From an optimization exercise on the open Yosys and OpenROAD flow, aimed at small area and a short achievable clock period; shortcuts taken in it are not production practice.
At most, simulation tests tie the RTL to the original design; equivalence was not proved.
Some runs may be left out. An edit can pass the tests and still lose a function that they never use.
For runs 1, 2 and 5, only the layout was checked, not whether the RTL still works.

**flow/flow/run.sh**
```bash
#!/bin/bash
set -euo pipefail
export BUFFER_PORTS_ARGS="-buffer_cell sky130_fd_sc_hd__buf_1"
bash standard.sh SETUP_SLACK_MARGIN=10.7 finish > standard.log 2>&1
```
**flow/standard.sh**
```bash
#!/bin/bash
# synth_recipe.tcl (not shown) runs the flow's synth.tcl, then flattens the netlist and writes it again
# the make line also repeats each setting of config.mk as NAME=value (left out here)
make -C /OpenROAD-flow-scripts/flow DESIGN_CONFIG=/design/flow/config.mk WORK_HOME=/design/flow/orfs CLKGATE_MAP_FILE= SYNTH_SCRIPT=/design/flow/synth_recipe.tcl "${@:-finish}"
```
**flow/config.mk**
```make
export PLATFORM = sky130hd
export DESIGN_NAME = hsv2rgb_pipe
export DESIGN_NICKNAME = hsv2rgb_pipe
export VERILOG_FILES = /design/flow/design.v
export SDC_FILE = /design/flow/constraint.sdc
export NUM_CORES = 4
export LEC_CHECK = 0
export ABC_AREA = 1
export CAP_MARGIN = 20
export CORE_MARGIN = 2
export CORE_UTILIZATION = 40
export CTS_BUF_LIST = sky130_fd_sc_hd__clkbuf_8
export SLEW_MARGIN = 20
export SYNTH_HIERARCHICAL = 1
export SYNTH_MINIMUM_KEEP_SIZE = 0
```
**flow/constraint.sdc**
```tcl
create_clock -name core_clock -period 15.0 [get_ports {clk}]
set_input_delay 3.0000 -clock core_clock [delete_from_list [all_inputs] [get_ports {clk}]]
set_output_delay 3.0000 -clock core_clock [all_outputs]
set_load 0.01 [all_outputs]
```
**flow/design.v**
```verilog
module hsv_fa (input a, input b, input c, output s, output co);
    assign s = a ^ b ^ c;
    assign co = (a & b) | (c & (a ^ b));
endmodule
module hsv_ha (input a, input b, output s, output co);
    assign s = a ^ b;
    assign co = a & b;
endmodule
module hsv_han (input a, input b, output s, output co);
    assign s = ~(a ^ b);
    assign co = a | b;
endmodule
module hsv2rgb_pipe (
        input clk,
        input rst_n,
        input in_valid,
        input [7:0] h,
        input [7:0] s,
        input [7:0] v,
        output reg out_valid,
        output reg [7:0] r,
        output reg [7:0] g,
        output reg [7:0] b
    );
    reg vld0, vld1, vld2;
    reg [7:0] h0, s0, v0;
    wire [2:0] region = (h0 >= 8'd215) ? 3'd5 : (h0 >= 8'd172) ? 3'd4 :
                        (h0 >= 8'd129) ? 3'd3 : (h0 >= 8'd86) ? 3'd2 :
                        (h0 >= 8'd43) ? 3'd1 : 3'd0;
    wire [6:0] h3 = h0[6:0] + {h0[5:0], 1'b0};
    wire [6:0] k3 = h3 - {4'd0, region};
    wire even = ~region[0];
    wire [7:0] x_c = {k3 ^ {7{even}}, even};
    wire [2:0] sel_c = (s0 == 8'd0) ? 3'd7 : region;
    reg [2:0] sel1;
    reg [7:0] x1, s1, v1;
    reg [9:0] s31, v31;      
    wire [7:0] u_c, p_c;
    wire mu_one0 = x1[0] & ~x1[1];
    wire mu_two0 = x1[1] & ~x1[0];
    wire mu_thr0 = x1[1] & x1[0];
    wire mu_pp0_1 = ~((mu_one0 & s1[1]) | (mu_two0 & s1[0]) | (mu_thr0 & s31[1]));
    wire mu_pp0_2 = ~((mu_one0 & s1[2]) | (mu_two0 & s1[1]) | (mu_thr0 & s31[2]));
    wire mu_pp0_3 = ~((mu_one0 & s1[3]) | (mu_two0 & s1[2]) | (mu_thr0 & s31[3]));
    wire mu_pp0_4 = ~((mu_one0 & s1[4]) | (mu_two0 & s1[3]) | (mu_thr0 & s31[4]));
    wire mu_pp0_5 = ~((mu_one0 & s1[5]) | (mu_two0 & s1[4]) | (mu_thr0 & s31[5]));
    wire mu_pp0_6 = ~((mu_one0 & s1[6]) | (mu_two0 & s1[5]) | (mu_thr0 & s31[6]));
    wire mu_pp0_7 = ~((mu_one0 & s1[7]) | (mu_two0 & s1[6]) | (mu_thr0 & s31[7]));
    wire mu_pp0_8 = ~((mu_two0 & s1[7]) | (mu_thr0 & s31[8]));
    wire mu_pp0_9 = ~((mu_thr0 & s31[9]));
    wire mu_one1 = x1[2] & ~x1[3];
    wire mu_two1 = x1[3] & ~x1[2];
    wire mu_thr1 = x1[3] & x1[2];
    wire mu_pp1_0 = ~((mu_one1 & s1[0]) | (mu_thr1 & s31[0]));
    wire mu_pp1_1 = ~((mu_one1 & s1[1]) | (mu_two1 & s1[0]) | (mu_thr1 & s31[1]));
    wire mu_pp1_2 = ~((mu_one1 & s1[2]) | (mu_two1 & s1[1]) | (mu_thr1 & s31[2]));
    wire mu_pp1_3 = ~((mu_one1 & s1[3]) | (mu_two1 & s1[2]) | (mu_thr1 & s31[3]));
    wire mu_pp1_4 = ~((mu_one1 & s1[4]) | (mu_two1 & s1[3]) | (mu_thr1 & s31[4]));
    wire mu_pp1_5 = ~((mu_one1 & s1[5]) | (mu_two1 & s1[4]) | (mu_thr1 & s31[5]));
    wire mu_pp1_6 = ~((mu_one1 & s1[6]) | (mu_two1 & s1[5]) | (mu_thr1 & s31[6]));
    wire mu_pp1_7 = ~((mu_one1 & s1[7]) | (mu_two1 & s1[6]) | (mu_thr1 & s31[7]));
    wire mu_pp1_8 = ~((mu_two1 & s1[7]) | (mu_thr1 & s31[8]));
    wire mu_pp1_9 = ~((mu_thr1 & s31[9]));
    wire mu_one2 = x1[4] & ~x1[5];
    wire mu_two2 = x1[5] & ~x1[4];
    wire mu_thr2 = x1[5] & x1[4];
    wire mu_pp2_0 = ~((mu_one2 & s1[0]) | (mu_thr2 & s31[0]));
    wire mu_pp2_1 = ~((mu_one2 & s1[1]) | (mu_two2 & s1[0]) | (mu_thr2 & s31[1]));
    wire mu_pp2_2 = ~((mu_one2 & s1[2]) | (mu_two2 & s1[1]) | (mu_thr2 & s31[2]));
    wire mu_pp2_3 = ~((mu_one2 & s1[3]) | (mu_two2 & s1[2]) | (mu_thr2 & s31[3]));
    wire mu_pp2_4 = ~((mu_one2 & s1[4]) | (mu_two2 & s1[3]) | (mu_thr2 & s31[4]));
    wire mu_pp2_5 = ~((mu_one2 & s1[5]) | (mu_two2 & s1[4]) | (mu_thr2 & s31[5]));
    wire mu_pp2_6 = ~((mu_one2 & s1[6]) | (mu_two2 & s1[5]) | (mu_thr2 & s31[6]));
    wire mu_pp2_7 = ~((mu_one2 & s1[7]) | (mu_two2 & s1[6]) | (mu_thr2 & s31[7]));
    wire mu_pp2_8 = ~((mu_two2 & s1[7]) | (mu_thr2 & s31[8]));
    wire mu_pp2_9 = ~((mu_thr2 & s31[9]));
    wire mu_one3 = x1[6] & ~x1[7];
    wire mu_two3 = x1[7] & ~x1[6];
    wire mu_thr3 = x1[7] & x1[6];
    wire mu_pp3_0 = ~((mu_one3 & s1[0]) | (mu_thr3 & s31[0]));
    wire mu_pp3_1 = ~((mu_one3 & s1[1]) | (mu_two3 & s1[0]) | (mu_thr3 & s31[1]));
    wire mu_pp3_2 = ~((mu_one3 & s1[2]) | (mu_two3 & s1[1]) | (mu_thr3 & s31[2]));
    wire mu_pp3_3 = ~((mu_one3 & s1[3]) | (mu_two3 & s1[2]) | (mu_thr3 & s31[3]));
    wire mu_pp3_4 = ~((mu_one3 & s1[4]) | (mu_two3 & s1[3]) | (mu_thr3 & s31[4]));
    wire mu_pp3_5 = ~((mu_one3 & s1[5]) | (mu_two3 & s1[4]) | (mu_thr3 & s31[5]));
    wire mu_pp3_6 = ~((mu_one3 & s1[6]) | (mu_two3 & s1[5]) | (mu_thr3 & s31[6]));
    wire mu_pp3_7 = ~((mu_one3 & s1[7]) | (mu_two3 & s1[6]) | (mu_thr3 & s31[7]));
    wire mu_pp3_8 = ~((mu_two3 & s1[7]) | (mu_thr3 & s31[8]));
    wire mu_pp3_9 = ~((mu_thr3 & s31[9]));
    wire mu_t1, mu_t2;
    hsv_fa mu_t1_ha (.a(mu_pp0_6), .b(mu_pp1_4), .c(1'b1), .s(mu_t1), .co(mu_t2));
    wire mu_t3, mu_t4;
    hsv_fa mu_t3_fa (.a(mu_pp0_7), .b(mu_pp1_5), .c(mu_pp2_3), .s(mu_t3), .co(mu_t4));
    wire mu_t5, mu_t6;
    hsv_fa mu_t5_fa (.a(mu_pp0_8), .b(mu_pp1_6), .c(mu_pp2_4), .s(mu_t5), .co(mu_t6));
    wire mu_t7, mu_t8;
    hsv_fa mu_t7_fa (.a(mu_pp0_9), .b(mu_pp1_7), .c(mu_pp2_5), .s(mu_t7), .co(mu_t8));
    wire mu_t9, mu_t10;
    hsv_fa mu_t9_ha (.a(mu_pp1_8), .b(mu_pp2_6), .c(1'b1), .s(mu_t9), .co(mu_t10));
    wire mu_t11, mu_t12;
    hsv_fa mu_t11_ha (.a(mu_pp1_9), .b(mu_pp2_7), .c(1'b1), .s(mu_t11), .co(mu_t12));
    wire mu_t13, mu_t14;
    hsv_fa mu_t13_ha (.a(mu_pp0_4), .b(mu_pp1_2), .c(1'b1), .s(mu_t13), .co(mu_t14));
    wire mu_t15, mu_t16;
    hsv_fa mu_t15_fa (.a(mu_pp0_5), .b(mu_pp1_3), .c(mu_pp2_1), .s(mu_t15), .co(mu_t16));
    wire mu_t17, mu_t18;
    hsv_fa mu_t17_fa (.a(mu_t1), .b(mu_pp2_2), .c(mu_pp3_0), .s(mu_t17), .co(mu_t18));
    wire mu_t19, mu_t20;
    hsv_fa mu_t19_fa (.a(mu_t2), .b(mu_t3), .c(mu_pp3_1), .s(mu_t19), .co(mu_t20));
    wire mu_t21, mu_t22;
    hsv_fa mu_t21_fa (.a(mu_t4), .b(mu_t5), .c(mu_pp3_2), .s(mu_t21), .co(mu_t22));
    wire mu_t23, mu_t24;
    hsv_fa mu_t23_fa (.a(mu_t6), .b(mu_t7), .c(mu_pp3_3), .s(mu_t23), .co(mu_t24));
    wire mu_t25, mu_t26;
    hsv_fa mu_t25_fa (.a(mu_t8), .b(mu_t9), .c(mu_pp3_4), .s(mu_t25), .co(mu_t26));
    wire mu_t27, mu_t28;
    hsv_fa mu_t27_fa (.a(mu_t10), .b(mu_t11), .c(mu_pp3_5), .s(mu_t27), .co(mu_t28));
    wire mu_t29, mu_t30;
    hsv_fa mu_t29_fa (.a(mu_t12), .b(mu_pp2_8), .c(mu_pp3_6), .s(mu_t29), .co(mu_t30));
    wire mu_t31, mu_t32;
    hsv_fa mu_t31_ha (.a(mu_pp2_9), .b(mu_pp3_7), .c(1'b1), .s(mu_t31), .co(mu_t32));
    wire mu_c2 = ~mu_pp0_1 & ~1'b1;
    wire mu_c3 = (~mu_pp0_2 & ~mu_pp1_0) | (mu_c2 & (~mu_pp0_2 | ~mu_pp1_0));
    wire mu_c4 = (~mu_pp0_3 & ~mu_pp1_1) | (mu_c3 & (~mu_pp0_3 | ~mu_pp1_1));
    wire mu_c5 = (~mu_t13 & ~mu_pp2_0) | (mu_c4 & (~mu_t13 | ~mu_pp2_0));
    wire [10:0] mu_ra = {mu_pp3_9, mu_t32, mu_t30, mu_t28, mu_t26, mu_t24, mu_t22, mu_t20, mu_t18, mu_t16, mu_t14};
    wire [10:0] mu_rb = {1'b1, mu_pp3_8, mu_t31, mu_t29, mu_t27, mu_t25, mu_t23, mu_t21, mu_t19, mu_t17, mu_t15};
    wire [10:0] mu_sum = ~mu_ra + ~mu_rb + {10'd0, mu_c5};
    assign u_c = mu_sum[10:3];
    wire mp_one0 = ~s1[0] & ~~s1[1];
    wire mp_two0 = ~s1[1] & ~~s1[0];
    wire mp_thr0 = ~s1[1] & ~s1[0];
    wire mp_pp0_1 = ~((mp_one0 & v1[1]) | (mp_two0 & v1[0]) | (mp_thr0 & v31[1]));
    wire mp_pp0_2 = ~((mp_one0 & v1[2]) | (mp_two0 & v1[1]) | (mp_thr0 & v31[2]));
    wire mp_pp0_3 = ~((mp_one0 & v1[3]) | (mp_two0 & v1[2]) | (mp_thr0 & v31[3]));
    wire mp_pp0_4 = ~((mp_one0 & v1[4]) | (mp_two0 & v1[3]) | (mp_thr0 & v31[4]));
    wire mp_pp0_5 = ~((mp_one0 & v1[5]) | (mp_two0 & v1[4]) | (mp_thr0 & v31[5]));
    wire mp_pp0_6 = ~((mp_one0 & v1[6]) | (mp_two0 & v1[5]) | (mp_thr0 & v31[6]));
    wire mp_pp0_7 = ~((mp_one0 & v1[7]) | (mp_two0 & v1[6]) | (mp_thr0 & v31[7]));
    wire mp_pp0_8 = ~((mp_two0 & v1[7]) | (mp_thr0 & v31[8]));
    wire mp_pp0_9 = ~((mp_thr0 & v31[9]));
    wire mp_one1 = ~s1[2] & ~~s1[3];
    wire mp_two1 = ~s1[3] & ~~s1[2];
    wire mp_thr1 = ~s1[3] & ~s1[2];
    wire mp_pp1_0 = ~((mp_one1 & v1[0]) | (mp_thr1 & v31[0]));
    wire mp_pp1_1 = ~((mp_one1 & v1[1]) | (mp_two1 & v1[0]) | (mp_thr1 & v31[1]));
    wire mp_pp1_2 = ~((mp_one1 & v1[2]) | (mp_two1 & v1[1]) | (mp_thr1 & v31[2]));
    wire mp_pp1_3 = ~((mp_one1 & v1[3]) | (mp_two1 & v1[2]) | (mp_thr1 & v31[3]));
    wire mp_pp1_4 = ~((mp_one1 & v1[4]) | (mp_two1 & v1[3]) | (mp_thr1 & v31[4]));
    wire mp_pp1_5 = ~((mp_one1 & v1[5]) | (mp_two1 & v1[4]) | (mp_thr1 & v31[5]));
    wire mp_pp1_6 = ~((mp_one1 & v1[6]) | (mp_two1 & v1[5]) | (mp_thr1 & v31[6]));
    wire mp_pp1_7 = ~((mp_one1 & v1[7]) | (mp_two1 & v1[6]) | (mp_thr1 & v31[7]));
    wire mp_pp1_8 = ~((mp_two1 & v1[7]) | (mp_thr1 & v31[8]));
    wire mp_pp1_9 = ~((mp_thr1 & v31[9]));
    wire mp_one2 = ~s1[4] & ~~s1[5];
    wire mp_two2 = ~s1[5] & ~~s1[4];
    wire mp_thr2 = ~s1[5] & ~s1[4];
    wire mp_pp2_0 = ~((mp_one2 & v1[0]) | (mp_thr2 & v31[0]));
    wire mp_pp2_1 = ~((mp_one2 & v1[1]) | (mp_two2 & v1[0]) | (mp_thr2 & v31[1]));
    wire mp_pp2_2 = ~((mp_one2 & v1[2]) | (mp_two2 & v1[1]) | (mp_thr2 & v31[2]));
    wire mp_pp2_3 = ~((mp_one2 & v1[3]) | (mp_two2 & v1[2]) | (mp_thr2 & v31[3]));
    wire mp_pp2_4 = ~((mp_one2 & v1[4]) | (mp_two2 & v1[3]) | (mp_thr2 & v31[4]));
    wire mp_pp2_5 = ~((mp_one2 & v1[5]) | (mp_two2 & v1[4]) | (mp_thr2 & v31[5]));
    wire mp_pp2_6 = ~((mp_one2 & v1[6]) | (mp_two2 & v1[5]) | (mp_thr2 & v31[6]));
    wire mp_pp2_7 = ~((mp_one2 & v1[7]) | (mp_two2 & v1[6]) | (mp_thr2 & v31[7]));
    wire mp_pp2_8 = ~((mp_two2 & v1[7]) | (mp_thr2 & v31[8]));
    wire mp_pp2_9 = ~((mp_thr2 & v31[9]));
    wire mp_one3 = ~s1[6] & ~~s1[7];
    wire mp_two3 = ~s1[7] & ~~s1[6];
    wire mp_thr3 = ~s1[7] & ~s1[6];
    wire mp_pp3_0 = ~((mp_one3 & v1[0]) | (mp_thr3 & v31[0]));
    wire mp_pp3_1 = ~((mp_one3 & v1[1]) | (mp_two3 & v1[0]) | (mp_thr3 & v31[1]));
    wire mp_pp3_2 = ~((mp_one3 & v1[2]) | (mp_two3 & v1[1]) | (mp_thr3 & v31[2]));
    wire mp_pp3_3 = ~((mp_one3 & v1[3]) | (mp_two3 & v1[2]) | (mp_thr3 & v31[3]));
    wire mp_pp3_4 = ~((mp_one3 & v1[4]) | (mp_two3 & v1[3]) | (mp_thr3 & v31[4]));
    wire mp_pp3_5 = ~((mp_one3 & v1[5]) | (mp_two3 & v1[4]) | (mp_thr3 & v31[5]));
    wire mp_pp3_6 = ~((mp_one3 & v1[6]) | (mp_two3 & v1[5]) | (mp_thr3 & v31[6]));
    wire mp_pp3_7 = ~((mp_one3 & v1[7]) | (mp_two3 & v1[6]) | (mp_thr3 & v31[7]));
    wire mp_pp3_8 = ~((mp_two3 & v1[7]) | (mp_thr3 & v31[8]));
    wire mp_pp3_9 = ~((mp_thr3 & v31[9]));
    wire mp_t1, mp_t2;
    hsv_fa mp_t1_ha (.a(mp_pp0_6), .b(mp_pp1_4), .c(1'b1), .s(mp_t1), .co(mp_t2));
    wire mp_t3, mp_t4;
    hsv_fa mp_t3_fa (.a(mp_pp0_7), .b(mp_pp1_5), .c(mp_pp2_3), .s(mp_t3), .co(mp_t4));
    wire mp_t5, mp_t6;
    hsv_fa mp_t5_fa (.a(mp_pp0_8), .b(mp_pp1_6), .c(mp_pp2_4), .s(mp_t5), .co(mp_t6));
    wire mp_t7, mp_t8;
    hsv_fa mp_t7_fa (.a(mp_pp0_9), .b(mp_pp1_7), .c(mp_pp2_5), .s(mp_t7), .co(mp_t8));
    wire mp_t9, mp_t10;
    hsv_fa mp_t9_ha (.a(mp_pp1_8), .b(mp_pp2_6), .c(1'b1), .s(mp_t9), .co(mp_t10));
    wire mp_t11, mp_t12;
    hsv_fa mp_t11_ha (.a(mp_pp1_9), .b(mp_pp2_7), .c(1'b1), .s(mp_t11), .co(mp_t12));
    wire mp_t13, mp_t14;
    hsv_fa mp_t13_ha (.a(mp_pp0_4), .b(mp_pp1_2), .c(1'b1), .s(mp_t13), .co(mp_t14));
    wire mp_t15, mp_t16;
    hsv_fa mp_t15_fa (.a(mp_pp0_5), .b(mp_pp1_3), .c(mp_pp2_1), .s(mp_t15), .co(mp_t16));
    wire mp_t17, mp_t18;
    hsv_fa mp_t17_fa (.a(mp_t1), .b(mp_pp2_2), .c(mp_pp3_0), .s(mp_t17), .co(mp_t18));
    wire mp_t19, mp_t20;
    hsv_fa mp_t19_fa (.a(mp_t2), .b(mp_t3), .c(mp_pp3_1), .s(mp_t19), .co(mp_t20));
    wire mp_t21, mp_t22;
    hsv_fa mp_t21_fa (.a(mp_t4), .b(mp_t5), .c(mp_pp3_2), .s(mp_t21), .co(mp_t22));
    wire mp_t23, mp_t24;
    hsv_fa mp_t23_fa (.a(mp_t6), .b(mp_t7), .c(mp_pp3_3), .s(mp_t23), .co(mp_t24));
    wire mp_t25, mp_t26;
    hsv_fa mp_t25_fa (.a(mp_t8), .b(mp_t9), .c(mp_pp3_4), .s(mp_t25), .co(mp_t26));
    wire mp_t27, mp_t28;
    hsv_fa mp_t27_fa (.a(mp_t10), .b(mp_t11), .c(mp_pp3_5), .s(mp_t27), .co(mp_t28));
    wire mp_t29, mp_t30;
    hsv_fa mp_t29_fa (.a(mp_t12), .b(mp_pp2_8), .c(mp_pp3_6), .s(mp_t29), .co(mp_t30));
    wire mp_t31, mp_t32;
    hsv_fa mp_t31_ha (.a(mp_pp2_9), .b(mp_pp3_7), .c(1'b1), .s(mp_t31), .co(mp_t32));
    wire mp_c2 = ~mp_pp0_1 & ~1'b1;
    wire mp_c3 = (~mp_pp0_2 & ~mp_pp1_0) | (mp_c2 & (~mp_pp0_2 | ~mp_pp1_0));
    wire mp_c4 = (~mp_pp0_3 & ~mp_pp1_1) | (mp_c3 & (~mp_pp0_3 | ~mp_pp1_1));
    wire mp_c5 = (~mp_t13 & ~mp_pp2_0) | (mp_c4 & (~mp_t13 | ~mp_pp2_0));
    wire [10:0] mp_ra = {mp_pp3_9, mp_t32, mp_t30, mp_t28, mp_t26, mp_t24, mp_t22, mp_t20, mp_t18, mp_t16, mp_t14};
    wire [10:0] mp_rb = {1'b1, mp_pp3_8, mp_t31, mp_t29, mp_t27, mp_t25, mp_t23, mp_t21, mp_t19, mp_t17, mp_t15};
    wire [10:0] mp_sum = ~mp_ra + ~mp_rb + {10'd0, mp_c5};
    assign p_c = mp_sum[10:3];
    reg [2:0] sel2;
    reg [7:0] nu2, p2, v2;
    reg [9:0] v32;           
    wire [7:0] w_c;
    wire mw_one0 = nu2[0] & ~nu2[1];
    wire mw_two0 = nu2[1] & ~nu2[0];
    wire mw_thr0 = nu2[1] & nu2[0];
    wire mw_pp0_1 = ~((mw_one0 & v2[1]) | (mw_two0 & v2[0]) | (mw_thr0 & v32[1]));
    wire mw_pp0_2 = ~((mw_one0 & v2[2]) | (mw_two0 & v2[1]) | (mw_thr0 & v32[2]));
    wire mw_pp0_3 = ~((mw_one0 & v2[3]) | (mw_two0 & v2[2]) | (mw_thr0 & v32[3]));
    wire mw_pp0_4 = ~((mw_one0 & v2[4]) | (mw_two0 & v2[3]) | (mw_thr0 & v32[4]));
    wire mw_pp0_5 = ~((mw_one0 & v2[5]) | (mw_two0 & v2[4]) | (mw_thr0 & v32[5]));
    wire mw_pp0_6 = ~((mw_one0 & v2[6]) | (mw_two0 & v2[5]) | (mw_thr0 & v32[6]));
    wire mw_pp0_7 = ~((mw_one0 & v2[7]) | (mw_two0 & v2[6]) | (mw_thr0 & v32[7]));
    wire mw_pp0_8 = ~((mw_two0 & v2[7]) | (mw_thr0 & v32[8]));
    wire mw_pp0_9 = ~((mw_thr0 & v32[9]));
    wire mw_one1 = nu2[2] & ~nu2[3];
    wire mw_two1 = nu2[3] & ~nu2[2];
    wire mw_thr1 = nu2[3] & nu2[2];
    wire mw_pp1_0 = ~((mw_one1 & v2[0]) | (mw_thr1 & v32[0]));
    wire mw_pp1_1 = ~((mw_one1 & v2[1]) | (mw_two1 & v2[0]) | (mw_thr1 & v32[1]));
    wire mw_pp1_2 = ~((mw_one1 & v2[2]) | (mw_two1 & v2[1]) | (mw_thr1 & v32[2]));
    wire mw_pp1_3 = ~((mw_one1 & v2[3]) | (mw_two1 & v2[2]) | (mw_thr1 & v32[3]));
    wire mw_pp1_4 = ~((mw_one1 & v2[4]) | (mw_two1 & v2[3]) | (mw_thr1 & v32[4]));
    wire mw_pp1_5 = ~((mw_one1 & v2[5]) | (mw_two1 & v2[4]) | (mw_thr1 & v32[5]));
    wire mw_pp1_6 = ~((mw_one1 & v2[6]) | (mw_two1 & v2[5]) | (mw_thr1 & v32[6]));
    wire mw_pp1_7 = ~((mw_one1 & v2[7]) | (mw_two1 & v2[6]) | (mw_thr1 & v32[7]));
    wire mw_pp1_8 = ~((mw_two1 & v2[7]) | (mw_thr1 & v32[8]));
    wire mw_pp1_9 = ~((mw_thr1 & v32[9]));
    wire mw_one2 = nu2[4] & ~nu2[5];
    wire mw_two2 = nu2[5] & ~nu2[4];
    wire mw_thr2 = nu2[5] & nu2[4];
    wire mw_pp2_0 = ~((mw_one2 & v2[0]) | (mw_thr2 & v32[0]));
    wire mw_pp2_1 = ~((mw_one2 & v2[1]) | (mw_two2 & v2[0]) | (mw_thr2 & v32[1]));
    wire mw_pp2_2 = ~((mw_one2 & v2[2]) | (mw_two2 & v2[1]) | (mw_thr2 & v32[2]));
    wire mw_pp2_3 = ~((mw_one2 & v2[3]) | (mw_two2 & v2[2]) | (mw_thr2 & v32[3]));
    wire mw_pp2_4 = ~((mw_one2 & v2[4]) | (mw_two2 & v2[3]) | (mw_thr2 & v32[4]));
    wire mw_pp2_5 = ~((mw_one2 & v2[5]) | (mw_two2 & v2[4]) | (mw_thr2 & v32[5]));
    wire mw_pp2_6 = ~((mw_one2 & v2[6]) | (mw_two2 & v2[5]) | (mw_thr2 & v32[6]));
    wire mw_pp2_7 = ~((mw_one2 & v2[7]) | (mw_two2 & v2[6]) | (mw_thr2 & v32[7]));
    wire mw_pp2_8 = ~((mw_two2 & v2[7]) | (mw_thr2 & v32[8]));
    wire mw_pp2_9 = ~((mw_thr2 & v32[9]));
    wire mw_one3 = nu2[6] & ~nu2[7];
    wire mw_two3 = nu2[7] & ~nu2[6];
    wire mw_thr3 = nu2[7] & nu2[6];
    wire mw_pp3_0 = ~((mw_one3 & v2[0]) | (mw_thr3 & v32[0]));
    wire mw_pp3_1 = ~((mw_one3 & v2[1]) | (mw_two3 & v2[0]) | (mw_thr3 & v32[1]));
    wire mw_pp3_2 = ~((mw_one3 & v2[2]) | (mw_two3 & v2[1]) | (mw_thr3 & v32[2]));
    wire mw_pp3_3 = ~((mw_one3 & v2[3]) | (mw_two3 & v2[2]) | (mw_thr3 & v32[3]));
    wire mw_pp3_4 = ~((mw_one3 & v2[4]) | (mw_two3 & v2[3]) | (mw_thr3 & v32[4]));
    wire mw_pp3_5 = ~((mw_one3 & v2[5]) | (mw_two3 & v2[4]) | (mw_thr3 & v32[5]));
    wire mw_pp3_6 = ~((mw_one3 & v2[6]) | (mw_two3 & v2[5]) | (mw_thr3 & v32[6]));
    wire mw_pp3_7 = ~((mw_one3 & v2[7]) | (mw_two3 & v2[6]) | (mw_thr3 & v32[7]));
    wire mw_pp3_8 = ~((mw_two3 & v2[7]) | (mw_thr3 & v32[8]));
    wire mw_pp3_9 = ~((mw_thr3 & v32[9]));
    wire mw_t1, mw_t2;
    hsv_fa mw_t1_ha (.a(mw_pp0_6), .b(mw_pp1_4), .c(1'b1), .s(mw_t1), .co(mw_t2));
    wire mw_t3, mw_t4;
    hsv_fa mw_t3_fa (.a(mw_pp0_7), .b(mw_pp1_5), .c(mw_pp2_3), .s(mw_t3), .co(mw_t4));
    wire mw_t5, mw_t6;
    hsv_fa mw_t5_fa (.a(mw_pp0_8), .b(mw_pp1_6), .c(mw_pp2_4), .s(mw_t5), .co(mw_t6));
    wire mw_t7, mw_t8;
    hsv_fa mw_t7_fa (.a(mw_pp0_9), .b(mw_pp1_7), .c(mw_pp2_5), .s(mw_t7), .co(mw_t8));
    wire mw_t9, mw_t10;
    hsv_fa mw_t9_ha (.a(mw_pp1_8), .b(mw_pp2_6), .c(1'b1), .s(mw_t9), .co(mw_t10));
    wire mw_t11, mw_t12;
    hsv_fa mw_t11_ha (.a(mw_pp1_9), .b(mw_pp2_7), .c(1'b1), .s(mw_t11), .co(mw_t12));
    wire mw_t13, mw_t14;
    hsv_fa mw_t13_ha (.a(mw_pp0_4), .b(mw_pp1_2), .c(1'b1), .s(mw_t13), .co(mw_t14));
    wire mw_t15, mw_t16;
    hsv_fa mw_t15_fa (.a(mw_pp0_5), .b(mw_pp1_3), .c(mw_pp2_1), .s(mw_t15), .co(mw_t16));
    wire mw_t17, mw_t18;
    hsv_fa mw_t17_fa (.a(mw_t1), .b(mw_pp2_2), .c(mw_pp3_0), .s(mw_t17), .co(mw_t18));
    wire mw_t19, mw_t20;
    hsv_fa mw_t19_fa (.a(mw_t2), .b(mw_t3), .c(mw_pp3_1), .s(mw_t19), .co(mw_t20));
    wire mw_t21, mw_t22;
    hsv_fa mw_t21_fa (.a(mw_t4), .b(mw_t5), .c(mw_pp3_2), .s(mw_t21), .co(mw_t22));
    wire mw_t23, mw_t24;
    hsv_fa mw_t23_fa (.a(mw_t6), .b(mw_t7), .c(mw_pp3_3), .s(mw_t23), .co(mw_t24));
    wire mw_t25, mw_t26;
    hsv_fa mw_t25_fa (.a(mw_t8), .b(mw_t9), .c(mw_pp3_4), .s(mw_t25), .co(mw_t26));
    wire mw_t27, mw_t28;
    hsv_fa mw_t27_fa (.a(mw_t10), .b(mw_t11), .c(mw_pp3_5), .s(mw_t27), .co(mw_t28));
    wire mw_t29, mw_t30;
    hsv_fa mw_t29_fa (.a(mw_t12), .b(mw_pp2_8), .c(mw_pp3_6), .s(mw_t29), .co(mw_t30));
    wire mw_t31, mw_t32;
    hsv_fa mw_t31_ha (.a(mw_pp2_9), .b(mw_pp3_7), .c(1'b1), .s(mw_t31), .co(mw_t32));
    wire mw_c2 = ~mw_pp0_1 & ~1'b1;
    wire mw_c3 = (~mw_pp0_2 & ~mw_pp1_0) | (mw_c2 & (~mw_pp0_2 | ~mw_pp1_0));
    wire mw_c4 = (~mw_pp0_3 & ~mw_pp1_1) | (mw_c3 & (~mw_pp0_3 | ~mw_pp1_1));
    wire mw_c5 = (~mw_t13 & ~mw_pp2_0) | (mw_c4 & (~mw_t13 | ~mw_pp2_0));
    wire [10:0] mw_ra = {mw_pp3_9, mw_t32, mw_t30, mw_t28, mw_t26, mw_t24, mw_t22, mw_t20, mw_t18, mw_t16, mw_t14};
    wire [10:0] mw_rb = {1'b1, mw_pp3_8, mw_t31, mw_t29, mw_t27, mw_t25, mw_t23, mw_t21, mw_t19, mw_t17, mw_t15};
    wire [10:0] mw_sum = ~mw_ra + ~mw_rb + {10'd0, mw_c5};
    assign w_c = mw_sum[10:3];
    reg [2:0] wsel;
    reg [2:0] vsel;
    always @* begin
        case (sel2)
            3'd0: begin wsel = 3'b010; vsel = 3'b100; end
            3'd1: begin wsel = 3'b100; vsel = 3'b010; end
            3'd2: begin wsel = 3'b001; vsel = 3'b010; end
            3'd3: begin wsel = 3'b010; vsel = 3'b001; end
            3'd4: begin wsel = 3'b100; vsel = 3'b001; end
            3'd5: begin wsel = 3'b001; vsel = 3'b100; end
            default: begin wsel = 3'b000; vsel = 3'b111; end
        endcase
    end
    wire [7:0] r_n = vsel[2] ? v2 : p2;
    wire [7:0] g_n = vsel[1] ? v2 : p2;
    wire [7:0] b_n = vsel[0] ? v2 : p2;
    always @(posedge clk or negedge rst_n) begin
        if (!rst_n) begin
            vld0 <= 1'b0;
            vld1 <= 1'b0;
            vld2 <= 1'b0;
            out_valid <= 1'b0;
        end else begin
            vld0 <= in_valid;
            vld1 <= vld0;
            vld2 <= vld1;
            out_valid <= vld2;
        end
    end
    always @(posedge clk) begin
        h0 <= h;
        s0 <= s;
        v0 <= v;
        sel1 <= sel_c;
        x1 <= x_c;
        s1 <= s0;
        s31 <= {2'b0, s0} + {1'b0, s0, 1'b0};
        v31 <= {2'b0, v0} + {1'b0, v0, 1'b0};
        v1 <= v0;
        sel2 <= sel1;
        nu2 <= ~u_c;
        p2 <= p_c;
        v2 <= v1;
        v32 <= v31;
        r <= wsel[2] ? w_c : r_n;
        g <= wsel[1] ? w_c : g_n;
        b <= wsel[0] ? w_c : b_n;
    end
endmodule
```
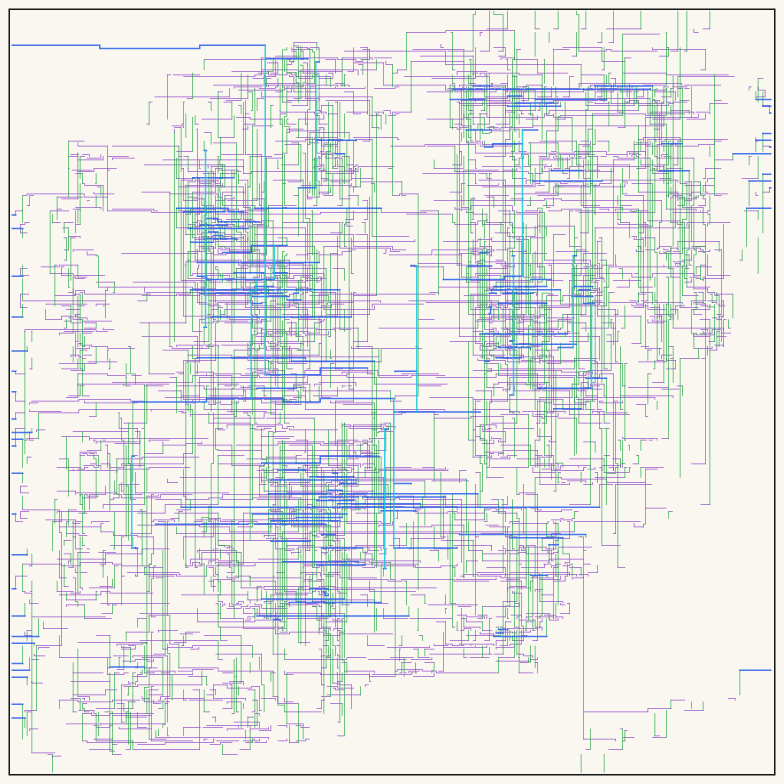
Fig. 1. Signal wires by layer (run 1).
colour	layer	wire length
purple	met1	10,400 um
green	met2	9,860 um
blue	met3	1,370 um
cyan	met4	356 um
WL final: 21,960 um
drt wl/cell: 14.53 um
vias after detailed routing: 7,652
GR Util All Layers: 0.1925

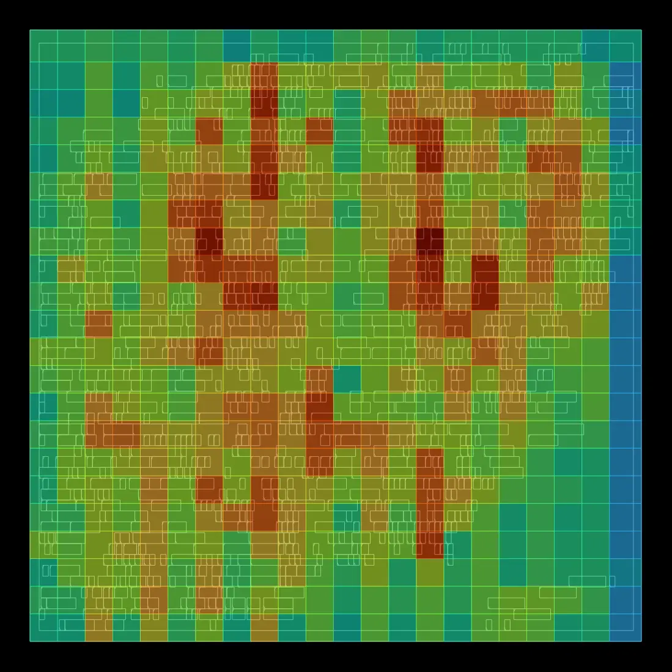
Fig. 2. Congestion heat map (run 1).
Global Route met3 Usage: 0.03062
fin util: 0.4521
met1 usage: 0.2660
grt met2 use: 0.3133
grt peak-use layer: met2

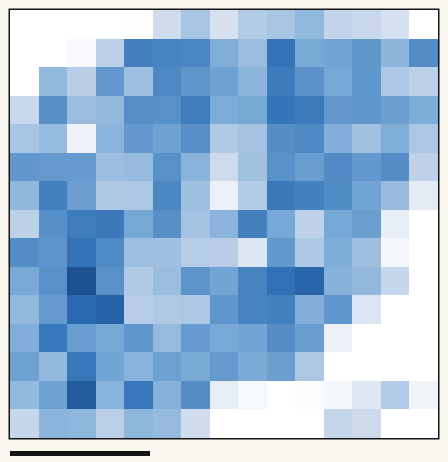
Fig. 3. Local utilization (run 1).
The bar under the picture is 50 um long. 15 x 15 tiles, from white (low) to dark blue (high), 0 to 100% covered.
fullest tile	87%
nearly empty tiles	13%
mean over tiles	41%
emptiest ninth of the die	south-east
core footprint: 21,820 sq um
Initial Utilization: 0.4063

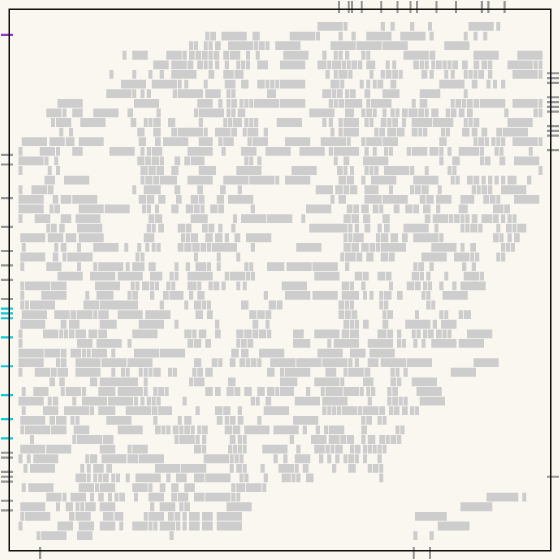
Fig. 4. Pin placement (run 1).
Pins as bars across the die edge, other pins in grey.
colour	port	pins	direction	edge
cyan	s	8	input	west
purple	clk	1	input	west
count of input and output buffers: 51
Die Wd: 152.9 um
Die Y: 152.9 um

==> flow_metrics.py, run 1 <==
metrics = {
    "global_route": {
        "grt_pass1_vias": 7286,
        "grt-ovfl-total": 0,
        "antenna_found_initial": 1,
    },
    "critical_path": {
        "cp-start-kind": "register",
        "critPathCaptureType": "output pin",
        "reg2regPathDepth": 16,
        "cp.required_ns": 12.00,
        "cp.buffers_inverters": 1,
        "cpLargestDelayFamily": "flip-flops",
        "r2r_end": "p2[6]",
        "crit_slowest_cell": "dfxtp_1",
        "reg2reg_slack_ns": 11.15,
        "r2r_start": "s31[0]",
    },
    "clock_tree": {
        "clk_pin_slew_worst_paths_ns": 0.09,
        "cts_setup_buffers": 0,
        "cts_buffer_depth": 2,
        "tritoncts": "yes",
        "numCtsBuffers": 17,
        "cts_sinks": 133,
        "insertion_delay_ns": 0.46,
    },
    "floorplanning": {
        "io_pins": 52,
        "rows": 54,
    },
    "layout": {
        "syn_to_final_growth_pct": 11.26,
        "top_regs": "s31 x10, v31 x10, v32 x10",
        "drive_above_1_share": 0.05925,
        "layout_commonest_cell": "inv_1",
        "layout_common_cells": "inv_1, nand2_1, dfxtp_1",
    },
    "logic_synthesis": {
        "syn_inst": 1140,
        "synth_compound_area_frac": 0.1678,
        "synthSimpleGateAreaFrac": 0.1673,
        "synth.top_cells.by_count": "inv_1, nand2_1, dfxtp_1",
        "synth_seq_area_share": 0.3025,
        "yosysMostFrequentCell": "inv_1",
        "synth_area_per_cell_sq_um": 7.778,
        "synth_top_family_by_area": "adder cells",
        "synth-seq-cells": 133,
    },
    "sta": {
        "period_minus_slack_ns": 3.956,
        "final_max_slew_viol_count": 0,
        "fmax_ghz": 0.2528,
        "worst_slew_pin_slew_ns": 0.9527,
        "fin_crit_sh": 0.2637,
        "max-slew-margin-rel": 0.3606,
        "whs_ns": 0.3311,
    },
    "min_path": {
        "min_path_type": "register to register",
    },
    "placed_design": {
        "dp.cells": 1480,
        "dp_hpwl_um": 17710,
    },
    "route": {
        "wl_met1_um": 10380,
        "drt-initial-drc-count": 751,
        "highest_layer": "met4",
        "wl_met3_um": 1365,
        "firstDrtPassIters": 5,
        "viasPerCell": 5.061,
    },
    "run": {
        "cap_viol_max_count": 0,
    },
    "run_status": {
        "status": "no timing/DRC/antenna violations",
    },
}
[run 1: stage by stage]
step | area [sq um] | worst slack (ns) | utilization
after floorplan | 8920 | 11.62 | -
after global placement | 9432 | 11.29 | 0.4322
after detailed placement | 9432 | 11.17 | 0.4322
after CTS | 9862 | 11.02 | 0.4519
after global routing | 9866 | 10.87 | 0.4521
final | 9866 | 11.04 | 0.4521
[run 1: worst max-delay path by stage]
stage	start	to	slack, ns	depth (start not counted)
after detailed placement	s31[0]	p2[6]	11.17	16
after global placement	nu2[4]	g[6]	11.29	17
after global routing	s31[0]	p2[6]	10.87	16
final	r[0]	r[0]	11.04	1
after CTS	r[0]	r[0]	11.02	1
after floorplan	out_valid	out_valid	11.62	0
[run 1: modules after synthesis (local to each module, per instance)]
| module | copies in the design | flops+latches |
|---|---|---|
| hsv2rgb_pipe | 1 | 133 |
| hsv_fa | 48 | 0 |
[run 1: kinds of logic after synthesis]
group,after synthesis
xor gates and xnor gates,37
and+or+nand+nor,350
adders and majority gates,123
AOI/OAI and AO/OA,257
other,1
DFF,133
buffers and inverters,239
[run 1: final cells by class]
| type | count | area [sq um] |
|---|---|---|
| fill | 2232 | 11960 |
| multi-input combinational | 782 | 5323 |
| sequential | 133 | 2683 |
| inverter | 232 | 873.3 |
| tap | 280 | 350.3 |
| clock buffer | 17 | 234.0 |
| timing repair buffer | 53 | 206.4 |
| clock inverter | 15 | 196.4 |
[run 1: per-layer routing]
layer,vias to the layer above,global-route usage
li1,3852,-
met1,3498,0.2660
met2,270,0.3133
met3,32,0.03062
met4,0,0.05467
met5,-,0
[run 1: worst register-to-register path, cell delays in order (launching register included)]
cell and delay, ns:
dfxtp_1 0.56, inv_2 0.11, nor2_1 0.23, inv_1 0.15, o22ai_1 0.15, inv_1 0.09
fa_1 0.51, fa_1 0.53, inv_1 0.04, ha_1 0.31, nand2_1 0.07, inv_1 0.05
a221oi_1 0.40, o21ai_0 0.13, nor3_1 0.15, o21ai_1 0.10, xor2_1 0.14
--- run 2 (changed files replaced; the others as in run 1) ---
==> flow/design.v <==
module hsv_fa (input a, input b, input c, output s, output co);
    assign s = a ^ b ^ c;
    assign co = (a & b) | (c & (a ^ b));
endmodule
module hsv_ha (input a, input b, output s, output co);
    assign s = a ^ b;
    assign co = a & b;
endmodule
module hsv_pp4 (input one, input two, input thr, input a, input b, input c, output y);
    assign y = ~((one & a) | (two & b) | (thr & c));
endmodule
module hsv_han (input a, input b, output s, output co);
    assign s = ~(a ^ b);
    assign co = a | b;
endmodule
module hsv2rgb_pipe (
        input clk,
        input rst_n,
        input in_valid,
        input [7:0] h,
        input [7:0] s,
        input [7:0] v,
        output reg out_valid,
        output reg [7:0] r,
        output reg [7:0] g,
        output reg [7:0] b
    );
    reg vld0, vld1, vld2;
    reg [7:0] h0, s0, v0;
    wire [2:0] region = (h0 >= 8'd215) ? 3'd5 : (h0 >= 8'd172) ? 3'd4 :
                        (h0 >= 8'd129) ? 3'd3 : (h0 >= 8'd86) ? 3'd2 :
                        (h0 >= 8'd43) ? 3'd1 : 3'd0;
    wire [6:0] h3 = h0[6:0] + {h0[5:0], 1'b0};
    wire [6:0] k3 = h3 - {4'd0, region};
    wire even = ~region[0];
    wire [7:0] x_c = {k3 ^ {7{even}}, even};
    wire [2:0] sel_c = (s0 == 8'd0) ? 3'd7 : region;
    reg [2:0] sel1;
    reg [7:0] x1, s1, v1;
    reg [9:0] s31, v31;      
    wire [7:0] u_c, p_c;
    wire mu_one0 = x1[0] & ~x1[1];
    wire mu_two0 = x1[1] & ~x1[0];
    wire mu_thr0 = x1[1] & x1[0];
    wire mu_pp0_1;
    hsv_pp4 mu_pp0_1_g (.one(mu_one0), .two(mu_two0), .thr(mu_thr0), .a(s1[1]), .b(s1[0]), .c(s31[1]), .y(mu_pp0_1));
    wire mu_pp0_2;
    hsv_pp4 mu_pp0_2_g (.one(mu_one0), .two(mu_two0), .thr(mu_thr0), .a(s1[2]), .b(s1[1]), .c(s31[2]), .y(mu_pp0_2));
    wire mu_pp0_3;
    hsv_pp4 mu_pp0_3_g (.one(mu_one0), .two(mu_two0), .thr(mu_thr0), .a(s1[3]), .b(s1[2]), .c(s31[3]), .y(mu_pp0_3));
    wire mu_pp0_4;
    hsv_pp4 mu_pp0_4_g (.one(mu_one0), .two(mu_two0), .thr(mu_thr0), .a(s1[4]), .b(s1[3]), .c(s31[4]), .y(mu_pp0_4));
    wire mu_pp0_5;
    hsv_pp4 mu_pp0_5_g (.one(mu_one0), .two(mu_two0), .thr(mu_thr0), .a(s1[5]), .b(s1[4]), .c(s31[5]), .y(mu_pp0_5));
    wire mu_pp0_6;
    hsv_pp4 mu_pp0_6_g (.one(mu_one0), .two(mu_two0), .thr(mu_thr0), .a(s1[6]), .b(s1[5]), .c(s31[6]), .y(mu_pp0_6));
    wire mu_pp0_7;
    hsv_pp4 mu_pp0_7_g (.one(mu_one0), .two(mu_two0), .thr(mu_thr0), .a(s1[7]), .b(s1[6]), .c(s31[7]), .y(mu_pp0_7));
    wire mu_pp0_8;
    hsv_pp4 mu_pp0_8_g (.one(mu_one0), .two(mu_two0), .thr(mu_thr0), .a(1'b0), .b(s1[7]), .c(s31[8]), .y(mu_pp0_8));
    wire mu_pp0_9;
    hsv_pp4 mu_pp0_9_g (.one(mu_one0), .two(mu_two0), .thr(mu_thr0), .a(1'b0), .b(1'b0), .c(s31[9]), .y(mu_pp0_9));
    wire mu_one1 = x1[2] & ~x1[3];
    wire mu_two1 = x1[3] & ~x1[2];
    wire mu_thr1 = x1[3] & x1[2];
    wire mu_pp1_0;
    hsv_pp4 mu_pp1_0_g (.one(mu_one1), .two(mu_two1), .thr(mu_thr1), .a(s1[0]), .b(1'b0), .c(s31[0]), .y(mu_pp1_0));
    wire mu_pp1_1;
    hsv_pp4 mu_pp1_1_g (.one(mu_one1), .two(mu_two1), .thr(mu_thr1), .a(s1[1]), .b(s1[0]), .c(s31[1]), .y(mu_pp1_1));
    wire mu_pp1_2;
    hsv_pp4 mu_pp1_2_g (.one(mu_one1), .two(mu_two1), .thr(mu_thr1), .a(s1[2]), .b(s1[1]), .c(s31[2]), .y(mu_pp1_2));
    wire mu_pp1_3;
    hsv_pp4 mu_pp1_3_g (.one(mu_one1), .two(mu_two1), .thr(mu_thr1), .a(s1[3]), .b(s1[2]), .c(s31[3]), .y(mu_pp1_3));
    wire mu_pp1_4;
    hsv_pp4 mu_pp1_4_g (.one(mu_one1), .two(mu_two1), .thr(mu_thr1), .a(s1[4]), .b(s1[3]), .c(s31[4]), .y(mu_pp1_4));
    wire mu_pp1_5;
    hsv_pp4 mu_pp1_5_g (.one(mu_one1), .two(mu_two1), .thr(mu_thr1), .a(s1[5]), .b(s1[4]), .c(s31[5]), .y(mu_pp1_5));
    wire mu_pp1_6;
    hsv_pp4 mu_pp1_6_g (.one(mu_one1), .two(mu_two1), .thr(mu_thr1), .a(s1[6]), .b(s1[5]), .c(s31[6]), .y(mu_pp1_6));
    wire mu_pp1_7;
    hsv_pp4 mu_pp1_7_g (.one(mu_one1), .two(mu_two1), .thr(mu_thr1), .a(s1[7]), .b(s1[6]), .c(s31[7]), .y(mu_pp1_7));
    wire mu_pp1_8;
    hsv_pp4 mu_pp1_8_g (.one(mu_one1), .two(mu_two1), .thr(mu_thr1), .a(1'b0), .b(s1[7]), .c(s31[8]), .y(mu_pp1_8));
    wire mu_pp1_9;
    hsv_pp4 mu_pp1_9_g (.one(mu_one1), .two(mu_two1), .thr(mu_thr1), .a(1'b0), .b(1'b0), .c(s31[9]), .y(mu_pp1_9));
    wire mu_one2 = x1[4] & ~x1[5];
    wire mu_two2 = x1[5] & ~x1[4];
    wire mu_thr2 = x1[5] & x1[4];
    wire mu_pp2_0;
    hsv_pp4 mu_pp2_0_g (.one(mu_one2), .two(mu_two2), .thr(mu_thr2), .a(s1[0]), .b(1'b0), .c(s31[0]), .y(mu_pp2_0));
    wire mu_pp2_1;
    hsv_pp4 mu_pp2_1_g (.one(mu_one2), .two(mu_two2), .thr(mu_thr2), .a(s1[1]), .b(s1[0]), .c(s31[1]), .y(mu_pp2_1));
    wire mu_pp2_2;
    hsv_pp4 mu_pp2_2_g (.one(mu_one2), .two(mu_two2), .thr(mu_thr2), .a(s1[2]), .b(s1[1]), .c(s31[2]), .y(mu_pp2_2));
    wire mu_pp2_3;
    hsv_pp4 mu_pp2_3_g (.one(mu_one2), .two(mu_two2), .thr(mu_thr2), .a(s1[3]), .b(s1[2]), .c(s31[3]), .y(mu_pp2_3));
    wire mu_pp2_4;
    hsv_pp4 mu_pp2_4_g (.one(mu_one2), .two(mu_two2), .thr(mu_thr2), .a(s1[4]), .b(s1[3]), .c(s31[4]), .y(mu_pp2_4));
    wire mu_pp2_5;
    hsv_pp4 mu_pp2_5_g (.one(mu_one2), .two(mu_two2), .thr(mu_thr2), .a(s1[5]), .b(s1[4]), .c(s31[5]), .y(mu_pp2_5));
    wire mu_pp2_6;
    hsv_pp4 mu_pp2_6_g (.one(mu_one2), .two(mu_two2), .thr(mu_thr2), .a(s1[6]), .b(s1[5]), .c(s31[6]), .y(mu_pp2_6));
    wire mu_pp2_7;
    hsv_pp4 mu_pp2_7_g (.one(mu_one2), .two(mu_two2), .thr(mu_thr2), .a(s1[7]), .b(s1[6]), .c(s31[7]), .y(mu_pp2_7));
    wire mu_pp2_8;
    hsv_pp4 mu_pp2_8_g (.one(mu_one2), .two(mu_two2), .thr(mu_thr2), .a(1'b0), .b(s1[7]), .c(s31[8]), .y(mu_pp2_8));
    wire mu_pp2_9;
    hsv_pp4 mu_pp2_9_g (.one(mu_one2), .two(mu_two2), .thr(mu_thr2), .a(1'b0), .b(1'b0), .c(s31[9]), .y(mu_pp2_9));
    wire mu_one3 = x1[6] & ~x1[7];
    wire mu_two3 = x1[7] & ~x1[6];
    wire mu_thr3 = x1[7] & x1[6];
    wire mu_pp3_0;
    hsv_pp4 mu_pp3_0_g (.one(mu_one3), .two(mu_two3), .thr(mu_thr3), .a(s1[0]), .b(1'b0), .c(s31[0]), .y(mu_pp3_0));
    wire mu_pp3_1;
    hsv_pp4 mu_pp3_1_g (.one(mu_one3), .two(mu_two3), .thr(mu_thr3), .a(s1[1]), .b(s1[0]), .c(s31[1]), .y(mu_pp3_1));
    wire mu_pp3_2;
    hsv_pp4 mu_pp3_2_g (.one(mu_one3), .two(mu_two3), .thr(mu_thr3), .a(s1[2]), .b(s1[1]), .c(s31[2]), .y(mu_pp3_2));
    wire mu_pp3_3;
    hsv_pp4 mu_pp3_3_g (.one(mu_one3), .two(mu_two3), .thr(mu_thr3), .a(s1[3]), .b(s1[2]), .c(s31[3]), .y(mu_pp3_3));
    wire mu_pp3_4;
    hsv_pp4 mu_pp3_4_g (.one(mu_one3), .two(mu_two3), .thr(mu_thr3), .a(s1[4]), .b(s1[3]), .c(s31[4]), .y(mu_pp3_4));
    wire mu_pp3_5;
    hsv_pp4 mu_pp3_5_g (.one(mu_one3), .two(mu_two3), .thr(mu_thr3), .a(s1[5]), .b(s1[4]), .c(s31[5]), .y(mu_pp3_5));
    wire mu_pp3_6;
    hsv_pp4 mu_pp3_6_g (.one(mu_one3), .two(mu_two3), .thr(mu_thr3), .a(s1[6]), .b(s1[5]), .c(s31[6]), .y(mu_pp3_6));
    wire mu_pp3_7;
    hsv_pp4 mu_pp3_7_g (.one(mu_one3), .two(mu_two3), .thr(mu_thr3), .a(s1[7]), .b(s1[6]), .c(s31[7]), .y(mu_pp3_7));
    wire mu_pp3_8;
    hsv_pp4 mu_pp3_8_g (.one(mu_one3), .two(mu_two3), .thr(mu_thr3), .a(1'b0), .b(s1[7]), .c(s31[8]), .y(mu_pp3_8));
    wire mu_pp3_9;
    hsv_pp4 mu_pp3_9_g (.one(mu_one3), .two(mu_two3), .thr(mu_thr3), .a(1'b0), .b(1'b0), .c(s31[9]), .y(mu_pp3_9));
    wire mu_t1, mu_t2;
    hsv_fa mu_t1_ha (.a(mu_pp0_6), .b(mu_pp1_4), .c(1'b1), .s(mu_t1), .co(mu_t2));
    wire mu_t3, mu_t4;
    hsv_fa mu_t3_fa (.a(mu_pp0_7), .b(mu_pp1_5), .c(mu_pp2_3), .s(mu_t3), .co(mu_t4));
    wire mu_t5, mu_t6;
    hsv_fa mu_t5_fa (.a(mu_pp0_8), .b(mu_pp1_6), .c(mu_pp2_4), .s(mu_t5), .co(mu_t6));
    wire mu_t7, mu_t8;
    hsv_fa mu_t7_fa (.a(mu_pp0_9), .b(mu_pp1_7), .c(mu_pp2_5), .s(mu_t7), .co(mu_t8));
    wire mu_t9, mu_t10;
    hsv_fa mu_t9_ha (.a(mu_pp1_8), .b(mu_pp2_6), .c(1'b1), .s(mu_t9), .co(mu_t10));
    wire mu_t11, mu_t12;
    hsv_fa mu_t11_ha (.a(mu_pp1_9), .b(mu_pp2_7), .c(1'b1), .s(mu_t11), .co(mu_t12));
    wire mu_t13, mu_t14;
    hsv_fa mu_t13_ha (.a(mu_pp0_4), .b(mu_pp1_2), .c(1'b1), .s(mu_t13), .co(mu_t14));
    wire mu_t15, mu_t16;
    hsv_fa mu_t15_fa (.a(mu_pp0_5), .b(mu_pp1_3), .c(mu_pp2_1), .s(mu_t15), .co(mu_t16));
    wire mu_t17, mu_t18;
    hsv_fa mu_t17_fa (.a(mu_t1), .b(mu_pp2_2), .c(mu_pp3_0), .s(mu_t17), .co(mu_t18));
    wire mu_t19, mu_t20;
    hsv_fa mu_t19_fa (.a(mu_t2), .b(mu_t3), .c(mu_pp3_1), .s(mu_t19), .co(mu_t20));
    wire mu_t21, mu_t22;
    hsv_fa mu_t21_fa (.a(mu_t4), .b(mu_t5), .c(mu_pp3_2), .s(mu_t21), .co(mu_t22));
    wire mu_t23, mu_t24;
    hsv_fa mu_t23_fa (.a(mu_t6), .b(mu_t7), .c(mu_pp3_3), .s(mu_t23), .co(mu_t24));
    wire mu_t25, mu_t26;
    hsv_fa mu_t25_fa (.a(mu_t8), .b(mu_t9), .c(mu_pp3_4), .s(mu_t25), .co(mu_t26));
    wire mu_t27, mu_t28;
    hsv_fa mu_t27_fa (.a(mu_t10), .b(mu_t11), .c(mu_pp3_5), .s(mu_t27), .co(mu_t28));
    wire mu_t29, mu_t30;
    hsv_fa mu_t29_fa (.a(mu_t12), .b(mu_pp2_8), .c(mu_pp3_6), .s(mu_t29), .co(mu_t30));
    wire mu_t31, mu_t32;
    hsv_fa mu_t31_ha (.a(mu_pp2_9), .b(mu_pp3_7), .c(1'b1), .s(mu_t31), .co(mu_t32));
    wire mu_c2 = mu_pp0_1 | 1'b1;
    wire mu_c3 = (mu_pp0_2 & mu_pp1_0) | (mu_c2 & (mu_pp0_2 | mu_pp1_0));
    wire mu_c4 = (mu_pp0_3 & mu_pp1_1) | (mu_c3 & (mu_pp0_3 | mu_pp1_1));
    wire mu_c5 = (mu_t13 & mu_pp2_0) | (mu_c4 & (mu_t13 | mu_pp2_0));
    wire [10:0] mu_ra = {mu_pp3_9, mu_t32, mu_t30, mu_t28, mu_t26, mu_t24, mu_t22, mu_t20, mu_t18, mu_t16, mu_t14};
    wire [10:0] mu_rb = {1'b1, mu_pp3_8, mu_t31, mu_t29, mu_t27, mu_t25, mu_t23, mu_t21, mu_t19, mu_t17, mu_t15};
    wire [10:0] mu_sum = mu_ra + mu_rb + {10'd0, mu_c5};
    assign u_c = ~mu_sum[10:3];
    wire mp_one0 = ~s1[0] & ~~s1[1];
    wire mp_two0 = ~s1[1] & ~~s1[0];
    wire mp_thr0 = ~s1[1] & ~s1[0];
    wire mp_pp0_1;
    hsv_pp4 mp_pp0_1_g (.one(mp_one0), .two(mp_two0), .thr(mp_thr0), .a(v1[1]), .b(v1[0]), .c(v31[1]), .y(mp_pp0_1));
    wire mp_pp0_2;
    hsv_pp4 mp_pp0_2_g (.one(mp_one0), .two(mp_two0), .thr(mp_thr0), .a(v1[2]), .b(v1[1]), .c(v31[2]), .y(mp_pp0_2));
    wire mp_pp0_3;
    hsv_pp4 mp_pp0_3_g (.one(mp_one0), .two(mp_two0), .thr(mp_thr0), .a(v1[3]), .b(v1[2]), .c(v31[3]), .y(mp_pp0_3));
    wire mp_pp0_4;
    hsv_pp4 mp_pp0_4_g (.one(mp_one0), .two(mp_two0), .thr(mp_thr0), .a(v1[4]), .b(v1[3]), .c(v31[4]), .y(mp_pp0_4));
    wire mp_pp0_5;
    hsv_pp4 mp_pp0_5_g (.one(mp_one0), .two(mp_two0), .thr(mp_thr0), .a(v1[5]), .b(v1[4]), .c(v31[5]), .y(mp_pp0_5));
    wire mp_pp0_6;
    hsv_pp4 mp_pp0_6_g (.one(mp_one0), .two(mp_two0), .thr(mp_thr0), .a(v1[6]), .b(v1[5]), .c(v31[6]), .y(mp_pp0_6));
    wire mp_pp0_7;
    hsv_pp4 mp_pp0_7_g (.one(mp_one0), .two(mp_two0), .thr(mp_thr0), .a(v1[7]), .b(v1[6]), .c(v31[7]), .y(mp_pp0_7));
    wire mp_pp0_8;
    hsv_pp4 mp_pp0_8_g (.one(mp_one0), .two(mp_two0), .thr(mp_thr0), .a(1'b0), .b(v1[7]), .c(v31[8]), .y(mp_pp0_8));
    wire mp_pp0_9;
    hsv_pp4 mp_pp0_9_g (.one(mp_one0), .two(mp_two0), .thr(mp_thr0), .a(1'b0), .b(1'b0), .c(v31[9]), .y(mp_pp0_9));
    wire mp_one1 = ~s1[2] & ~~s1[3];
    wire mp_two1 = ~s1[3] & ~~s1[2];
    wire mp_thr1 = ~s1[3] & ~s1[2];
    wire mp_pp1_0;
    hsv_pp4 mp_pp1_0_g (.one(mp_one1), .two(mp_two1), .thr(mp_thr1), .a(v1[0]), .b(1'b0), .c(v31[0]), .y(mp_pp1_0));
    wire mp_pp1_1;
    hsv_pp4 mp_pp1_1_g (.one(mp_one1), .two(mp_two1), .thr(mp_thr1), .a(v1[1]), .b(v1[0]), .c(v31[1]), .y(mp_pp1_1));
    wire mp_pp1_2;
    hsv_pp4 mp_pp1_2_g (.one(mp_one1), .two(mp_two1), .thr(mp_thr1), .a(v1[2]), .b(v1[1]), .c(v31[2]), .y(mp_pp1_2));
    wire mp_pp1_3;
    hsv_pp4 mp_pp1_3_g (.one(mp_one1), .two(mp_two1), .thr(mp_thr1), .a(v1[3]), .b(v1[2]), .c(v31[3]), .y(mp_pp1_3));
    wire mp_pp1_4;
    hsv_pp4 mp_pp1_4_g (.one(mp_one1), .two(mp_two1), .thr(mp_thr1), .a(v1[4]), .b(v1[3]), .c(v31[4]), .y(mp_pp1_4));
    wire mp_pp1_5;
    hsv_pp4 mp_pp1_5_g (.one(mp_one1), .two(mp_two1), .thr(mp_thr1), .a(v1[5]), .b(v1[4]), .c(v31[5]), .y(mp_pp1_5));
    wire mp_pp1_6;
    hsv_pp4 mp_pp1_6_g (.one(mp_one1), .two(mp_two1), .thr(mp_thr1), .a(v1[6]), .b(v1[5]), .c(v31[6]), .y(mp_pp1_6));
    wire mp_pp1_7;
    hsv_pp4 mp_pp1_7_g (.one(mp_one1), .two(mp_two1), .thr(mp_thr1), .a(v1[7]), .b(v1[6]), .c(v31[7]), .y(mp_pp1_7));
    wire mp_pp1_8;
    hsv_pp4 mp_pp1_8_g (.one(mp_one1), .two(mp_two1), .thr(mp_thr1), .a(1'b0), .b(v1[7]), .c(v31[8]), .y(mp_pp1_8));
    wire mp_pp1_9;
    hsv_pp4 mp_pp1_9_g (.one(mp_one1), .two(mp_two1), .thr(mp_thr1), .a(1'b0), .b(1'b0), .c(v31[9]), .y(mp_pp1_9));
    wire mp_one2 = ~s1[4] & ~~s1[5];
    wire mp_two2 = ~s1[5] & ~~s1[4];
    wire mp_thr2 = ~s1[5] & ~s1[4];
    wire mp_pp2_0;
    hsv_pp4 mp_pp2_0_g (.one(mp_one2), .two(mp_two2), .thr(mp_thr2), .a(v1[0]), .b(1'b0), .c(v31[0]), .y(mp_pp2_0));
    wire mp_pp2_1;
    hsv_pp4 mp_pp2_1_g (.one(mp_one2), .two(mp_two2), .thr(mp_thr2), .a(v1[1]), .b(v1[0]), .c(v31[1]), .y(mp_pp2_1));
    wire mp_pp2_2;
    hsv_pp4 mp_pp2_2_g (.one(mp_one2), .two(mp_two2), .thr(mp_thr2), .a(v1[2]), .b(v1[1]), .c(v31[2]), .y(mp_pp2_2));
    wire mp_pp2_3;
    hsv_pp4 mp_pp2_3_g (.one(mp_one2), .two(mp_two2), .thr(mp_thr2), .a(v1[3]), .b(v1[2]), .c(v31[3]), .y(mp_pp2_3));
    wire mp_pp2_4;
    hsv_pp4 mp_pp2_4_g (.one(mp_one2), .two(mp_two2), .thr(mp_thr2), .a(v1[4]), .b(v1[3]), .c(v31[4]), .y(mp_pp2_4));
    wire mp_pp2_5;
    hsv_pp4 mp_pp2_5_g (.one(mp_one2), .two(mp_two2), .thr(mp_thr2), .a(v1[5]), .b(v1[4]), .c(v31[5]), .y(mp_pp2_5));
    wire mp_pp2_6;
    hsv_pp4 mp_pp2_6_g (.one(mp_one2), .two(mp_two2), .thr(mp_thr2), .a(v1[6]), .b(v1[5]), .c(v31[6]), .y(mp_pp2_6));
    wire mp_pp2_7;
    hsv_pp4 mp_pp2_7_g (.one(mp_one2), .two(mp_two2), .thr(mp_thr2), .a(v1[7]), .b(v1[6]), .c(v31[7]), .y(mp_pp2_7));
    wire mp_pp2_8;
    hsv_pp4 mp_pp2_8_g (.one(mp_one2), .two(mp_two2), .thr(mp_thr2), .a(1'b0), .b(v1[7]), .c(v31[8]), .y(mp_pp2_8));
    wire mp_pp2_9;
    hsv_pp4 mp_pp2_9_g (.one(mp_one2), .two(mp_two2), .thr(mp_thr2), .a(1'b0), .b(1'b0), .c(v31[9]), .y(mp_pp2_9));
    wire mp_one3 = ~s1[6] & ~~s1[7];
    wire mp_two3 = ~s1[7] & ~~s1[6];
    wire mp_thr3 = ~s1[7] & ~s1[6];
    wire mp_pp3_0;
    hsv_pp4 mp_pp3_0_g (.one(mp_one3), .two(mp_two3), .thr(mp_thr3), .a(v1[0]), .b(1'b0), .c(v31[0]), .y(mp_pp3_0));
    wire mp_pp3_1;
    hsv_pp4 mp_pp3_1_g (.one(mp_one3), .two(mp_two3), .thr(mp_thr3), .a(v1[1]), .b(v1[0]), .c(v31[1]), .y(mp_pp3_1));
    wire mp_pp3_2;
    hsv_pp4 mp_pp3_2_g (.one(mp_one3), .two(mp_two3), .thr(mp_thr3), .a(v1[2]), .b(v1[1]), .c(v31[2]), .y(mp_pp3_2));
    wire mp_pp3_3;
    hsv_pp4 mp_pp3_3_g (.one(mp_one3), .two(mp_two3), .thr(mp_thr3), .a(v1[3]), .b(v1[2]), .c(v31[3]), .y(mp_pp3_3));
    wire mp_pp3_4;
    hsv_pp4 mp_pp3_4_g (.one(mp_one3), .two(mp_two3), .thr(mp_thr3), .a(v1[4]), .b(v1[3]), .c(v31[4]), .y(mp_pp3_4));
    wire mp_pp3_5;
    hsv_pp4 mp_pp3_5_g (.one(mp_one3), .two(mp_two3), .thr(mp_thr3), .a(v1[5]), .b(v1[4]), .c(v31[5]), .y(mp_pp3_5));
    wire mp_pp3_6;
    hsv_pp4 mp_pp3_6_g (.one(mp_one3), .two(mp_two3), .thr(mp_thr3), .a(v1[6]), .b(v1[5]), .c(v31[6]), .y(mp_pp3_6));
    wire mp_pp3_7;
    hsv_pp4 mp_pp3_7_g (.one(mp_one3), .two(mp_two3), .thr(mp_thr3), .a(v1[7]), .b(v1[6]), .c(v31[7]), .y(mp_pp3_7));
    wire mp_pp3_8;
    hsv_pp4 mp_pp3_8_g (.one(mp_one3), .two(mp_two3), .thr(mp_thr3), .a(1'b0), .b(v1[7]), .c(v31[8]), .y(mp_pp3_8));
    wire mp_pp3_9;
    hsv_pp4 mp_pp3_9_g (.one(mp_one3), .two(mp_two3), .thr(mp_thr3), .a(1'b0), .b(1'b0), .c(v31[9]), .y(mp_pp3_9));
    wire mp_t1, mp_t2;
    hsv_fa mp_t1_ha (.a(mp_pp0_6), .b(mp_pp1_4), .c(1'b1), .s(mp_t1), .co(mp_t2));
    wire mp_t3, mp_t4;
    hsv_fa mp_t3_fa (.a(mp_pp0_7), .b(mp_pp1_5), .c(mp_pp2_3), .s(mp_t3), .co(mp_t4));
    wire mp_t5, mp_t6;
    hsv_fa mp_t5_fa (.a(mp_pp0_8), .b(mp_pp1_6), .c(mp_pp2_4), .s(mp_t5), .co(mp_t6));
    wire mp_t7, mp_t8;
    hsv_fa mp_t7_fa (.a(mp_pp0_9), .b(mp_pp1_7), .c(mp_pp2_5), .s(mp_t7), .co(mp_t8));
    wire mp_t9, mp_t10;
    hsv_fa mp_t9_ha (.a(mp_pp1_8), .b(mp_pp2_6), .c(1'b1), .s(mp_t9), .co(mp_t10));
    wire mp_t11, mp_t12;
    hsv_fa mp_t11_ha (.a(mp_pp1_9), .b(mp_pp2_7), .c(1'b1), .s(mp_t11), .co(mp_t12));
    wire mp_t13, mp_t14;
    hsv_fa mp_t13_ha (.a(mp_pp0_4), .b(mp_pp1_2), .c(1'b1), .s(mp_t13), .co(mp_t14));
    wire mp_t15, mp_t16;
    hsv_fa mp_t15_fa (.a(mp_pp0_5), .b(mp_pp1_3), .c(mp_pp2_1), .s(mp_t15), .co(mp_t16));
    wire mp_t17, mp_t18;
    hsv_fa mp_t17_fa (.a(mp_t1), .b(mp_pp2_2), .c(mp_pp3_0), .s(mp_t17), .co(mp_t18));
    wire mp_t19, mp_t20;
    hsv_fa mp_t19_fa (.a(mp_t2), .b(mp_t3), .c(mp_pp3_1), .s(mp_t19), .co(mp_t20));
    wire mp_t21, mp_t22;
    hsv_fa mp_t21_fa (.a(mp_t4), .b(mp_t5), .c(mp_pp3_2), .s(mp_t21), .co(mp_t22));
    wire mp_t23, mp_t24;
    hsv_fa mp_t23_fa (.a(mp_t6), .b(mp_t7), .c(mp_pp3_3), .s(mp_t23), .co(mp_t24));
    wire mp_t25, mp_t26;
    hsv_fa mp_t25_fa (.a(mp_t8), .b(mp_t9), .c(mp_pp3_4), .s(mp_t25), .co(mp_t26));
    wire mp_t27, mp_t28;
    hsv_fa mp_t27_fa (.a(mp_t10), .b(mp_t11), .c(mp_pp3_5), .s(mp_t27), .co(mp_t28));
    wire mp_t29, mp_t30;
    hsv_fa mp_t29_fa (.a(mp_t12), .b(mp_pp2_8), .c(mp_pp3_6), .s(mp_t29), .co(mp_t30));
    wire mp_t31, mp_t32;
    hsv_fa mp_t31_ha (.a(mp_pp2_9), .b(mp_pp3_7), .c(1'b1), .s(mp_t31), .co(mp_t32));
    wire mp_c2 = mp_pp0_1 | 1'b1;
    wire mp_c3 = (mp_pp0_2 & mp_pp1_0) | (mp_c2 & (mp_pp0_2 | mp_pp1_0));
    wire mp_c4 = (mp_pp0_3 & mp_pp1_1) | (mp_c3 & (mp_pp0_3 | mp_pp1_1));
    wire mp_c5 = (mp_t13 & mp_pp2_0) | (mp_c4 & (mp_t13 | mp_pp2_0));
    wire [10:0] mp_ra = {mp_pp3_9, mp_t32, mp_t30, mp_t28, mp_t26, mp_t24, mp_t22, mp_t20, mp_t18, mp_t16, mp_t14};
    wire [10:0] mp_rb = {1'b1, mp_pp3_8, mp_t31, mp_t29, mp_t27, mp_t25, mp_t23, mp_t21, mp_t19, mp_t17, mp_t15};
    wire [10:0] mp_sum = mp_ra + mp_rb + {10'd0, mp_c5};
    assign p_c = ~mp_sum[10:3];
    reg [2:0] sel2;
    reg [7:0] nu2, p2, v2;
    reg [9:0] v32;           
    wire [7:0] w_c;
    wire mw_one0 = nu2[0] & ~nu2[1];
    wire mw_two0 = nu2[1] & ~nu2[0];
    wire mw_thr0 = nu2[1] & nu2[0];
    wire mw_pp0_1;
    hsv_pp4 mw_pp0_1_g (.one(mw_one0), .two(mw_two0), .thr(mw_thr0), .a(v2[1]), .b(v2[0]), .c(v32[1]), .y(mw_pp0_1));
    wire mw_pp0_2;
    hsv_pp4 mw_pp0_2_g (.one(mw_one0), .two(mw_two0), .thr(mw_thr0), .a(v2[2]), .b(v2[1]), .c(v32[2]), .y(mw_pp0_2));
    wire mw_pp0_3;
    hsv_pp4 mw_pp0_3_g (.one(mw_one0), .two(mw_two0), .thr(mw_thr0), .a(v2[3]), .b(v2[2]), .c(v32[3]), .y(mw_pp0_3));
    wire mw_pp0_4;
    hsv_pp4 mw_pp0_4_g (.one(mw_one0), .two(mw_two0), .thr(mw_thr0), .a(v2[4]), .b(v2[3]), .c(v32[4]), .y(mw_pp0_4));
    wire mw_pp0_5;
    hsv_pp4 mw_pp0_5_g (.one(mw_one0), .two(mw_two0), .thr(mw_thr0), .a(v2[5]), .b(v2[4]), .c(v32[5]), .y(mw_pp0_5));
    wire mw_pp0_6;
    hsv_pp4 mw_pp0_6_g (.one(mw_one0), .two(mw_two0), .thr(mw_thr0), .a(v2[6]), .b(v2[5]), .c(v32[6]), .y(mw_pp0_6));
    wire mw_pp0_7;
    hsv_pp4 mw_pp0_7_g (.one(mw_one0), .two(mw_two0), .thr(mw_thr0), .a(v2[7]), .b(v2[6]), .c(v32[7]), .y(mw_pp0_7));
    wire mw_pp0_8;
    hsv_pp4 mw_pp0_8_g (.one(mw_one0), .two(mw_two0), .thr(mw_thr0), .a(1'b0), .b(v2[7]), .c(v32[8]), .y(mw_pp0_8));
    wire mw_pp0_9;
    hsv_pp4 mw_pp0_9_g (.one(mw_one0), .two(mw_two0), .thr(mw_thr0), .a(1'b0), .b(1'b0), .c(v32[9]), .y(mw_pp0_9));
    wire mw_one1 = nu2[2] & ~nu2[3];
    wire mw_two1 = nu2[3] & ~nu2[2];
    wire mw_thr1 = nu2[3] & nu2[2];
    wire mw_pp1_0;
    hsv_pp4 mw_pp1_0_g (.one(mw_one1), .two(mw_two1), .thr(mw_thr1), .a(v2[0]), .b(1'b0), .c(v32[0]), .y(mw_pp1_0));
    wire mw_pp1_1;
    hsv_pp4 mw_pp1_1_g (.one(mw_one1), .two(mw_two1), .thr(mw_thr1), .a(v2[1]), .b(v2[0]), .c(v32[1]), .y(mw_pp1_1));
    wire mw_pp1_2;
    hsv_pp4 mw_pp1_2_g (.one(mw_one1), .two(mw_two1), .thr(mw_thr1), .a(v2[2]), .b(v2[1]), .c(v32[2]), .y(mw_pp1_2));
    wire mw_pp1_3;
    hsv_pp4 mw_pp1_3_g (.one(mw_one1), .two(mw_two1), .thr(mw_thr1), .a(v2[3]), .b(v2[2]), .c(v32[3]), .y(mw_pp1_3));
    wire mw_pp1_4;
    hsv_pp4 mw_pp1_4_g (.one(mw_one1), .two(mw_two1), .thr(mw_thr1), .a(v2[4]), .b(v2[3]), .c(v32[4]), .y(mw_pp1_4));
    wire mw_pp1_5;
    hsv_pp4 mw_pp1_5_g (.one(mw_one1), .two(mw_two1), .thr(mw_thr1), .a(v2[5]), .b(v2[4]), .c(v32[5]), .y(mw_pp1_5));
    wire mw_pp1_6;
    hsv_pp4 mw_pp1_6_g (.one(mw_one1), .two(mw_two1), .thr(mw_thr1), .a(v2[6]), .b(v2[5]), .c(v32[6]), .y(mw_pp1_6));
    wire mw_pp1_7;
    hsv_pp4 mw_pp1_7_g (.one(mw_one1), .two(mw_two1), .thr(mw_thr1), .a(v2[7]), .b(v2[6]), .c(v32[7]), .y(mw_pp1_7));
    wire mw_pp1_8;
    hsv_pp4 mw_pp1_8_g (.one(mw_one1), .two(mw_two1), .thr(mw_thr1), .a(1'b0), .b(v2[7]), .c(v32[8]), .y(mw_pp1_8));
    wire mw_pp1_9;
    hsv_pp4 mw_pp1_9_g (.one(mw_one1), .two(mw_two1), .thr(mw_thr1), .a(1'b0), .b(1'b0), .c(v32[9]), .y(mw_pp1_9));
    wire mw_one2 = nu2[4] & ~nu2[5];
    wire mw_two2 = nu2[5] & ~nu2[4];
    wire mw_thr2 = nu2[5] & nu2[4];
    wire mw_pp2_0;
    hsv_pp4 mw_pp2_0_g (.one(mw_one2), .two(mw_two2), .thr(mw_thr2), .a(v2[0]), .b(1'b0), .c(v32[0]), .y(mw_pp2_0));
    wire mw_pp2_1;
    hsv_pp4 mw_pp2_1_g (.one(mw_one2), .two(mw_two2), .thr(mw_thr2), .a(v2[1]), .b(v2[0]), .c(v32[1]), .y(mw_pp2_1));
    wire mw_pp2_2;
    hsv_pp4 mw_pp2_2_g (.one(mw_one2), .two(mw_two2), .thr(mw_thr2), .a(v2[2]), .b(v2[1]), .c(v32[2]), .y(mw_pp2_2));
    wire mw_pp2_3;
    hsv_pp4 mw_pp2_3_g (.one(mw_one2), .two(mw_two2), .thr(mw_thr2), .a(v2[3]), .b(v2[2]), .c(v32[3]), .y(mw_pp2_3));
    wire mw_pp2_4;
    hsv_pp4 mw_pp2_4_g (.one(mw_one2), .two(mw_two2), .thr(mw_thr2), .a(v2[4]), .b(v2[3]), .c(v32[4]), .y(mw_pp2_4));
    wire mw_pp2_5;
    hsv_pp4 mw_pp2_5_g (.one(mw_one2), .two(mw_two2), .thr(mw_thr2), .a(v2[5]), .b(v2[4]), .c(v32[5]), .y(mw_pp2_5));
    wire mw_pp2_6;
    hsv_pp4 mw_pp2_6_g (.one(mw_one2), .two(mw_two2), .thr(mw_thr2), .a(v2[6]), .b(v2[5]), .c(v32[6]), .y(mw_pp2_6));
    wire mw_pp2_7;
    hsv_pp4 mw_pp2_7_g (.one(mw_one2), .two(mw_two2), .thr(mw_thr2), .a(v2[7]), .b(v2[6]), .c(v32[7]), .y(mw_pp2_7));
    wire mw_pp2_8;
    hsv_pp4 mw_pp2_8_g (.one(mw_one2), .two(mw_two2), .thr(mw_thr2), .a(1'b0), .b(v2[7]), .c(v32[8]), .y(mw_pp2_8));
    wire mw_pp2_9;
    hsv_pp4 mw_pp2_9_g (.one(mw_one2), .two(mw_two2), .thr(mw_thr2), .a(1'b0), .b(1'b0), .c(v32[9]), .y(mw_pp2_9));
    wire mw_one3 = nu2[6] & ~nu2[7];
    wire mw_two3 = nu2[7] & ~nu2[6];
    wire mw_thr3 = nu2[7] & nu2[6];
    wire mw_pp3_0;
    hsv_pp4 mw_pp3_0_g (.one(mw_one3), .two(mw_two3), .thr(mw_thr3), .a(v2[0]), .b(1'b0), .c(v32[0]), .y(mw_pp3_0));
    wire mw_pp3_1;
    hsv_pp4 mw_pp3_1_g (.one(mw_one3), .two(mw_two3), .thr(mw_thr3), .a(v2[1]), .b(v2[0]), .c(v32[1]), .y(mw_pp3_1));
    wire mw_pp3_2;
    hsv_pp4 mw_pp3_2_g (.one(mw_one3), .two(mw_two3), .thr(mw_thr3), .a(v2[2]), .b(v2[1]), .c(v32[2]), .y(mw_pp3_2));
    wire mw_pp3_3;
    hsv_pp4 mw_pp3_3_g (.one(mw_one3), .two(mw_two3), .thr(mw_thr3), .a(v2[3]), .b(v2[2]), .c(v32[3]), .y(mw_pp3_3));
    wire mw_pp3_4;
    hsv_pp4 mw_pp3_4_g (.one(mw_one3), .two(mw_two3), .thr(mw_thr3), .a(v2[4]), .b(v2[3]), .c(v32[4]), .y(mw_pp3_4));
    wire mw_pp3_5;
    hsv_pp4 mw_pp3_5_g (.one(mw_one3), .two(mw_two3), .thr(mw_thr3), .a(v2[5]), .b(v2[4]), .c(v32[5]), .y(mw_pp3_5));
    wire mw_pp3_6;
    hsv_pp4 mw_pp3_6_g (.one(mw_one3), .two(mw_two3), .thr(mw_thr3), .a(v2[6]), .b(v2[5]), .c(v32[6]), .y(mw_pp3_6));
    wire mw_pp3_7;
    hsv_pp4 mw_pp3_7_g (.one(mw_one3), .two(mw_two3), .thr(mw_thr3), .a(v2[7]), .b(v2[6]), .c(v32[7]), .y(mw_pp3_7));
    wire mw_pp3_8;
    hsv_pp4 mw_pp3_8_g (.one(mw_one3), .two(mw_two3), .thr(mw_thr3), .a(1'b0), .b(v2[7]), .c(v32[8]), .y(mw_pp3_8));
    wire mw_pp3_9;
    hsv_pp4 mw_pp3_9_g (.one(mw_one3), .two(mw_two3), .thr(mw_thr3), .a(1'b0), .b(1'b0), .c(v32[9]), .y(mw_pp3_9));
    wire mw_t1, mw_t2;
    hsv_fa mw_t1_ha (.a(mw_pp0_6), .b(mw_pp1_4), .c(1'b1), .s(mw_t1), .co(mw_t2));
    wire mw_t3, mw_t4;
    hsv_fa mw_t3_fa (.a(mw_pp0_7), .b(mw_pp1_5), .c(mw_pp2_3), .s(mw_t3), .co(mw_t4));
    wire mw_t5, mw_t6;
    hsv_fa mw_t5_fa (.a(mw_pp0_8), .b(mw_pp1_6), .c(mw_pp2_4), .s(mw_t5), .co(mw_t6));
    wire mw_t7, mw_t8;
    hsv_fa mw_t7_fa (.a(mw_pp0_9), .b(mw_pp1_7), .c(mw_pp2_5), .s(mw_t7), .co(mw_t8));
    wire mw_t9, mw_t10;
    hsv_fa mw_t9_ha (.a(mw_pp1_8), .b(mw_pp2_6), .c(1'b1), .s(mw_t9), .co(mw_t10));
    wire mw_t11, mw_t12;
    hsv_fa mw_t11_ha (.a(mw_pp1_9), .b(mw_pp2_7), .c(1'b1), .s(mw_t11), .co(mw_t12));
    wire mw_t13, mw_t14;
    hsv_fa mw_t13_ha (.a(mw_pp0_4), .b(mw_pp1_2), .c(1'b1), .s(mw_t13), .co(mw_t14));
    wire mw_t15, mw_t16;
    hsv_fa mw_t15_fa (.a(mw_pp0_5), .b(mw_pp1_3), .c(mw_pp2_1), .s(mw_t15), .co(mw_t16));
    wire mw_t17, mw_t18;
    hsv_fa mw_t17_fa (.a(mw_t1), .b(mw_pp2_2), .c(mw_pp3_0), .s(mw_t17), .co(mw_t18));
    wire mw_t19, mw_t20;
    hsv_fa mw_t19_fa (.a(mw_t2), .b(mw_t3), .c(mw_pp3_1), .s(mw_t19), .co(mw_t20));
    wire mw_t21, mw_t22;
    hsv_fa mw_t21_fa (.a(mw_t4), .b(mw_t5), .c(mw_pp3_2), .s(mw_t21), .co(mw_t22));
    wire mw_t23, mw_t24;
    hsv_fa mw_t23_fa (.a(mw_t6), .b(mw_t7), .c(mw_pp3_3), .s(mw_t23), .co(mw_t24));
    wire mw_t25, mw_t26;
    hsv_fa mw_t25_fa (.a(mw_t8), .b(mw_t9), .c(mw_pp3_4), .s(mw_t25), .co(mw_t26));
    wire mw_t27, mw_t28;
    hsv_fa mw_t27_fa (.a(mw_t10), .b(mw_t11), .c(mw_pp3_5), .s(mw_t27), .co(mw_t28));
    wire mw_t29, mw_t30;
    hsv_fa mw_t29_fa (.a(mw_t12), .b(mw_pp2_8), .c(mw_pp3_6), .s(mw_t29), .co(mw_t30));
    wire mw_t31, mw_t32;
    hsv_fa mw_t31_ha (.a(mw_pp2_9), .b(mw_pp3_7), .c(1'b1), .s(mw_t31), .co(mw_t32));
    wire mw_c2 = mw_pp0_1 | 1'b1;
    wire mw_c3 = (mw_pp0_2 & mw_pp1_0) | (mw_c2 & (mw_pp0_2 | mw_pp1_0));
    wire mw_c4 = (mw_pp0_3 & mw_pp1_1) | (mw_c3 & (mw_pp0_3 | mw_pp1_1));
    wire mw_c5 = (mw_t13 & mw_pp2_0) | (mw_c4 & (mw_t13 | mw_pp2_0));
    wire [10:0] mw_ra = {mw_pp3_9, mw_t32, mw_t30, mw_t28, mw_t26, mw_t24, mw_t22, mw_t20, mw_t18, mw_t16, mw_t14};
    wire [10:0] mw_rb = {1'b1, mw_pp3_8, mw_t31, mw_t29, mw_t27, mw_t25, mw_t23, mw_t21, mw_t19, mw_t17, mw_t15};
    wire [10:0] mw_sum = mw_ra + mw_rb + {10'd0, mw_c5};
    assign w_c = ~mw_sum[10:3];
    reg [2:0] wsel;
    reg [2:0] vsel;
    always @* begin
        case (sel2)
            3'd0: begin wsel = 3'b010; vsel = 3'b100; end
            3'd1: begin wsel = 3'b100; vsel = 3'b010; end
            3'd2: begin wsel = 3'b001; vsel = 3'b010; end
            3'd3: begin wsel = 3'b010; vsel = 3'b001; end
            3'd4: begin wsel = 3'b100; vsel = 3'b001; end
            3'd5: begin wsel = 3'b001; vsel = 3'b100; end
            default: begin wsel = 3'b000; vsel = 3'b111; end
        endcase
    end
    wire [7:0] r_n = vsel[2] ? v2 : p2;
    wire [7:0] g_n = vsel[1] ? v2 : p2;
    wire [7:0] b_n = vsel[0] ? v2 : p2;
    always @(posedge clk or negedge rst_n) begin
        if (!rst_n) begin
            vld0 <= 1'b0;
            vld1 <= 1'b0;
            vld2 <= 1'b0;
            out_valid <= 1'b0;
        end else begin
            vld0 <= in_valid;
            vld1 <= vld0;
            vld2 <= vld1;
            out_valid <= vld2;
        end
    end
    always @(posedge clk) begin
        h0 <= h;
        s0 <= s;
        v0 <= v;
        sel1 <= sel_c;
        x1 <= x_c;
        s1 <= s0;
        s31 <= {2'b0, s0} + {1'b0, s0, 1'b0};
        v31 <= {2'b0, v0} + {1'b0, v0, 1'b0};
        v1 <= v0;
        sel2 <= sel1;
        nu2 <= ~u_c;
        p2 <= p_c;
        v2 <= v1;
        v32 <= v31;
        r <= wsel[2] ? w_c : r_n;
        g <= wsel[1] ? w_c : g_n;
        b <= wsel[0] ? w_c : b_n;
    end
endmodule
==> flow/config.mk <==
export PLATFORM = sky130hd
export DESIGN_NAME = hsv2rgb_pipe
export DESIGN_NICKNAME = hsv2rgb_pipe
export VERILOG_FILES = /design/flow/design.v
export SDC_FILE = /design/flow/constraint.sdc
export NUM_CORES = 4
export LEC_CHECK = 0
export CAP_MARGIN = 20
export CORE_MARGIN = 2
export CORE_UTILIZATION = 40
export CTS_BUF_LIST = sky130_fd_sc_hd__clkbuf_8
export SLEW_MARGIN = 20
export SYNTH_HIERARCHICAL = 1
export SYNTH_MINIMUM_KEEP_SIZE = 0
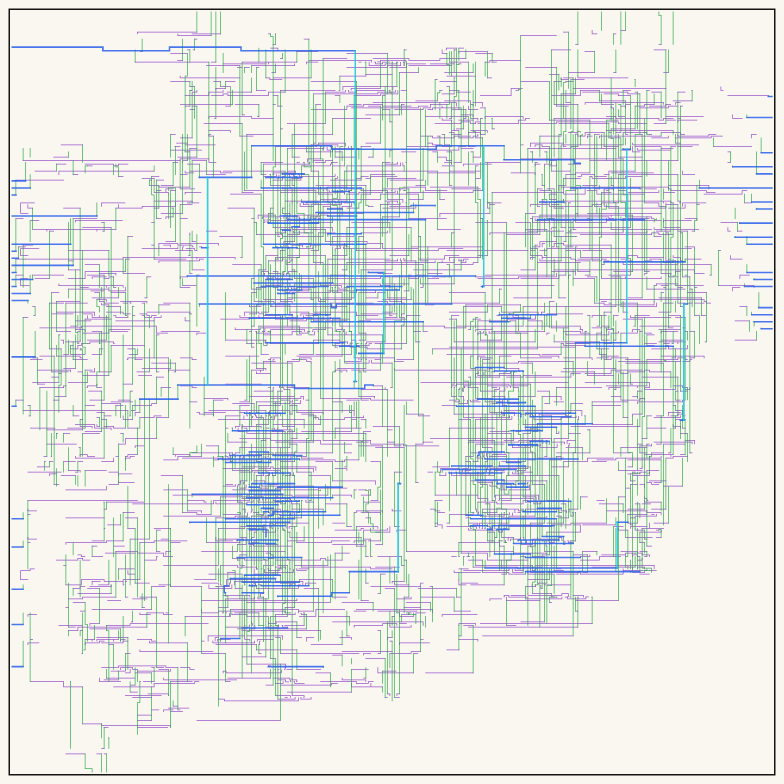
Fig. 5. Signal wires by layer (run 2).
colour	layer	wire length
blue	met3	1,490 um
cyan	met4	233 um
purple	met1	8,780 um
green	met2	9,080 um
WL final: 19,570 um
GR Util All Layers: 0.1830
vias after detailed routing: 6,673
drt wl/cell: 16.58 um

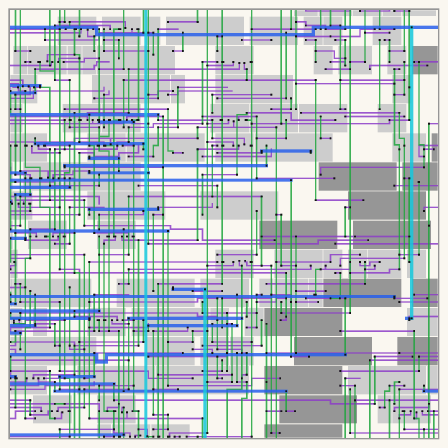
Fig. 6. Layout detail (run 2).
Region (54, 83) to (94, 123) um. Cells in grey, sequential cells in the stronger grey; small squares are vias.
colour	layer
green	met2
blue	met3
cyan	met4
purple	met1
cells with their middle in the window	85
most frequent	a222oi_1 (21), fa_1 (15)
sequential cells in the window	10
netlist names of flops here include	v2 (5), v32 (3), sel2 (2)

==> run 2 against run 1 <==
Effect of this change:
- first-iteration DRC count grew 97%
- die area is 6.8% lower
- critical endpoint is now r[7]
- final cell count fell by 22%
- global-route usage decreased by 0.95 points
- worst hold slack better by 0.024 ns
- still clean
- non-clock buffer count decreased by 1
- largest cell class unchanged
==> flow_metrics.py, run 2 <==
metrics = {
    "run_status": {
        "status": "no timing/DRC/antenna violations",
    },
    "route": {
        "highest_layer": "met4",
        "wl_met1_um": 8777,
        "firstDrtPassIters": 12,
        "wl_met3_um": 1485,
        "drt-initial-drc-count": 1476,
    },
    "logic_synthesis": {
        "syn_inst": 779,
        "synth_seq_area_share": 0.3252,
        "yosysMostFrequentCell": "dfxtp_1",
        "synth_area_per_cell_sq_um": 10.59,
        "synth.top_cells.by_count": "dfxtp_1, a222oi_1, ha_1",
        "synth-seq-cells": 133,
    },
    "sta": {
        "final_max_slew_viol_count": 0,
        "fmax_ghz": 0.2421,
        "max-slew-margin-rel": 0.3196,
        "worst_slew_pin_slew_ns": 1.021,
        "period_minus_slack_ns": 4.131,
        "finClkSkew_ns": 0.01719,
    },
    "critical_path": {
        "critPathCaptureType": "register",
        "cp.required_ns": 15.30,
        "r2r_start": "nu2[3]",
        "reg2regPathDepth": 12,
        "r2r_end": "r[7]",
        "reg2reg_slack_ns": 10.87,
    },
    "global_route": {
        "met2_usage": 0.2900,
        "busiest_layer": "met2",
        "grt_use_met3": 0.03951,
        "grt-ovfl-total": 0,
        "met1_usage": 0.2480,
        "antenna_found_initial": 0,
    },
    "layout": {
        "syn_to_final_growth_pct": 13.71,
        "layout_common_cells": "dfxtp_1, a222oi_1, ha_1",
        "fillers": 1955,
        "drive_above_1_share": 0.06154,
        "top_regs": "s31 x10, v31 x10, v32 x10",
        "layout_commonest_cell": "dfxtp_1",
    },
    "floorplanning": {
        "start_util": 0.4076,
    },
    "clock_tree": {
        "cts_sinks": 133,
        "clk_pin_slew_worst_paths_ns": 0.08,
        "cts_buffer_depth": 2,
        "insertion_delay_ns": 0.45,
        "cts_setup_buffers": 0,
    },
    "run": {
        "cap_viol_max_count": 0,
    },
    "placed_design": {
        "port_buffers": 51,
        "dp_hpwl_um": 14770,
    },
    "min_path": {
        "min_path_type": "register to register",
    },
}
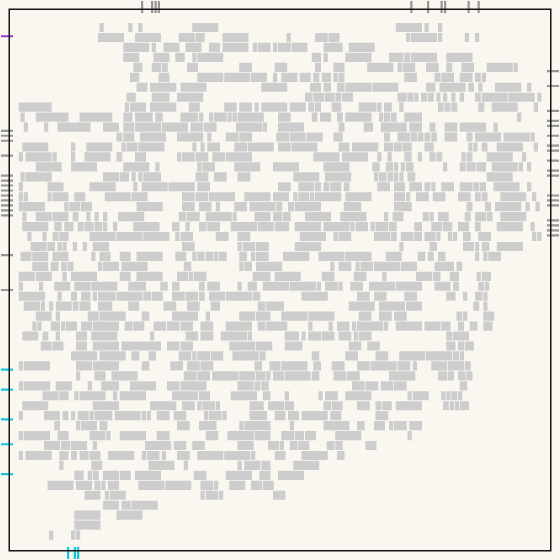
Fig. 7. Pin placement (run 2).
Pins as bars across the die edge, other pins in grey.
colour	port	pins	direction	edge
cyan	s	8	input	5 west, 3 south
purple	clk	1	input	west
all pins by edge	21 west, 18 east, 10 north, 3 south
Die Wd: 147.6 um
Die Y: 147.6 um

-- run 2: changes by cell type after synthesis, sizes merged, moves of 31 or more --
cell	before	now
o22ai	80	1
a21oi	101	33
nor2	61	30
nand2	228	28
nor2b	0	32
inv	231	44
a222oi	0	114
-- run 2: cells by family after synthesis --
family | synth area share
compound gates | 0.2503
fa+ha+maj | 0.2360
buf+inv | 0.02518
mux | 0.02321
simple gates | 0.09345
other cells | 0.0009105
xor+xnor | 0.04566
flops | 0.3252
-- run 2: area by class of cell --
class | count | area (sq um) | area share
inverters | 44 | 165.2 | 0.01761
repair buffers | 52 | 198.9 | 0.02121
flip-flops and latches | 133 | 2683 | 0.2860
clock buffers | 17 | 234.0 | 0.02495
multi-input cells | 649 | 5600 | 0.5971
clock inverters | 15 | 160.2 | 0.01708
well taps | 270 | 337.8 | 0.03602
-- run 2: worst max path at each step --
stage | start | to | slack (ns) | depth (start not counted)
final | nu2[3] | r[7] | 10.87 | 12
after global routing | x1[5] | nu2[7] | 10.71 | 11
after CTS | nu2[4] | r[7] | 10.84 | 12
after detailed placement | nu2[4] | b[7] | 10.83 | 12
after global placement | nu2[4] | b[7] | 10.90 | 12
after floorplan | x1[2] | nu2[7] | 11.33 | 11
-- run 2: metrics by stage --
step | setup WS, ns | utilization | std cells | hold slack, ns | area [sq um]
after floorplan | 11.33 | - | 837 | 0.3096 | 8466
after global placement | 10.90 | 0.4428 | 1148 | 0.3334 | 8960
after detailed placement | 10.83 | 0.4428 | 1148 | 0.3381 | 8960
after CTS | 10.84 | 0.4623 | 1180 | 0.3589 | 9354
after global routing | 10.71 | 0.4635 | 1180 | 0.3644 | 9379
final | 10.87 | 0.4635 | 1180 | 0.3552 | 9379
-- run 2: what timing repair did --
action,4_1_cts,5_1_grt
resized for setup,0,9
endpoints found under the hold margin,0,0
setup endpoints to repair,0,20
-- run 2: worst max-delay path, stage by stage (launching register included) --
cell and delay [ns]:
dfxtp_1 0.33, and2_1 0.27, a222oi_1 0.54, fa_1 0.51
fa_1 0.47, ha_1 0.40, a21o_1 0.22, a221oi_2 0.36
nor2b_1 0.17, o21ai_0 0.10, a21oi_1 0.17, xor2_1 0.32
mux2i_1 0.13
--- run 3: outline of the changes from run 2 ---
flow/design.v: 484 -> 539 lines; modules unchanged: 3
  hsv2rgb_pipe: edited, 469 -> 527 lines
  removed: hsv_pp4
==> flow/flow/run.sh (replaced) <==
#!/bin/bash
# The standard layout (standard.sh), with plain buffers on the ports
# instead of the delay buffers buffer_ports picks by default, and timing
# repair aiming for 11 ns of setup slack at the design's clock period.
set -euo pipefail
export BUFFER_PORTS_ARGS="-buffer_cell sky130_fd_sc_hd__buf_2"
bash standard.sh SETUP_SLACK_MARGIN=11 finish > standard.log 2>&1
--- a/flow/config.mk
+++ b/flow/config.mk
@@ -9,5 +9,4 @@
 export CORE_MARGIN = 2
 export CORE_UTILIZATION = 40
-export CTS_BUF_LIST = sky130_fd_sc_hd__clkbuf_8
 export SLEW_MARGIN = 20
 export SYNTH_HIERARCHICAL = 1
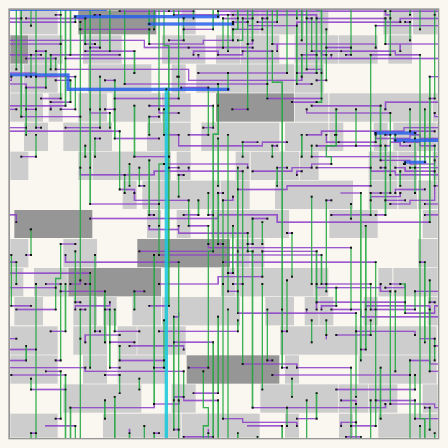
Fig. 8. Layout detail (run 3).
Region (53, 82) to (93, 122) um. Cells in grey, sequential cells in the stronger grey; small squares are vias.
colour	layer
green	met2
purple	met1
blue	met3
cyan	met4
most frequent	nand2_1 (20), fa_1 (17)
cells with their middle in the window	102
netlist names of flops here include	v2 (3), b (2)
sequential cells in the window	6

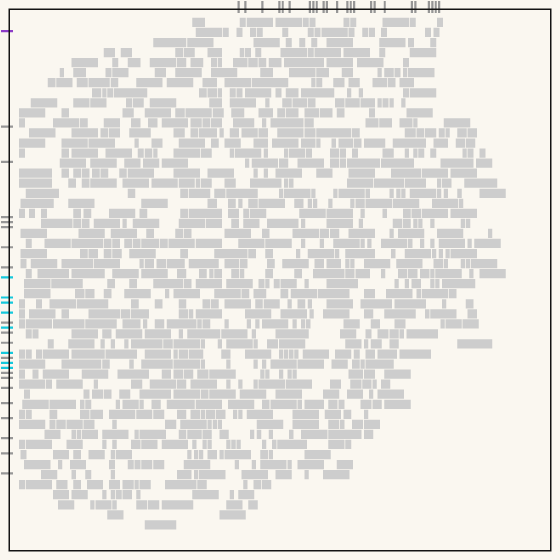
Fig. 9. Pin placement (run 3).
Pins as bars across the die edge, other pins in grey.
colour	port	pins	direction	edge
purple	clk	1	input	west
cyan	s	8	input	west
Die Wd: 146.2 um
Die Y: 146.2 um

==> run 3 against run 2 <==
Effect of this change:
- still clean on timing, DRC and antenna
- sequential share of layout area is 5.9 points lower
- flip-flop and latch count down 27
- synthesized cell count down 1.8%
- register-to-register slack gained 0.06 ns
- clock-buffer cell count decreased by 8
- first-iteration DRC count shrank 89%
- worst setup slack better by 0.060 ns
==> flow_metrics.py, run 3 <==
metrics = {
    "placed_design": {
        "dp.cells": 1069,
        "place_area_sq_um": 8626,
        "dp_hpwl_um": 12360,
    },
    "global_route": {
        "grt-ovfl-total": 0,
        "met1_usage": 0.2146,
    },
    "critical_path": {
        "cp.required_ns": 15.21,
        "crit_path_max_incr_delay_ns": 0.52,
        "cp-start-kind": "register",
        "cp_common_cell": "fa_1",
    },
    "clock_tree": {
        "clk_pin_slew_worst_paths_ns": 0.07,
        "insertion_delay_ns": 0.36,
        "cts_sinks": 106,
    },
    "sta": {
        "whs_ns": 0.3251,
        "worst_slew_pin_slew_ns": 0.7313,
        "fmax_ghz": 0.2457,
        "final_max_slew_viol_count": 0,
        "fin_crit_sh": 0.2714,
    },
    "logic_synthesis": {
        "synth_top_family_by_area": "adder cells",
        "yosysMostFrequentCell": "nand2_1",
    },
    "run_status": {
        "status": "no timing/DRC/antenna violations",
    },
    "layout": {
        "stdcell_count": 1144,
        "multi_input_area_sq_um": 6162,
        "fillers": 1916,
        "stdcell_area_sq_um": 9884,
        "seqCellArea_sq_um": 2248,
        "drive_above_1_share": 0.2700,
    },
    "floorplanning": {
        "io_pins": 52,
    },
    "route": {
        "wl_met1_um": 7430,
    },
}
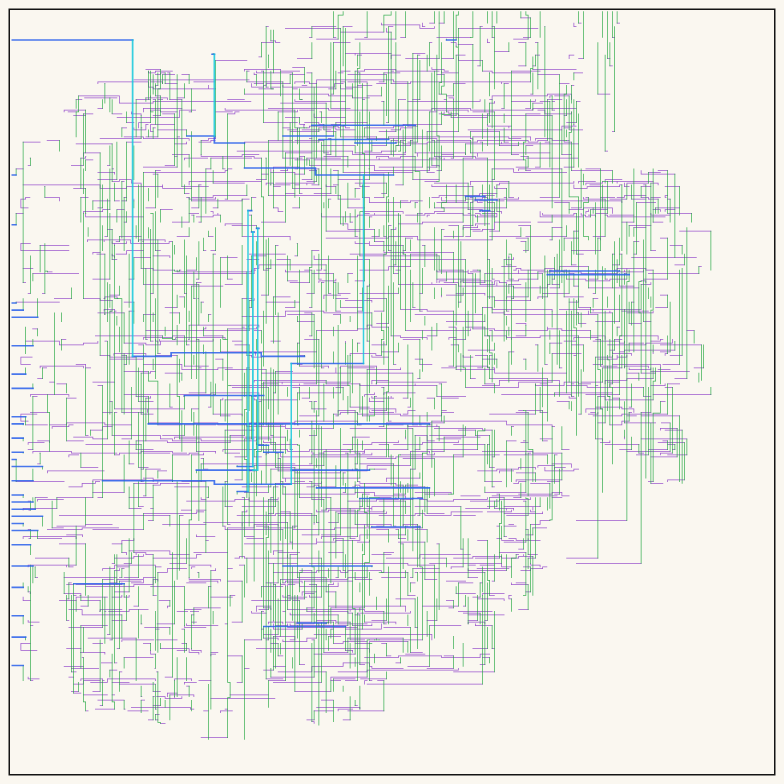
Fig. 10. Signal wires by layer (run 3).
colour	layer	wire length
cyan	met4	281 um
green	met2	8,220 um
purple	met1	7,430 um
blue	met3	516 um
drt wl/cell: 14.37 um
vias after detailed routing: 5,546

-- run 3: cell count changes after synthesis, moves of 15 or more --
cell and change:
nand2_1 +116, o21ai_0 -25, nand3_1 -15, nand2b_1 +60
clkbuf_1 +22, dfxtp_1 -27, nor2b_1 -21, a222oi_1 -114
inv_1 -21, fa_1 +76
-- run 3: kinds of logic (layout without fill, tap and decap cells) --
| kind of cell | count (synthesis) | after routing |
|---|---|---|
| simple gates | 266 | 266 |
| fa+ha+maj | 186 | 186 |
| flops | 106 | 106 |
| compound gates | 92 | 92 |
| buf+inv | 60 | 149 |
| xor+xnor | 31 | 31 |
| mux | 23 | 23 |
| other cells | 1 | 21 |
-- run 3: path summary, 6_finish.rpt --
path,startpoint,endpoint,slack (ns),depth (start not counted)
max in group asynchronous,rst_n,vld1,12.46,1
min in group asynchronous,rst_n,out_valid,2.43,1
max reg2reg,nu2[6],r[7],10.93,13
min,v0[4],v1[4],0.33,0
max,nu2[6],r[7],10.93,13
min reg2reg,v0[4],v1[4],0.33,0
-- run 3: worst reg2reg max path, cell delays in order (launching register included) --
cell	delay, ns
dfxtp_4	0.37
buf_12	0.11
nand2_4	0.05
fa_1	0.52
fa_1	0.44
fa_1	0.51
fa_1	0.45
ha_4	0.32
a21oi_4	0.06
and3_4	0.18
o41a_1	0.40
o21bai_2	0.19
a21o_1	0.22
mux2i_1	0.09
-- run 3: Yosys stat by module, one instance, submodules excluded --
module,cells,area (sq um)
hsv_fa,1,20.02
hsv2rgb_pipe,639,5562
-- run 3: through the flow --
stage / setup slack, ns / utilization
finish: 10.93 / 0.4933
global route: 10.79 / 0.4933
CTS: 10.88 / 0.4784
detailed placement: 10.55 / 0.4304
global placement: 10.61 / 0.4304
floorplan: 11.00 / -
-- run 3: final cells by class --
type,instances,area share
well taps,270,0.03418
clock inverters,7,0.01076
clock buffers,9,0.02278
repair buffers,110,0.07266
multi-input cells,619,0.6234
inverters,23,0.008734
flip-flops and latches,106,0.2275
## Run 4: what changed since run 3
==> flow/flow/run.sh (replaced) <==
#!/bin/bash
# The standard layout, with plain buffers on the ports instead of the
# delay buffers buffer_ports picks by default.
set -euo pipefail
export BUFFER_PORTS_ARGS="-buffer_cell sky130_fd_sc_hd__buf_2"
bash standard.sh > standard.log 2>&1
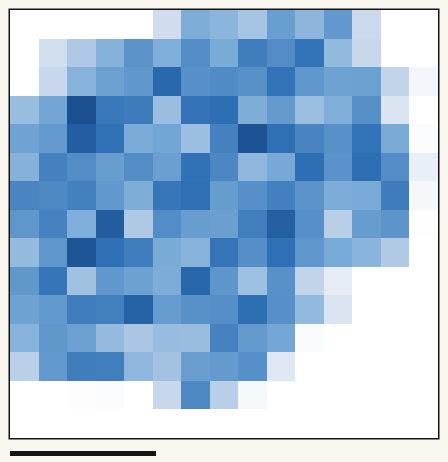
Fig. 11. Local utilization (run 4).
The bar under the picture is 50 um long. 15 x 15 tiles, from white (low) to dark blue (high), 0 to 100% covered.
fin util: 0.4457
Initial Utilization: 0.4034
core footprint: 20,040 sq um

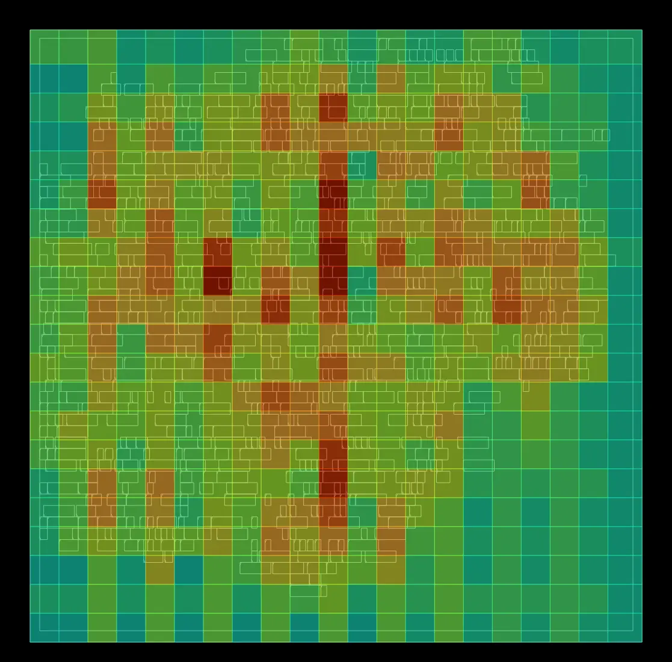
Fig. 12. Congestion heat map (run 4).
met1 usage: 0.2048
Global Route met3 Usage: 0.03031
grt met2 use: 0.2552
drt wl/cell: 13.80 um
GR Util All Layers: 0.1529

==> run 4 against run 3 <==
Effect of this change:
- die area unchanged
- fmax down 10%
- register-to-register slack worse by 0.45 ns
- routed wire length down 8.8%
- worst setup slack worse by 0.45 ns
- via count down 5.0%
- global-route usage down 1.1 points
- cell area down 9.6%
- core utilization down 4.8 points
- critical path type unchanged
==> flow_metrics.py, run 4 <==
metrics = {
    "run_status": {
        "status": "no timing/DRC/antenna violations",
    },
    "logic_synthesis": {
        "synth.top_cells.by_count": "nand2_1, fa_1, dfxtp_1",
        "synth-seq-cells": 106,
        "syn_inst": 765,
        "synth_seq_area_share": 0.2650,
        "synth_area_per_cell_sq_um": 10.57,
    },
    "critical_path": {
        "cp.buffers_inverters": 0,
        "crit_chain": "nand2_1 -> fa_1 -> fa_1 -> fa_1 -> fa_1 -> ha_1 -> a211oi_1 -> and3b_1 -> nor3b_2 -> a311oi_1 -> o21bai_1 -> xor2_1",
        "crit_start": "s1[1]",
        "critPathCaptureType": "register",
        "crit_path_end": "nu2[5]",
        "reg2reg_slack_ns": 10.48,
        "cpLargestDelayFamily": "adder cells",
        "r2r_end": "nu2[5]",
        "crit_path_max_incr_delay_ns": 0.69,
        "reg2regPathDepth": 12,
    },
    "global_route": {
        "busiest_layer": "met2",
        "grt_pass1_vias": 5630,
        "antenna_found_initial": 0,
    },
    "clock_tree": {
        "cts_sinks": 106,
        "ctsResizeCount": 0,
        "tritoncts": "yes",
        "numCtsBuffers": 9,
        "insertion_delay_ns": 0.36,
        "cts_setup_buffers": 0,
    },
    "floorplanning": {
        "die_x_um": 146.2,
        "dieHeight_um": 146.2,
        "rows": 52,
        "io_pins": 52,
    },
    "layout": {
        "layout_commonest_cell": "nand2_1",
        "drive_above_1_share": 0.1164,
        "syn_to_final_growth_pct": 10.48,
    },
    "min_path": {
        "min_from": "v0[5]",
    },
    "sta": {
        "finClkSkew_ns": 0.009702,
        "max-slew-margin-rel": 0.2950,
        "setup_slack_ns": 10.48,
        "period_minus_slack_ns": 4.521,
        "final_max_slew_viol_count": 0,
    },
    "route": {
        "routed_wl_um": 14990,
        "viasPerCell": 4.850,
        "drt-initial-drc-count": 171,
        "vias": 5267,
    },
    "placed_design": {
        "port_buffers": 51,
        "dp_slack_ns": 10.45,
    },
    "run": {
        "cap_viol_max_count": 0,
    },
}
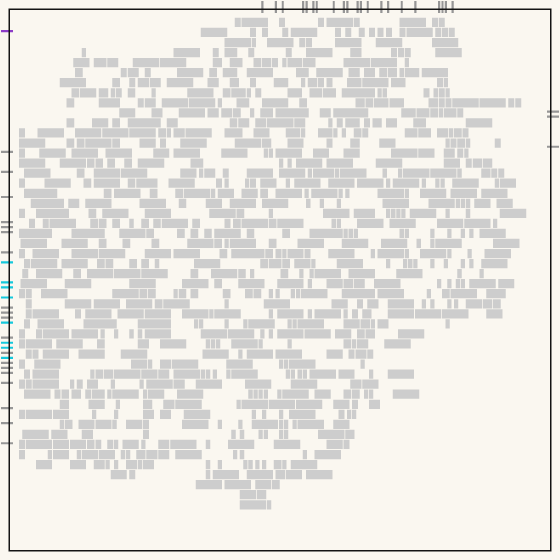
Fig. 13. Pin placement (run 4).
Pins as bars across the die edge, other pins in grey.

-- run 4: changes by cell type in the layout (fill, tap and decap cells not counted), moves of 5 or more --
cell / before / now
buf_4: 56 / 1
dfxtp_1: 73 / 102
dfxtp_4: 28 / 0
ha_1: 48 / 57
nand2_1: 135 / 144
ha_4: 8 / 0
fa_1: 122 / 129
fa_2: 7 / 0
nand2_2: 5 / 0
nor2_1: 16 / 21
-- run 4: Yosys stat by module, one instance, submodules excluded --
module / cell area [sq um] / cells inside / flops+latches / times used
hsv2rgb_pipe: 5562 / 639 / 106 / 1
hsv_fa: 20.02 / 1 / 0 / 126
-- run 4: area by class of cell --
cell class	instances	area (sq um)
Clock inverter	7	88.84
Tap cell	270	337.8
Sequential cell	106	2142
Clock buffer	9	225.2
Timing Repair Buffer	52	262.8
Multi-Input combinational cell	619	5788
Inverter	23	86.33
Fill cell	1969	11110
-- run 4: per-stage QoR --
stage,hold WS [ns],cells
floorplan,0.3096,785
global placement,0.3100,1070
detailed placement,0.3132,1070
CTS,0.3321,1086
global route,0.3339,1086
finish,0.3286,1086
-- run 4: how the worst min path moves through the flow --
stage / endpoint / slack [ns] / depth (start not counted)
5_1_grt: v1[5] / 0.33 / 0
4_1_cts: v1[5] / 0.33 / 0
2_1_floorplan: sel2[0] / 0.31 / 0
6_report: v1[5] / 0.33 / 0
3_3_place_gp: v1[5] / 0.31 / 0
3_5_place_dp: v1[5] / 0.31 / 0
-- run 4: cells by family after synthesis --
logic type,Yosys count,share of synthesized area
other,1,0.0004639
buffers and inverters,60,0.02941
XOR/XNOR,31,0.03359
AO/OA/AOI/OAI,92,0.07770
AND/OR/NAND/NOR,266,0.1559
multiplexers,23,0.03034
adder cells (fa/ha/maj),186,0.4077
flip-flops,106,0.2650
-- run 4: metal layers --
| layer | share of wire | up-vias |
|---|---|---|
| met5 | 0 | - |
| met4 | 0.015 | 0 |
| met3 | 0.032 | 12 |
| met2 | 0.47 | 77 |
| met1 | 0.48 | 2624 |
| li1 | - | 2554 |
## Run 5: what changed since run 4
--- a/flow/design.v
+++ b/flow/design.v
@@ -182,10 +182,14 @@
     hsv_fa mu_t81_fa (.a(mu_t58), .b(mu_t59), .c(mu_pp75), .s(mu_t81), .co(mu_t82));
     wire mu_t83, mu_t84;
     hsv_fa mu_t83_fa (.a(mu_t60), .b(mu_pp67), .c(mu_pp76), .s(mu_t83), .co(mu_t84));
-    wire [15:0] mu_ra = {1'b1, mu_t84, mu_t82, mu_t80, mu_t78, mu_t76, mu_t74, mu_t72, mu_t70, mu_t68, mu_t66, mu_t64, mu_t62, mu_t61, mu_pp01, 1'b1};
-    wire [15:0] mu_rb = {1'b1, mu_pp77, mu_t83, mu_t81, mu_t79, mu_t77, mu_t75, mu_t73, mu_t71, mu_t69, mu_t67, mu_t65, mu_t63, mu_pp20, mu_pp10, 1'b1};
-    wire [15:0] mu_sum = mu_ra + mu_rb + 16'd1;
-    assign u_c = ~mu_sum[15:8];
+    wire mu_c2 = ~mu_pp01 & ~mu_pp10;
+    wire mu_c3 = (~mu_t61 & ~mu_pp20) | (mu_c2 & (~mu_t61 | ~mu_pp20));
+    wire mu_c4 = (~mu_t62 & ~mu_t63) | (mu_c3 & (~mu_t62 | ~mu_t63));
+    wire mu_c5 = (~mu_t64 & ~mu_t65) | (mu_c4 & (~mu_t64 | ~mu_t65));
+    wire [10:0] mu_ra = {1'b1, mu_t84, mu_t82, mu_t80, mu_t78, mu_t76, mu_t74, mu_t72, mu_t70, mu_t68, mu_t66};
+    wire [10:0] mu_rb = {1'b1, mu_pp77, mu_t83, mu_t81, mu_t79, mu_t77, mu_t75, mu_t73, mu_t71, mu_t69, mu_t67};
+    wire [10:0] mu_sum = ~mu_ra + ~mu_rb + {10'd0, mu_c5};
+    assign u_c = mu_sum[10:3];
     wire mp_pp01 = ~(v1[0] & ~s1[1]);
     wire mp_pp02 = ~(v1[0] & ~s1[2]);
     wire mp_pp03 = ~(v1[0] & ~s1[3]);
@@ -333,10 +337,14 @@
     hsv_fa mp_t81_fa (.a(mp_t58), .b(mp_t59), .c(mp_pp75), .s(mp_t81), .co(mp_t82));
     wire mp_t83, mp_t84;
     hsv_fa mp_t83_fa (.a(mp_t60), .b(mp_pp67), .c(mp_pp76), .s(mp_t83), .co(mp_t84));
-    wire [15:0] mp_ra = {1'b1, mp_t84, mp_t82, mp_t80, mp_t78, mp_t76, mp_t74, mp_t72, mp_t70, mp_t68, mp_t66, mp_t64, mp_t62, mp_t61, mp_pp01, 1'b1};
-    wire [15:0] mp_rb = {1'b1, mp_pp77, mp_t83, mp_t81, mp_t79, mp_t77, mp_t75, mp_t73, mp_t71, mp_t69, mp_t67, mp_t65, mp_t63, mp_pp20, mp_pp10, 1'b1};
-    wire [15:0] mp_sum = mp_ra + mp_rb + 16'd1;
-    assign p_c = ~mp_sum[15:8];
+    wire mp_c2 = ~mp_pp01 & ~mp_pp10;
+    wire mp_c3 = (~mp_t61 & ~mp_pp20) | (mp_c2 & (~mp_t61 | ~mp_pp20));
+    wire mp_c4 = (~mp_t62 & ~mp_t63) | (mp_c3 & (~mp_t62 | ~mp_t63));
+    wire mp_c5 = (~mp_t64 & ~mp_t65) | (mp_c4 & (~mp_t64 | ~mp_t65));
+    wire [10:0] mp_ra = {1'b1, mp_t84, mp_t82, mp_t80, mp_t78, mp_t76, mp_t74, mp_t72, mp_t70, mp_t68, mp_t66};
+    wire [10:0] mp_rb = {1'b1, mp_pp77, mp_t83, mp_t81, mp_t79, mp_t77, mp_t75, mp_t73, mp_t71, mp_t69, mp_t67};
+    wire [10:0] mp_sum = ~mp_ra + ~mp_rb + {10'd0, mp_c5};
+    assign p_c = mp_sum[10:3];
     reg [2:0] sel2;
     reg [7:0] nu2, p2, v2;
     wire [7:0] w_c;
@@ -487,10 +495,14 @@
     hsv_fa mw_t81_fa (.a(mw_t58), .b(mw_t59), .c(mw_pp75), .s(mw_t81), .co(mw_t82));
     wire mw_t83, mw_t84;
     hsv_fa mw_t83_fa (.a(mw_t60), .b(mw_pp67), .c(mw_pp76), .s(mw_t83), .co(mw_t84));
-    wire [15:0] mw_ra = {1'b1, mw_t84, mw_t82, mw_t80, mw_t78, mw_t76, mw_t74, mw_t72, mw_t70, mw_t68, mw_t66, mw_t64, mw_t62, mw_t61, mw_pp01, 1'b1};
-    wire [15:0] mw_rb = {1'b1, mw_pp77, mw_t83, mw_t81, mw_t79, mw_t77, mw_t75, mw_t73, mw_t71, mw_t69, mw_t67, mw_t65, mw_t63, mw_pp20, mw_pp10, 1'b1};
-    wire [15:0] mw_sum = mw_ra + mw_rb + 16'd1;
-    assign w_c = ~mw_sum[15:8];
+    wire mw_c2 = ~mw_pp01 & ~mw_pp10;
+    wire mw_c3 = (~mw_t61 & ~mw_pp20) | (mw_c2 & (~mw_t61 | ~mw_pp20));
+    wire mw_c4 = (~mw_t62 & ~mw_t63) | (mw_c3 & (~mw_t62 | ~mw_t63));
+    wire mw_c5 = (~mw_t64 & ~mw_t65) | (mw_c4 & (~mw_t64 | ~mw_t65));
+    wire [10:0] mw_ra = {1'b1, mw_t84, mw_t82, mw_t80, mw_t78, mw_t76, mw_t74, mw_t72, mw_t70, mw_t68, mw_t66};
+    wire [10:0] mw_rb = {1'b1, mw_pp77, mw_t83, mw_t81, mw_t79, mw_t77, mw_t75, mw_t73, mw_t71, mw_t69, mw_t67};
+    wire [10:0] mw_sum = ~mw_ra + ~mw_rb + {10'd0, mw_c5};
+    assign w_c = mw_sum[10:3];
     reg [2:0] wsel;
     reg [2:0] vsel;
     always @* begin
==> flow/flow/run.sh (replaced) <==
#!/bin/bash
set -euo pipefail
export BUFFER_PORTS_ARGS="-buffer_cell sky130_fd_sc_hd__buf_1"
bash standard.sh SETUP_SLACK_MARGIN=10.7 finish > standard.log 2>&1
--- a/flow/config.mk
+++ b/flow/config.mk
@@ -8,6 +8,7 @@
 export CAP_MARGIN = 20
 export CORE_MARGIN = 2
 export CORE_UTILIZATION = 40
+export CTS_BUF_LIST = sky130_fd_sc_hd__clkbuf_8
 export SLEW_MARGIN = 20
 export SYNTH_HIERARCHICAL = 1
 export SYNTH_MINIMUM_KEEP_SIZE = 0
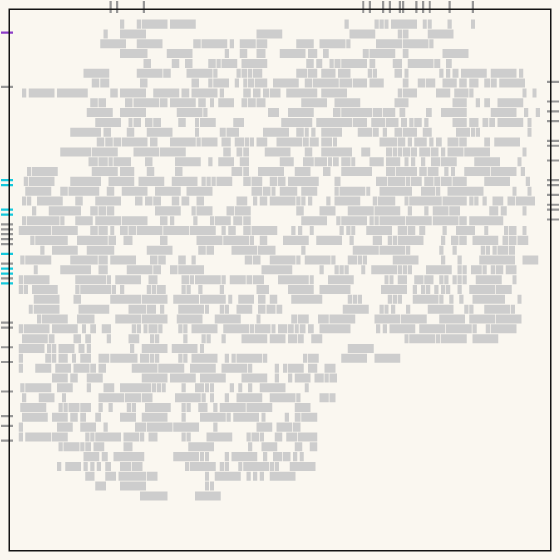
Fig. 14. Pin placement (run 5).
Pins as bars across the die edge, other pins in grey.
colour	port	pins	direction	edge
cyan	s	8	input	west
purple	clk	1	input	west
Die Y: 149.4 um
Die Wd: 149.4 um

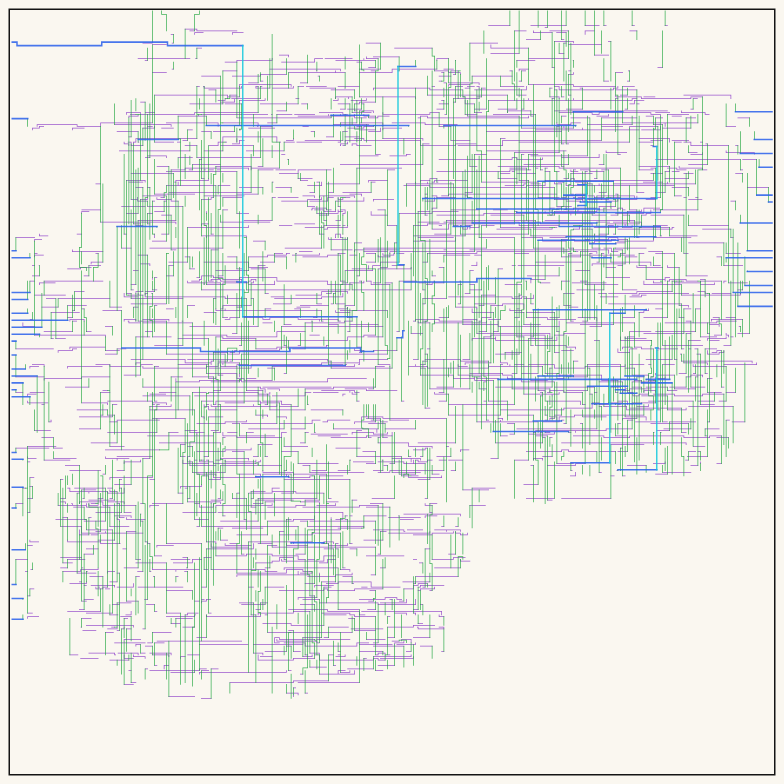
Fig. 15. Signal wires by layer (run 5).
GR Util All Layers: 0.1650
WL final: 17,050 um

==> run 5 against run 4 <==
Effect of this change:
- global-route usage rose by 1.2 points
- first-iteration DRC count rose by 33%
- fmax rose by 8.6%
- die area rose by 4.5%
- register-to-register slack improved by 0.36 ns
- final cell count rose by 12%
- routed wire length rose by 14%
- clock-buffer cell count rose by 1
==> flow_metrics.py, run 5 <==
metrics = {
    "run_status": {
        "status": "no timing/DRC/antenna violations",
    },
    "clock_tree": {
        "cts_buffer_depth": 2,
        "tritoncts": "yes",
    },
    "layout": {
        "fillers": 2018,
        "layout_common_cells": "nand2_1, fa_1, inv_1",
        "drive_above_1_share": 0.1322,
        "stdcell_area_sq_um": 9579,
        "stdcell_count": 1213,
    },
    "global_route": {
        "grt-ovfl-total": 0,
        "grt_pass1_vias": 6125,
    },
    "logic_synthesis": {
        "syn_inst": 864,
        "synthMuxAreaShare": 0.02855,
        "synth_area_per_cell_sq_um": 9.791,
        "synth_fa_ha_area_frac": 0.3763,
        "synth_compound_area_frac": 0.08505,
        "synth_xor_area_frac": 0.02781,
        "synth-seq-cells": 106,
        "yosysMostFrequentCell": "nand2_1",
        "synth_seq_area_share": 0.2532,
        "synthSimpleGateAreaFrac": 0.1725,
    },
    "placed_design": {
        "port_buffers": 51,
        "dp_slack_ns": 10.33,
        "place_area_sq_um": 8921,
    },
    "min_path": {
        "min_path_type": "register to register",
    },
    "floorplanning": {
        "io_pins": 52,
    },
    "critical_path": {
        "cp.buffers_inverters": 2,
        "cp.required_ns": 15.30,
        "crit_chain": "buf_4 -> nand2_1 -> fa_1 -> fa_1 -> fa_1 -> fa_1 -> inv_1 -> ha_4 -> or2_1 -> a21oi_2 -> a2111oi_4 -> o21ai_2 -> and3_1 -> o31ai_1",
        "cpLargestDelayFamily": "adder cells",
        "crit_path_max_incr_delay_ns": 0.57,
        "cp_common_cell": "fa_1",
        "critPathCaptureType": "register",
    },
    "route": {
        "firstDrtPassIters": 5,
        "viasPerCell": 4.845,
        "vias": 5877,
        "routedWlPerCell_um": 14.05,
    },
    "sta": {
        "whs_ns": 0.3306,
        "worst_slew_pin_slew_ns": 0.9474,
        "fmax_ghz": 0.2403,
    },
    "run": {
        "cap_viol_max_count": 0,
    },
}
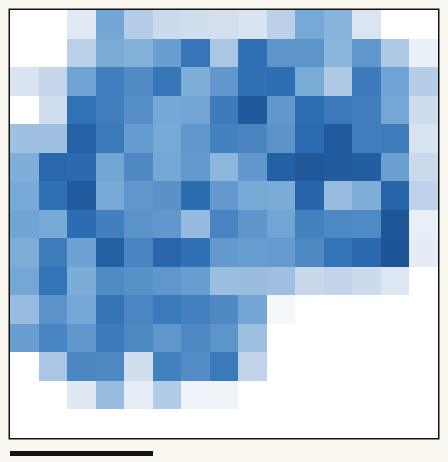
Fig. 16. Local utilization (run 5).
The bar under the picture is 50 um long. 15 x 15 tiles, from white (low) to dark blue (high), 0 to 100% covered.
core footprint: 20,890 sq um
fin util: 0.4586
Initial Utilization: 0.4050

-- run 5: changes by cell type after synthesis, sizes merged, moves of 5 or more --
cell,change
nor2,+7
ha,-9
and2,+6
mux2,+8
mux2i,-9
o31ai,+5
inv,+58
-- run 5: layout make-up --
| class | instances | area (sq um) | area share |
|---|---|---|---|
| clock buffer | 10 | 137.6 | 0.01437 |
| clock inverter | 6 | 55.05 | 0.005747 |
| inverter | 81 | 304.0 | 0.03174 |
| multi-input combinational | 656 | 6085 | 0.6352 |
| sequential | 106 | 2240 | 0.2338 |
| tap | 275 | 344.1 | 0.03592 |
| timing repair buffer | 79 | 414.1 | 0.04323 |
-- run 5: layer usage --
layer / vias up / GRT usage / part of all wire
met2: 130 / 0.2764 / 0.48
met3: 12 / 0.02744 / 0.045
li1: 2876 / - / -
met1: 2859 / 0.2226 / 0.46
met5: - / 0 / 0
met4: 0 / 0.04381 / 0.0093
-- run 5: Yosys stat by module, one instance, submodules excluded --
module / flip-flops and latches / area [sq um] / copies in the design / cells inside
hsv2rgb_pipe: 106 / 5937 / 1 / 738
hsv_fa: 0 / 20.02 / 126 / 1
-- run 5: timing repair --
| item | CTS | global route |
|---|---|---|
| setup buffers | 4 | 21 |
| resized for setup | 38 | 45 |
| endpoints found under the setup margin | 34 | 28 |
| pin swaps | 1 | 10 |
-- run 5: path summary, 6_finish.rpt --
check,startpoint,end,slack (ns),cells after the start
worst max register to register,nu2[6],r[5],10.84,14
max in group asynchronous,rst_n,vld1,12.39,1
min in group asynchronous,rst_n,out_valid,2.43,1
worst min-delay path,v0[0],v1[0],0.33,0
worst max-delay path,nu2[6],r[5],10.84,14
worst min register to register,v0[0],v1[0],0.33,0
-- run 5: cell families (layout without fill, tap and decap cells) --
logic type	Yosys count	count (layout)
other	1	21
multiplexers	22	22
XOR/XNOR	26	26
adder cells (fa/ha/maj)	177	177
AO/OA/AOI/OAI	107	107
buffers and inverters	122	176
AND/OR/NAND/NOR	303	303
flip-flops	106	106

## afterwards: timing with drivers on the ports
The results above use ideal ports. As a check the final layouts listed here were re-extracted and re-timed, cells and wires unchanged.
Step 1 (the two cells are an assumption about what drives the block):
set clk [get_ports {clk}]
set_driving_cell -lib_cell sky130_fd_sc_hd__clkbuf_16 $clk
set_driving_cell -lib_cell sky130_fd_sc_hd__buf_2 [delete_from_list [all_inputs] $clk]
Step 2 adds t to the input delays and takes it off the output delays; t is the mean of the earliest and latest rising clock arrival at the registers after step 1. Input paths then give back, and output paths get back, about the clock's delay inside the block.
a / b / c = no drivers / after step 1 / after step 2; a / b = the first two.
| run | shift t [ns] | setup WS [ns] | worst setup path at the end | clock arrival spread, ns | cell pins on the clock port's net |
|---|---|---|---|---|---|
| run 1 | 0.495 | 11.044 / 11.004 / 11.148 | register to register | 0.011 / 0.011 | 1 |
| run 2 | 0.479 | 10.869 / 10.869 / 10.869 | register to register | 0.018 / 0.017 | 1 |
| run 3 | 0.392 | 10.929 / 10.929 / 10.929 | register to register | 0.013 / 0.014 | 1 |
| run 4 | 0.393 | 10.479 / 10.479 / 10.479 | register to register | 0.010 / 0.010 | 1 |
| run 5 | 0.413 | 10.838 / 10.838 / 10.838 | register to register | 0.020 / 0.021 | 1 |
After both steps every run listed still meets setup and hold.
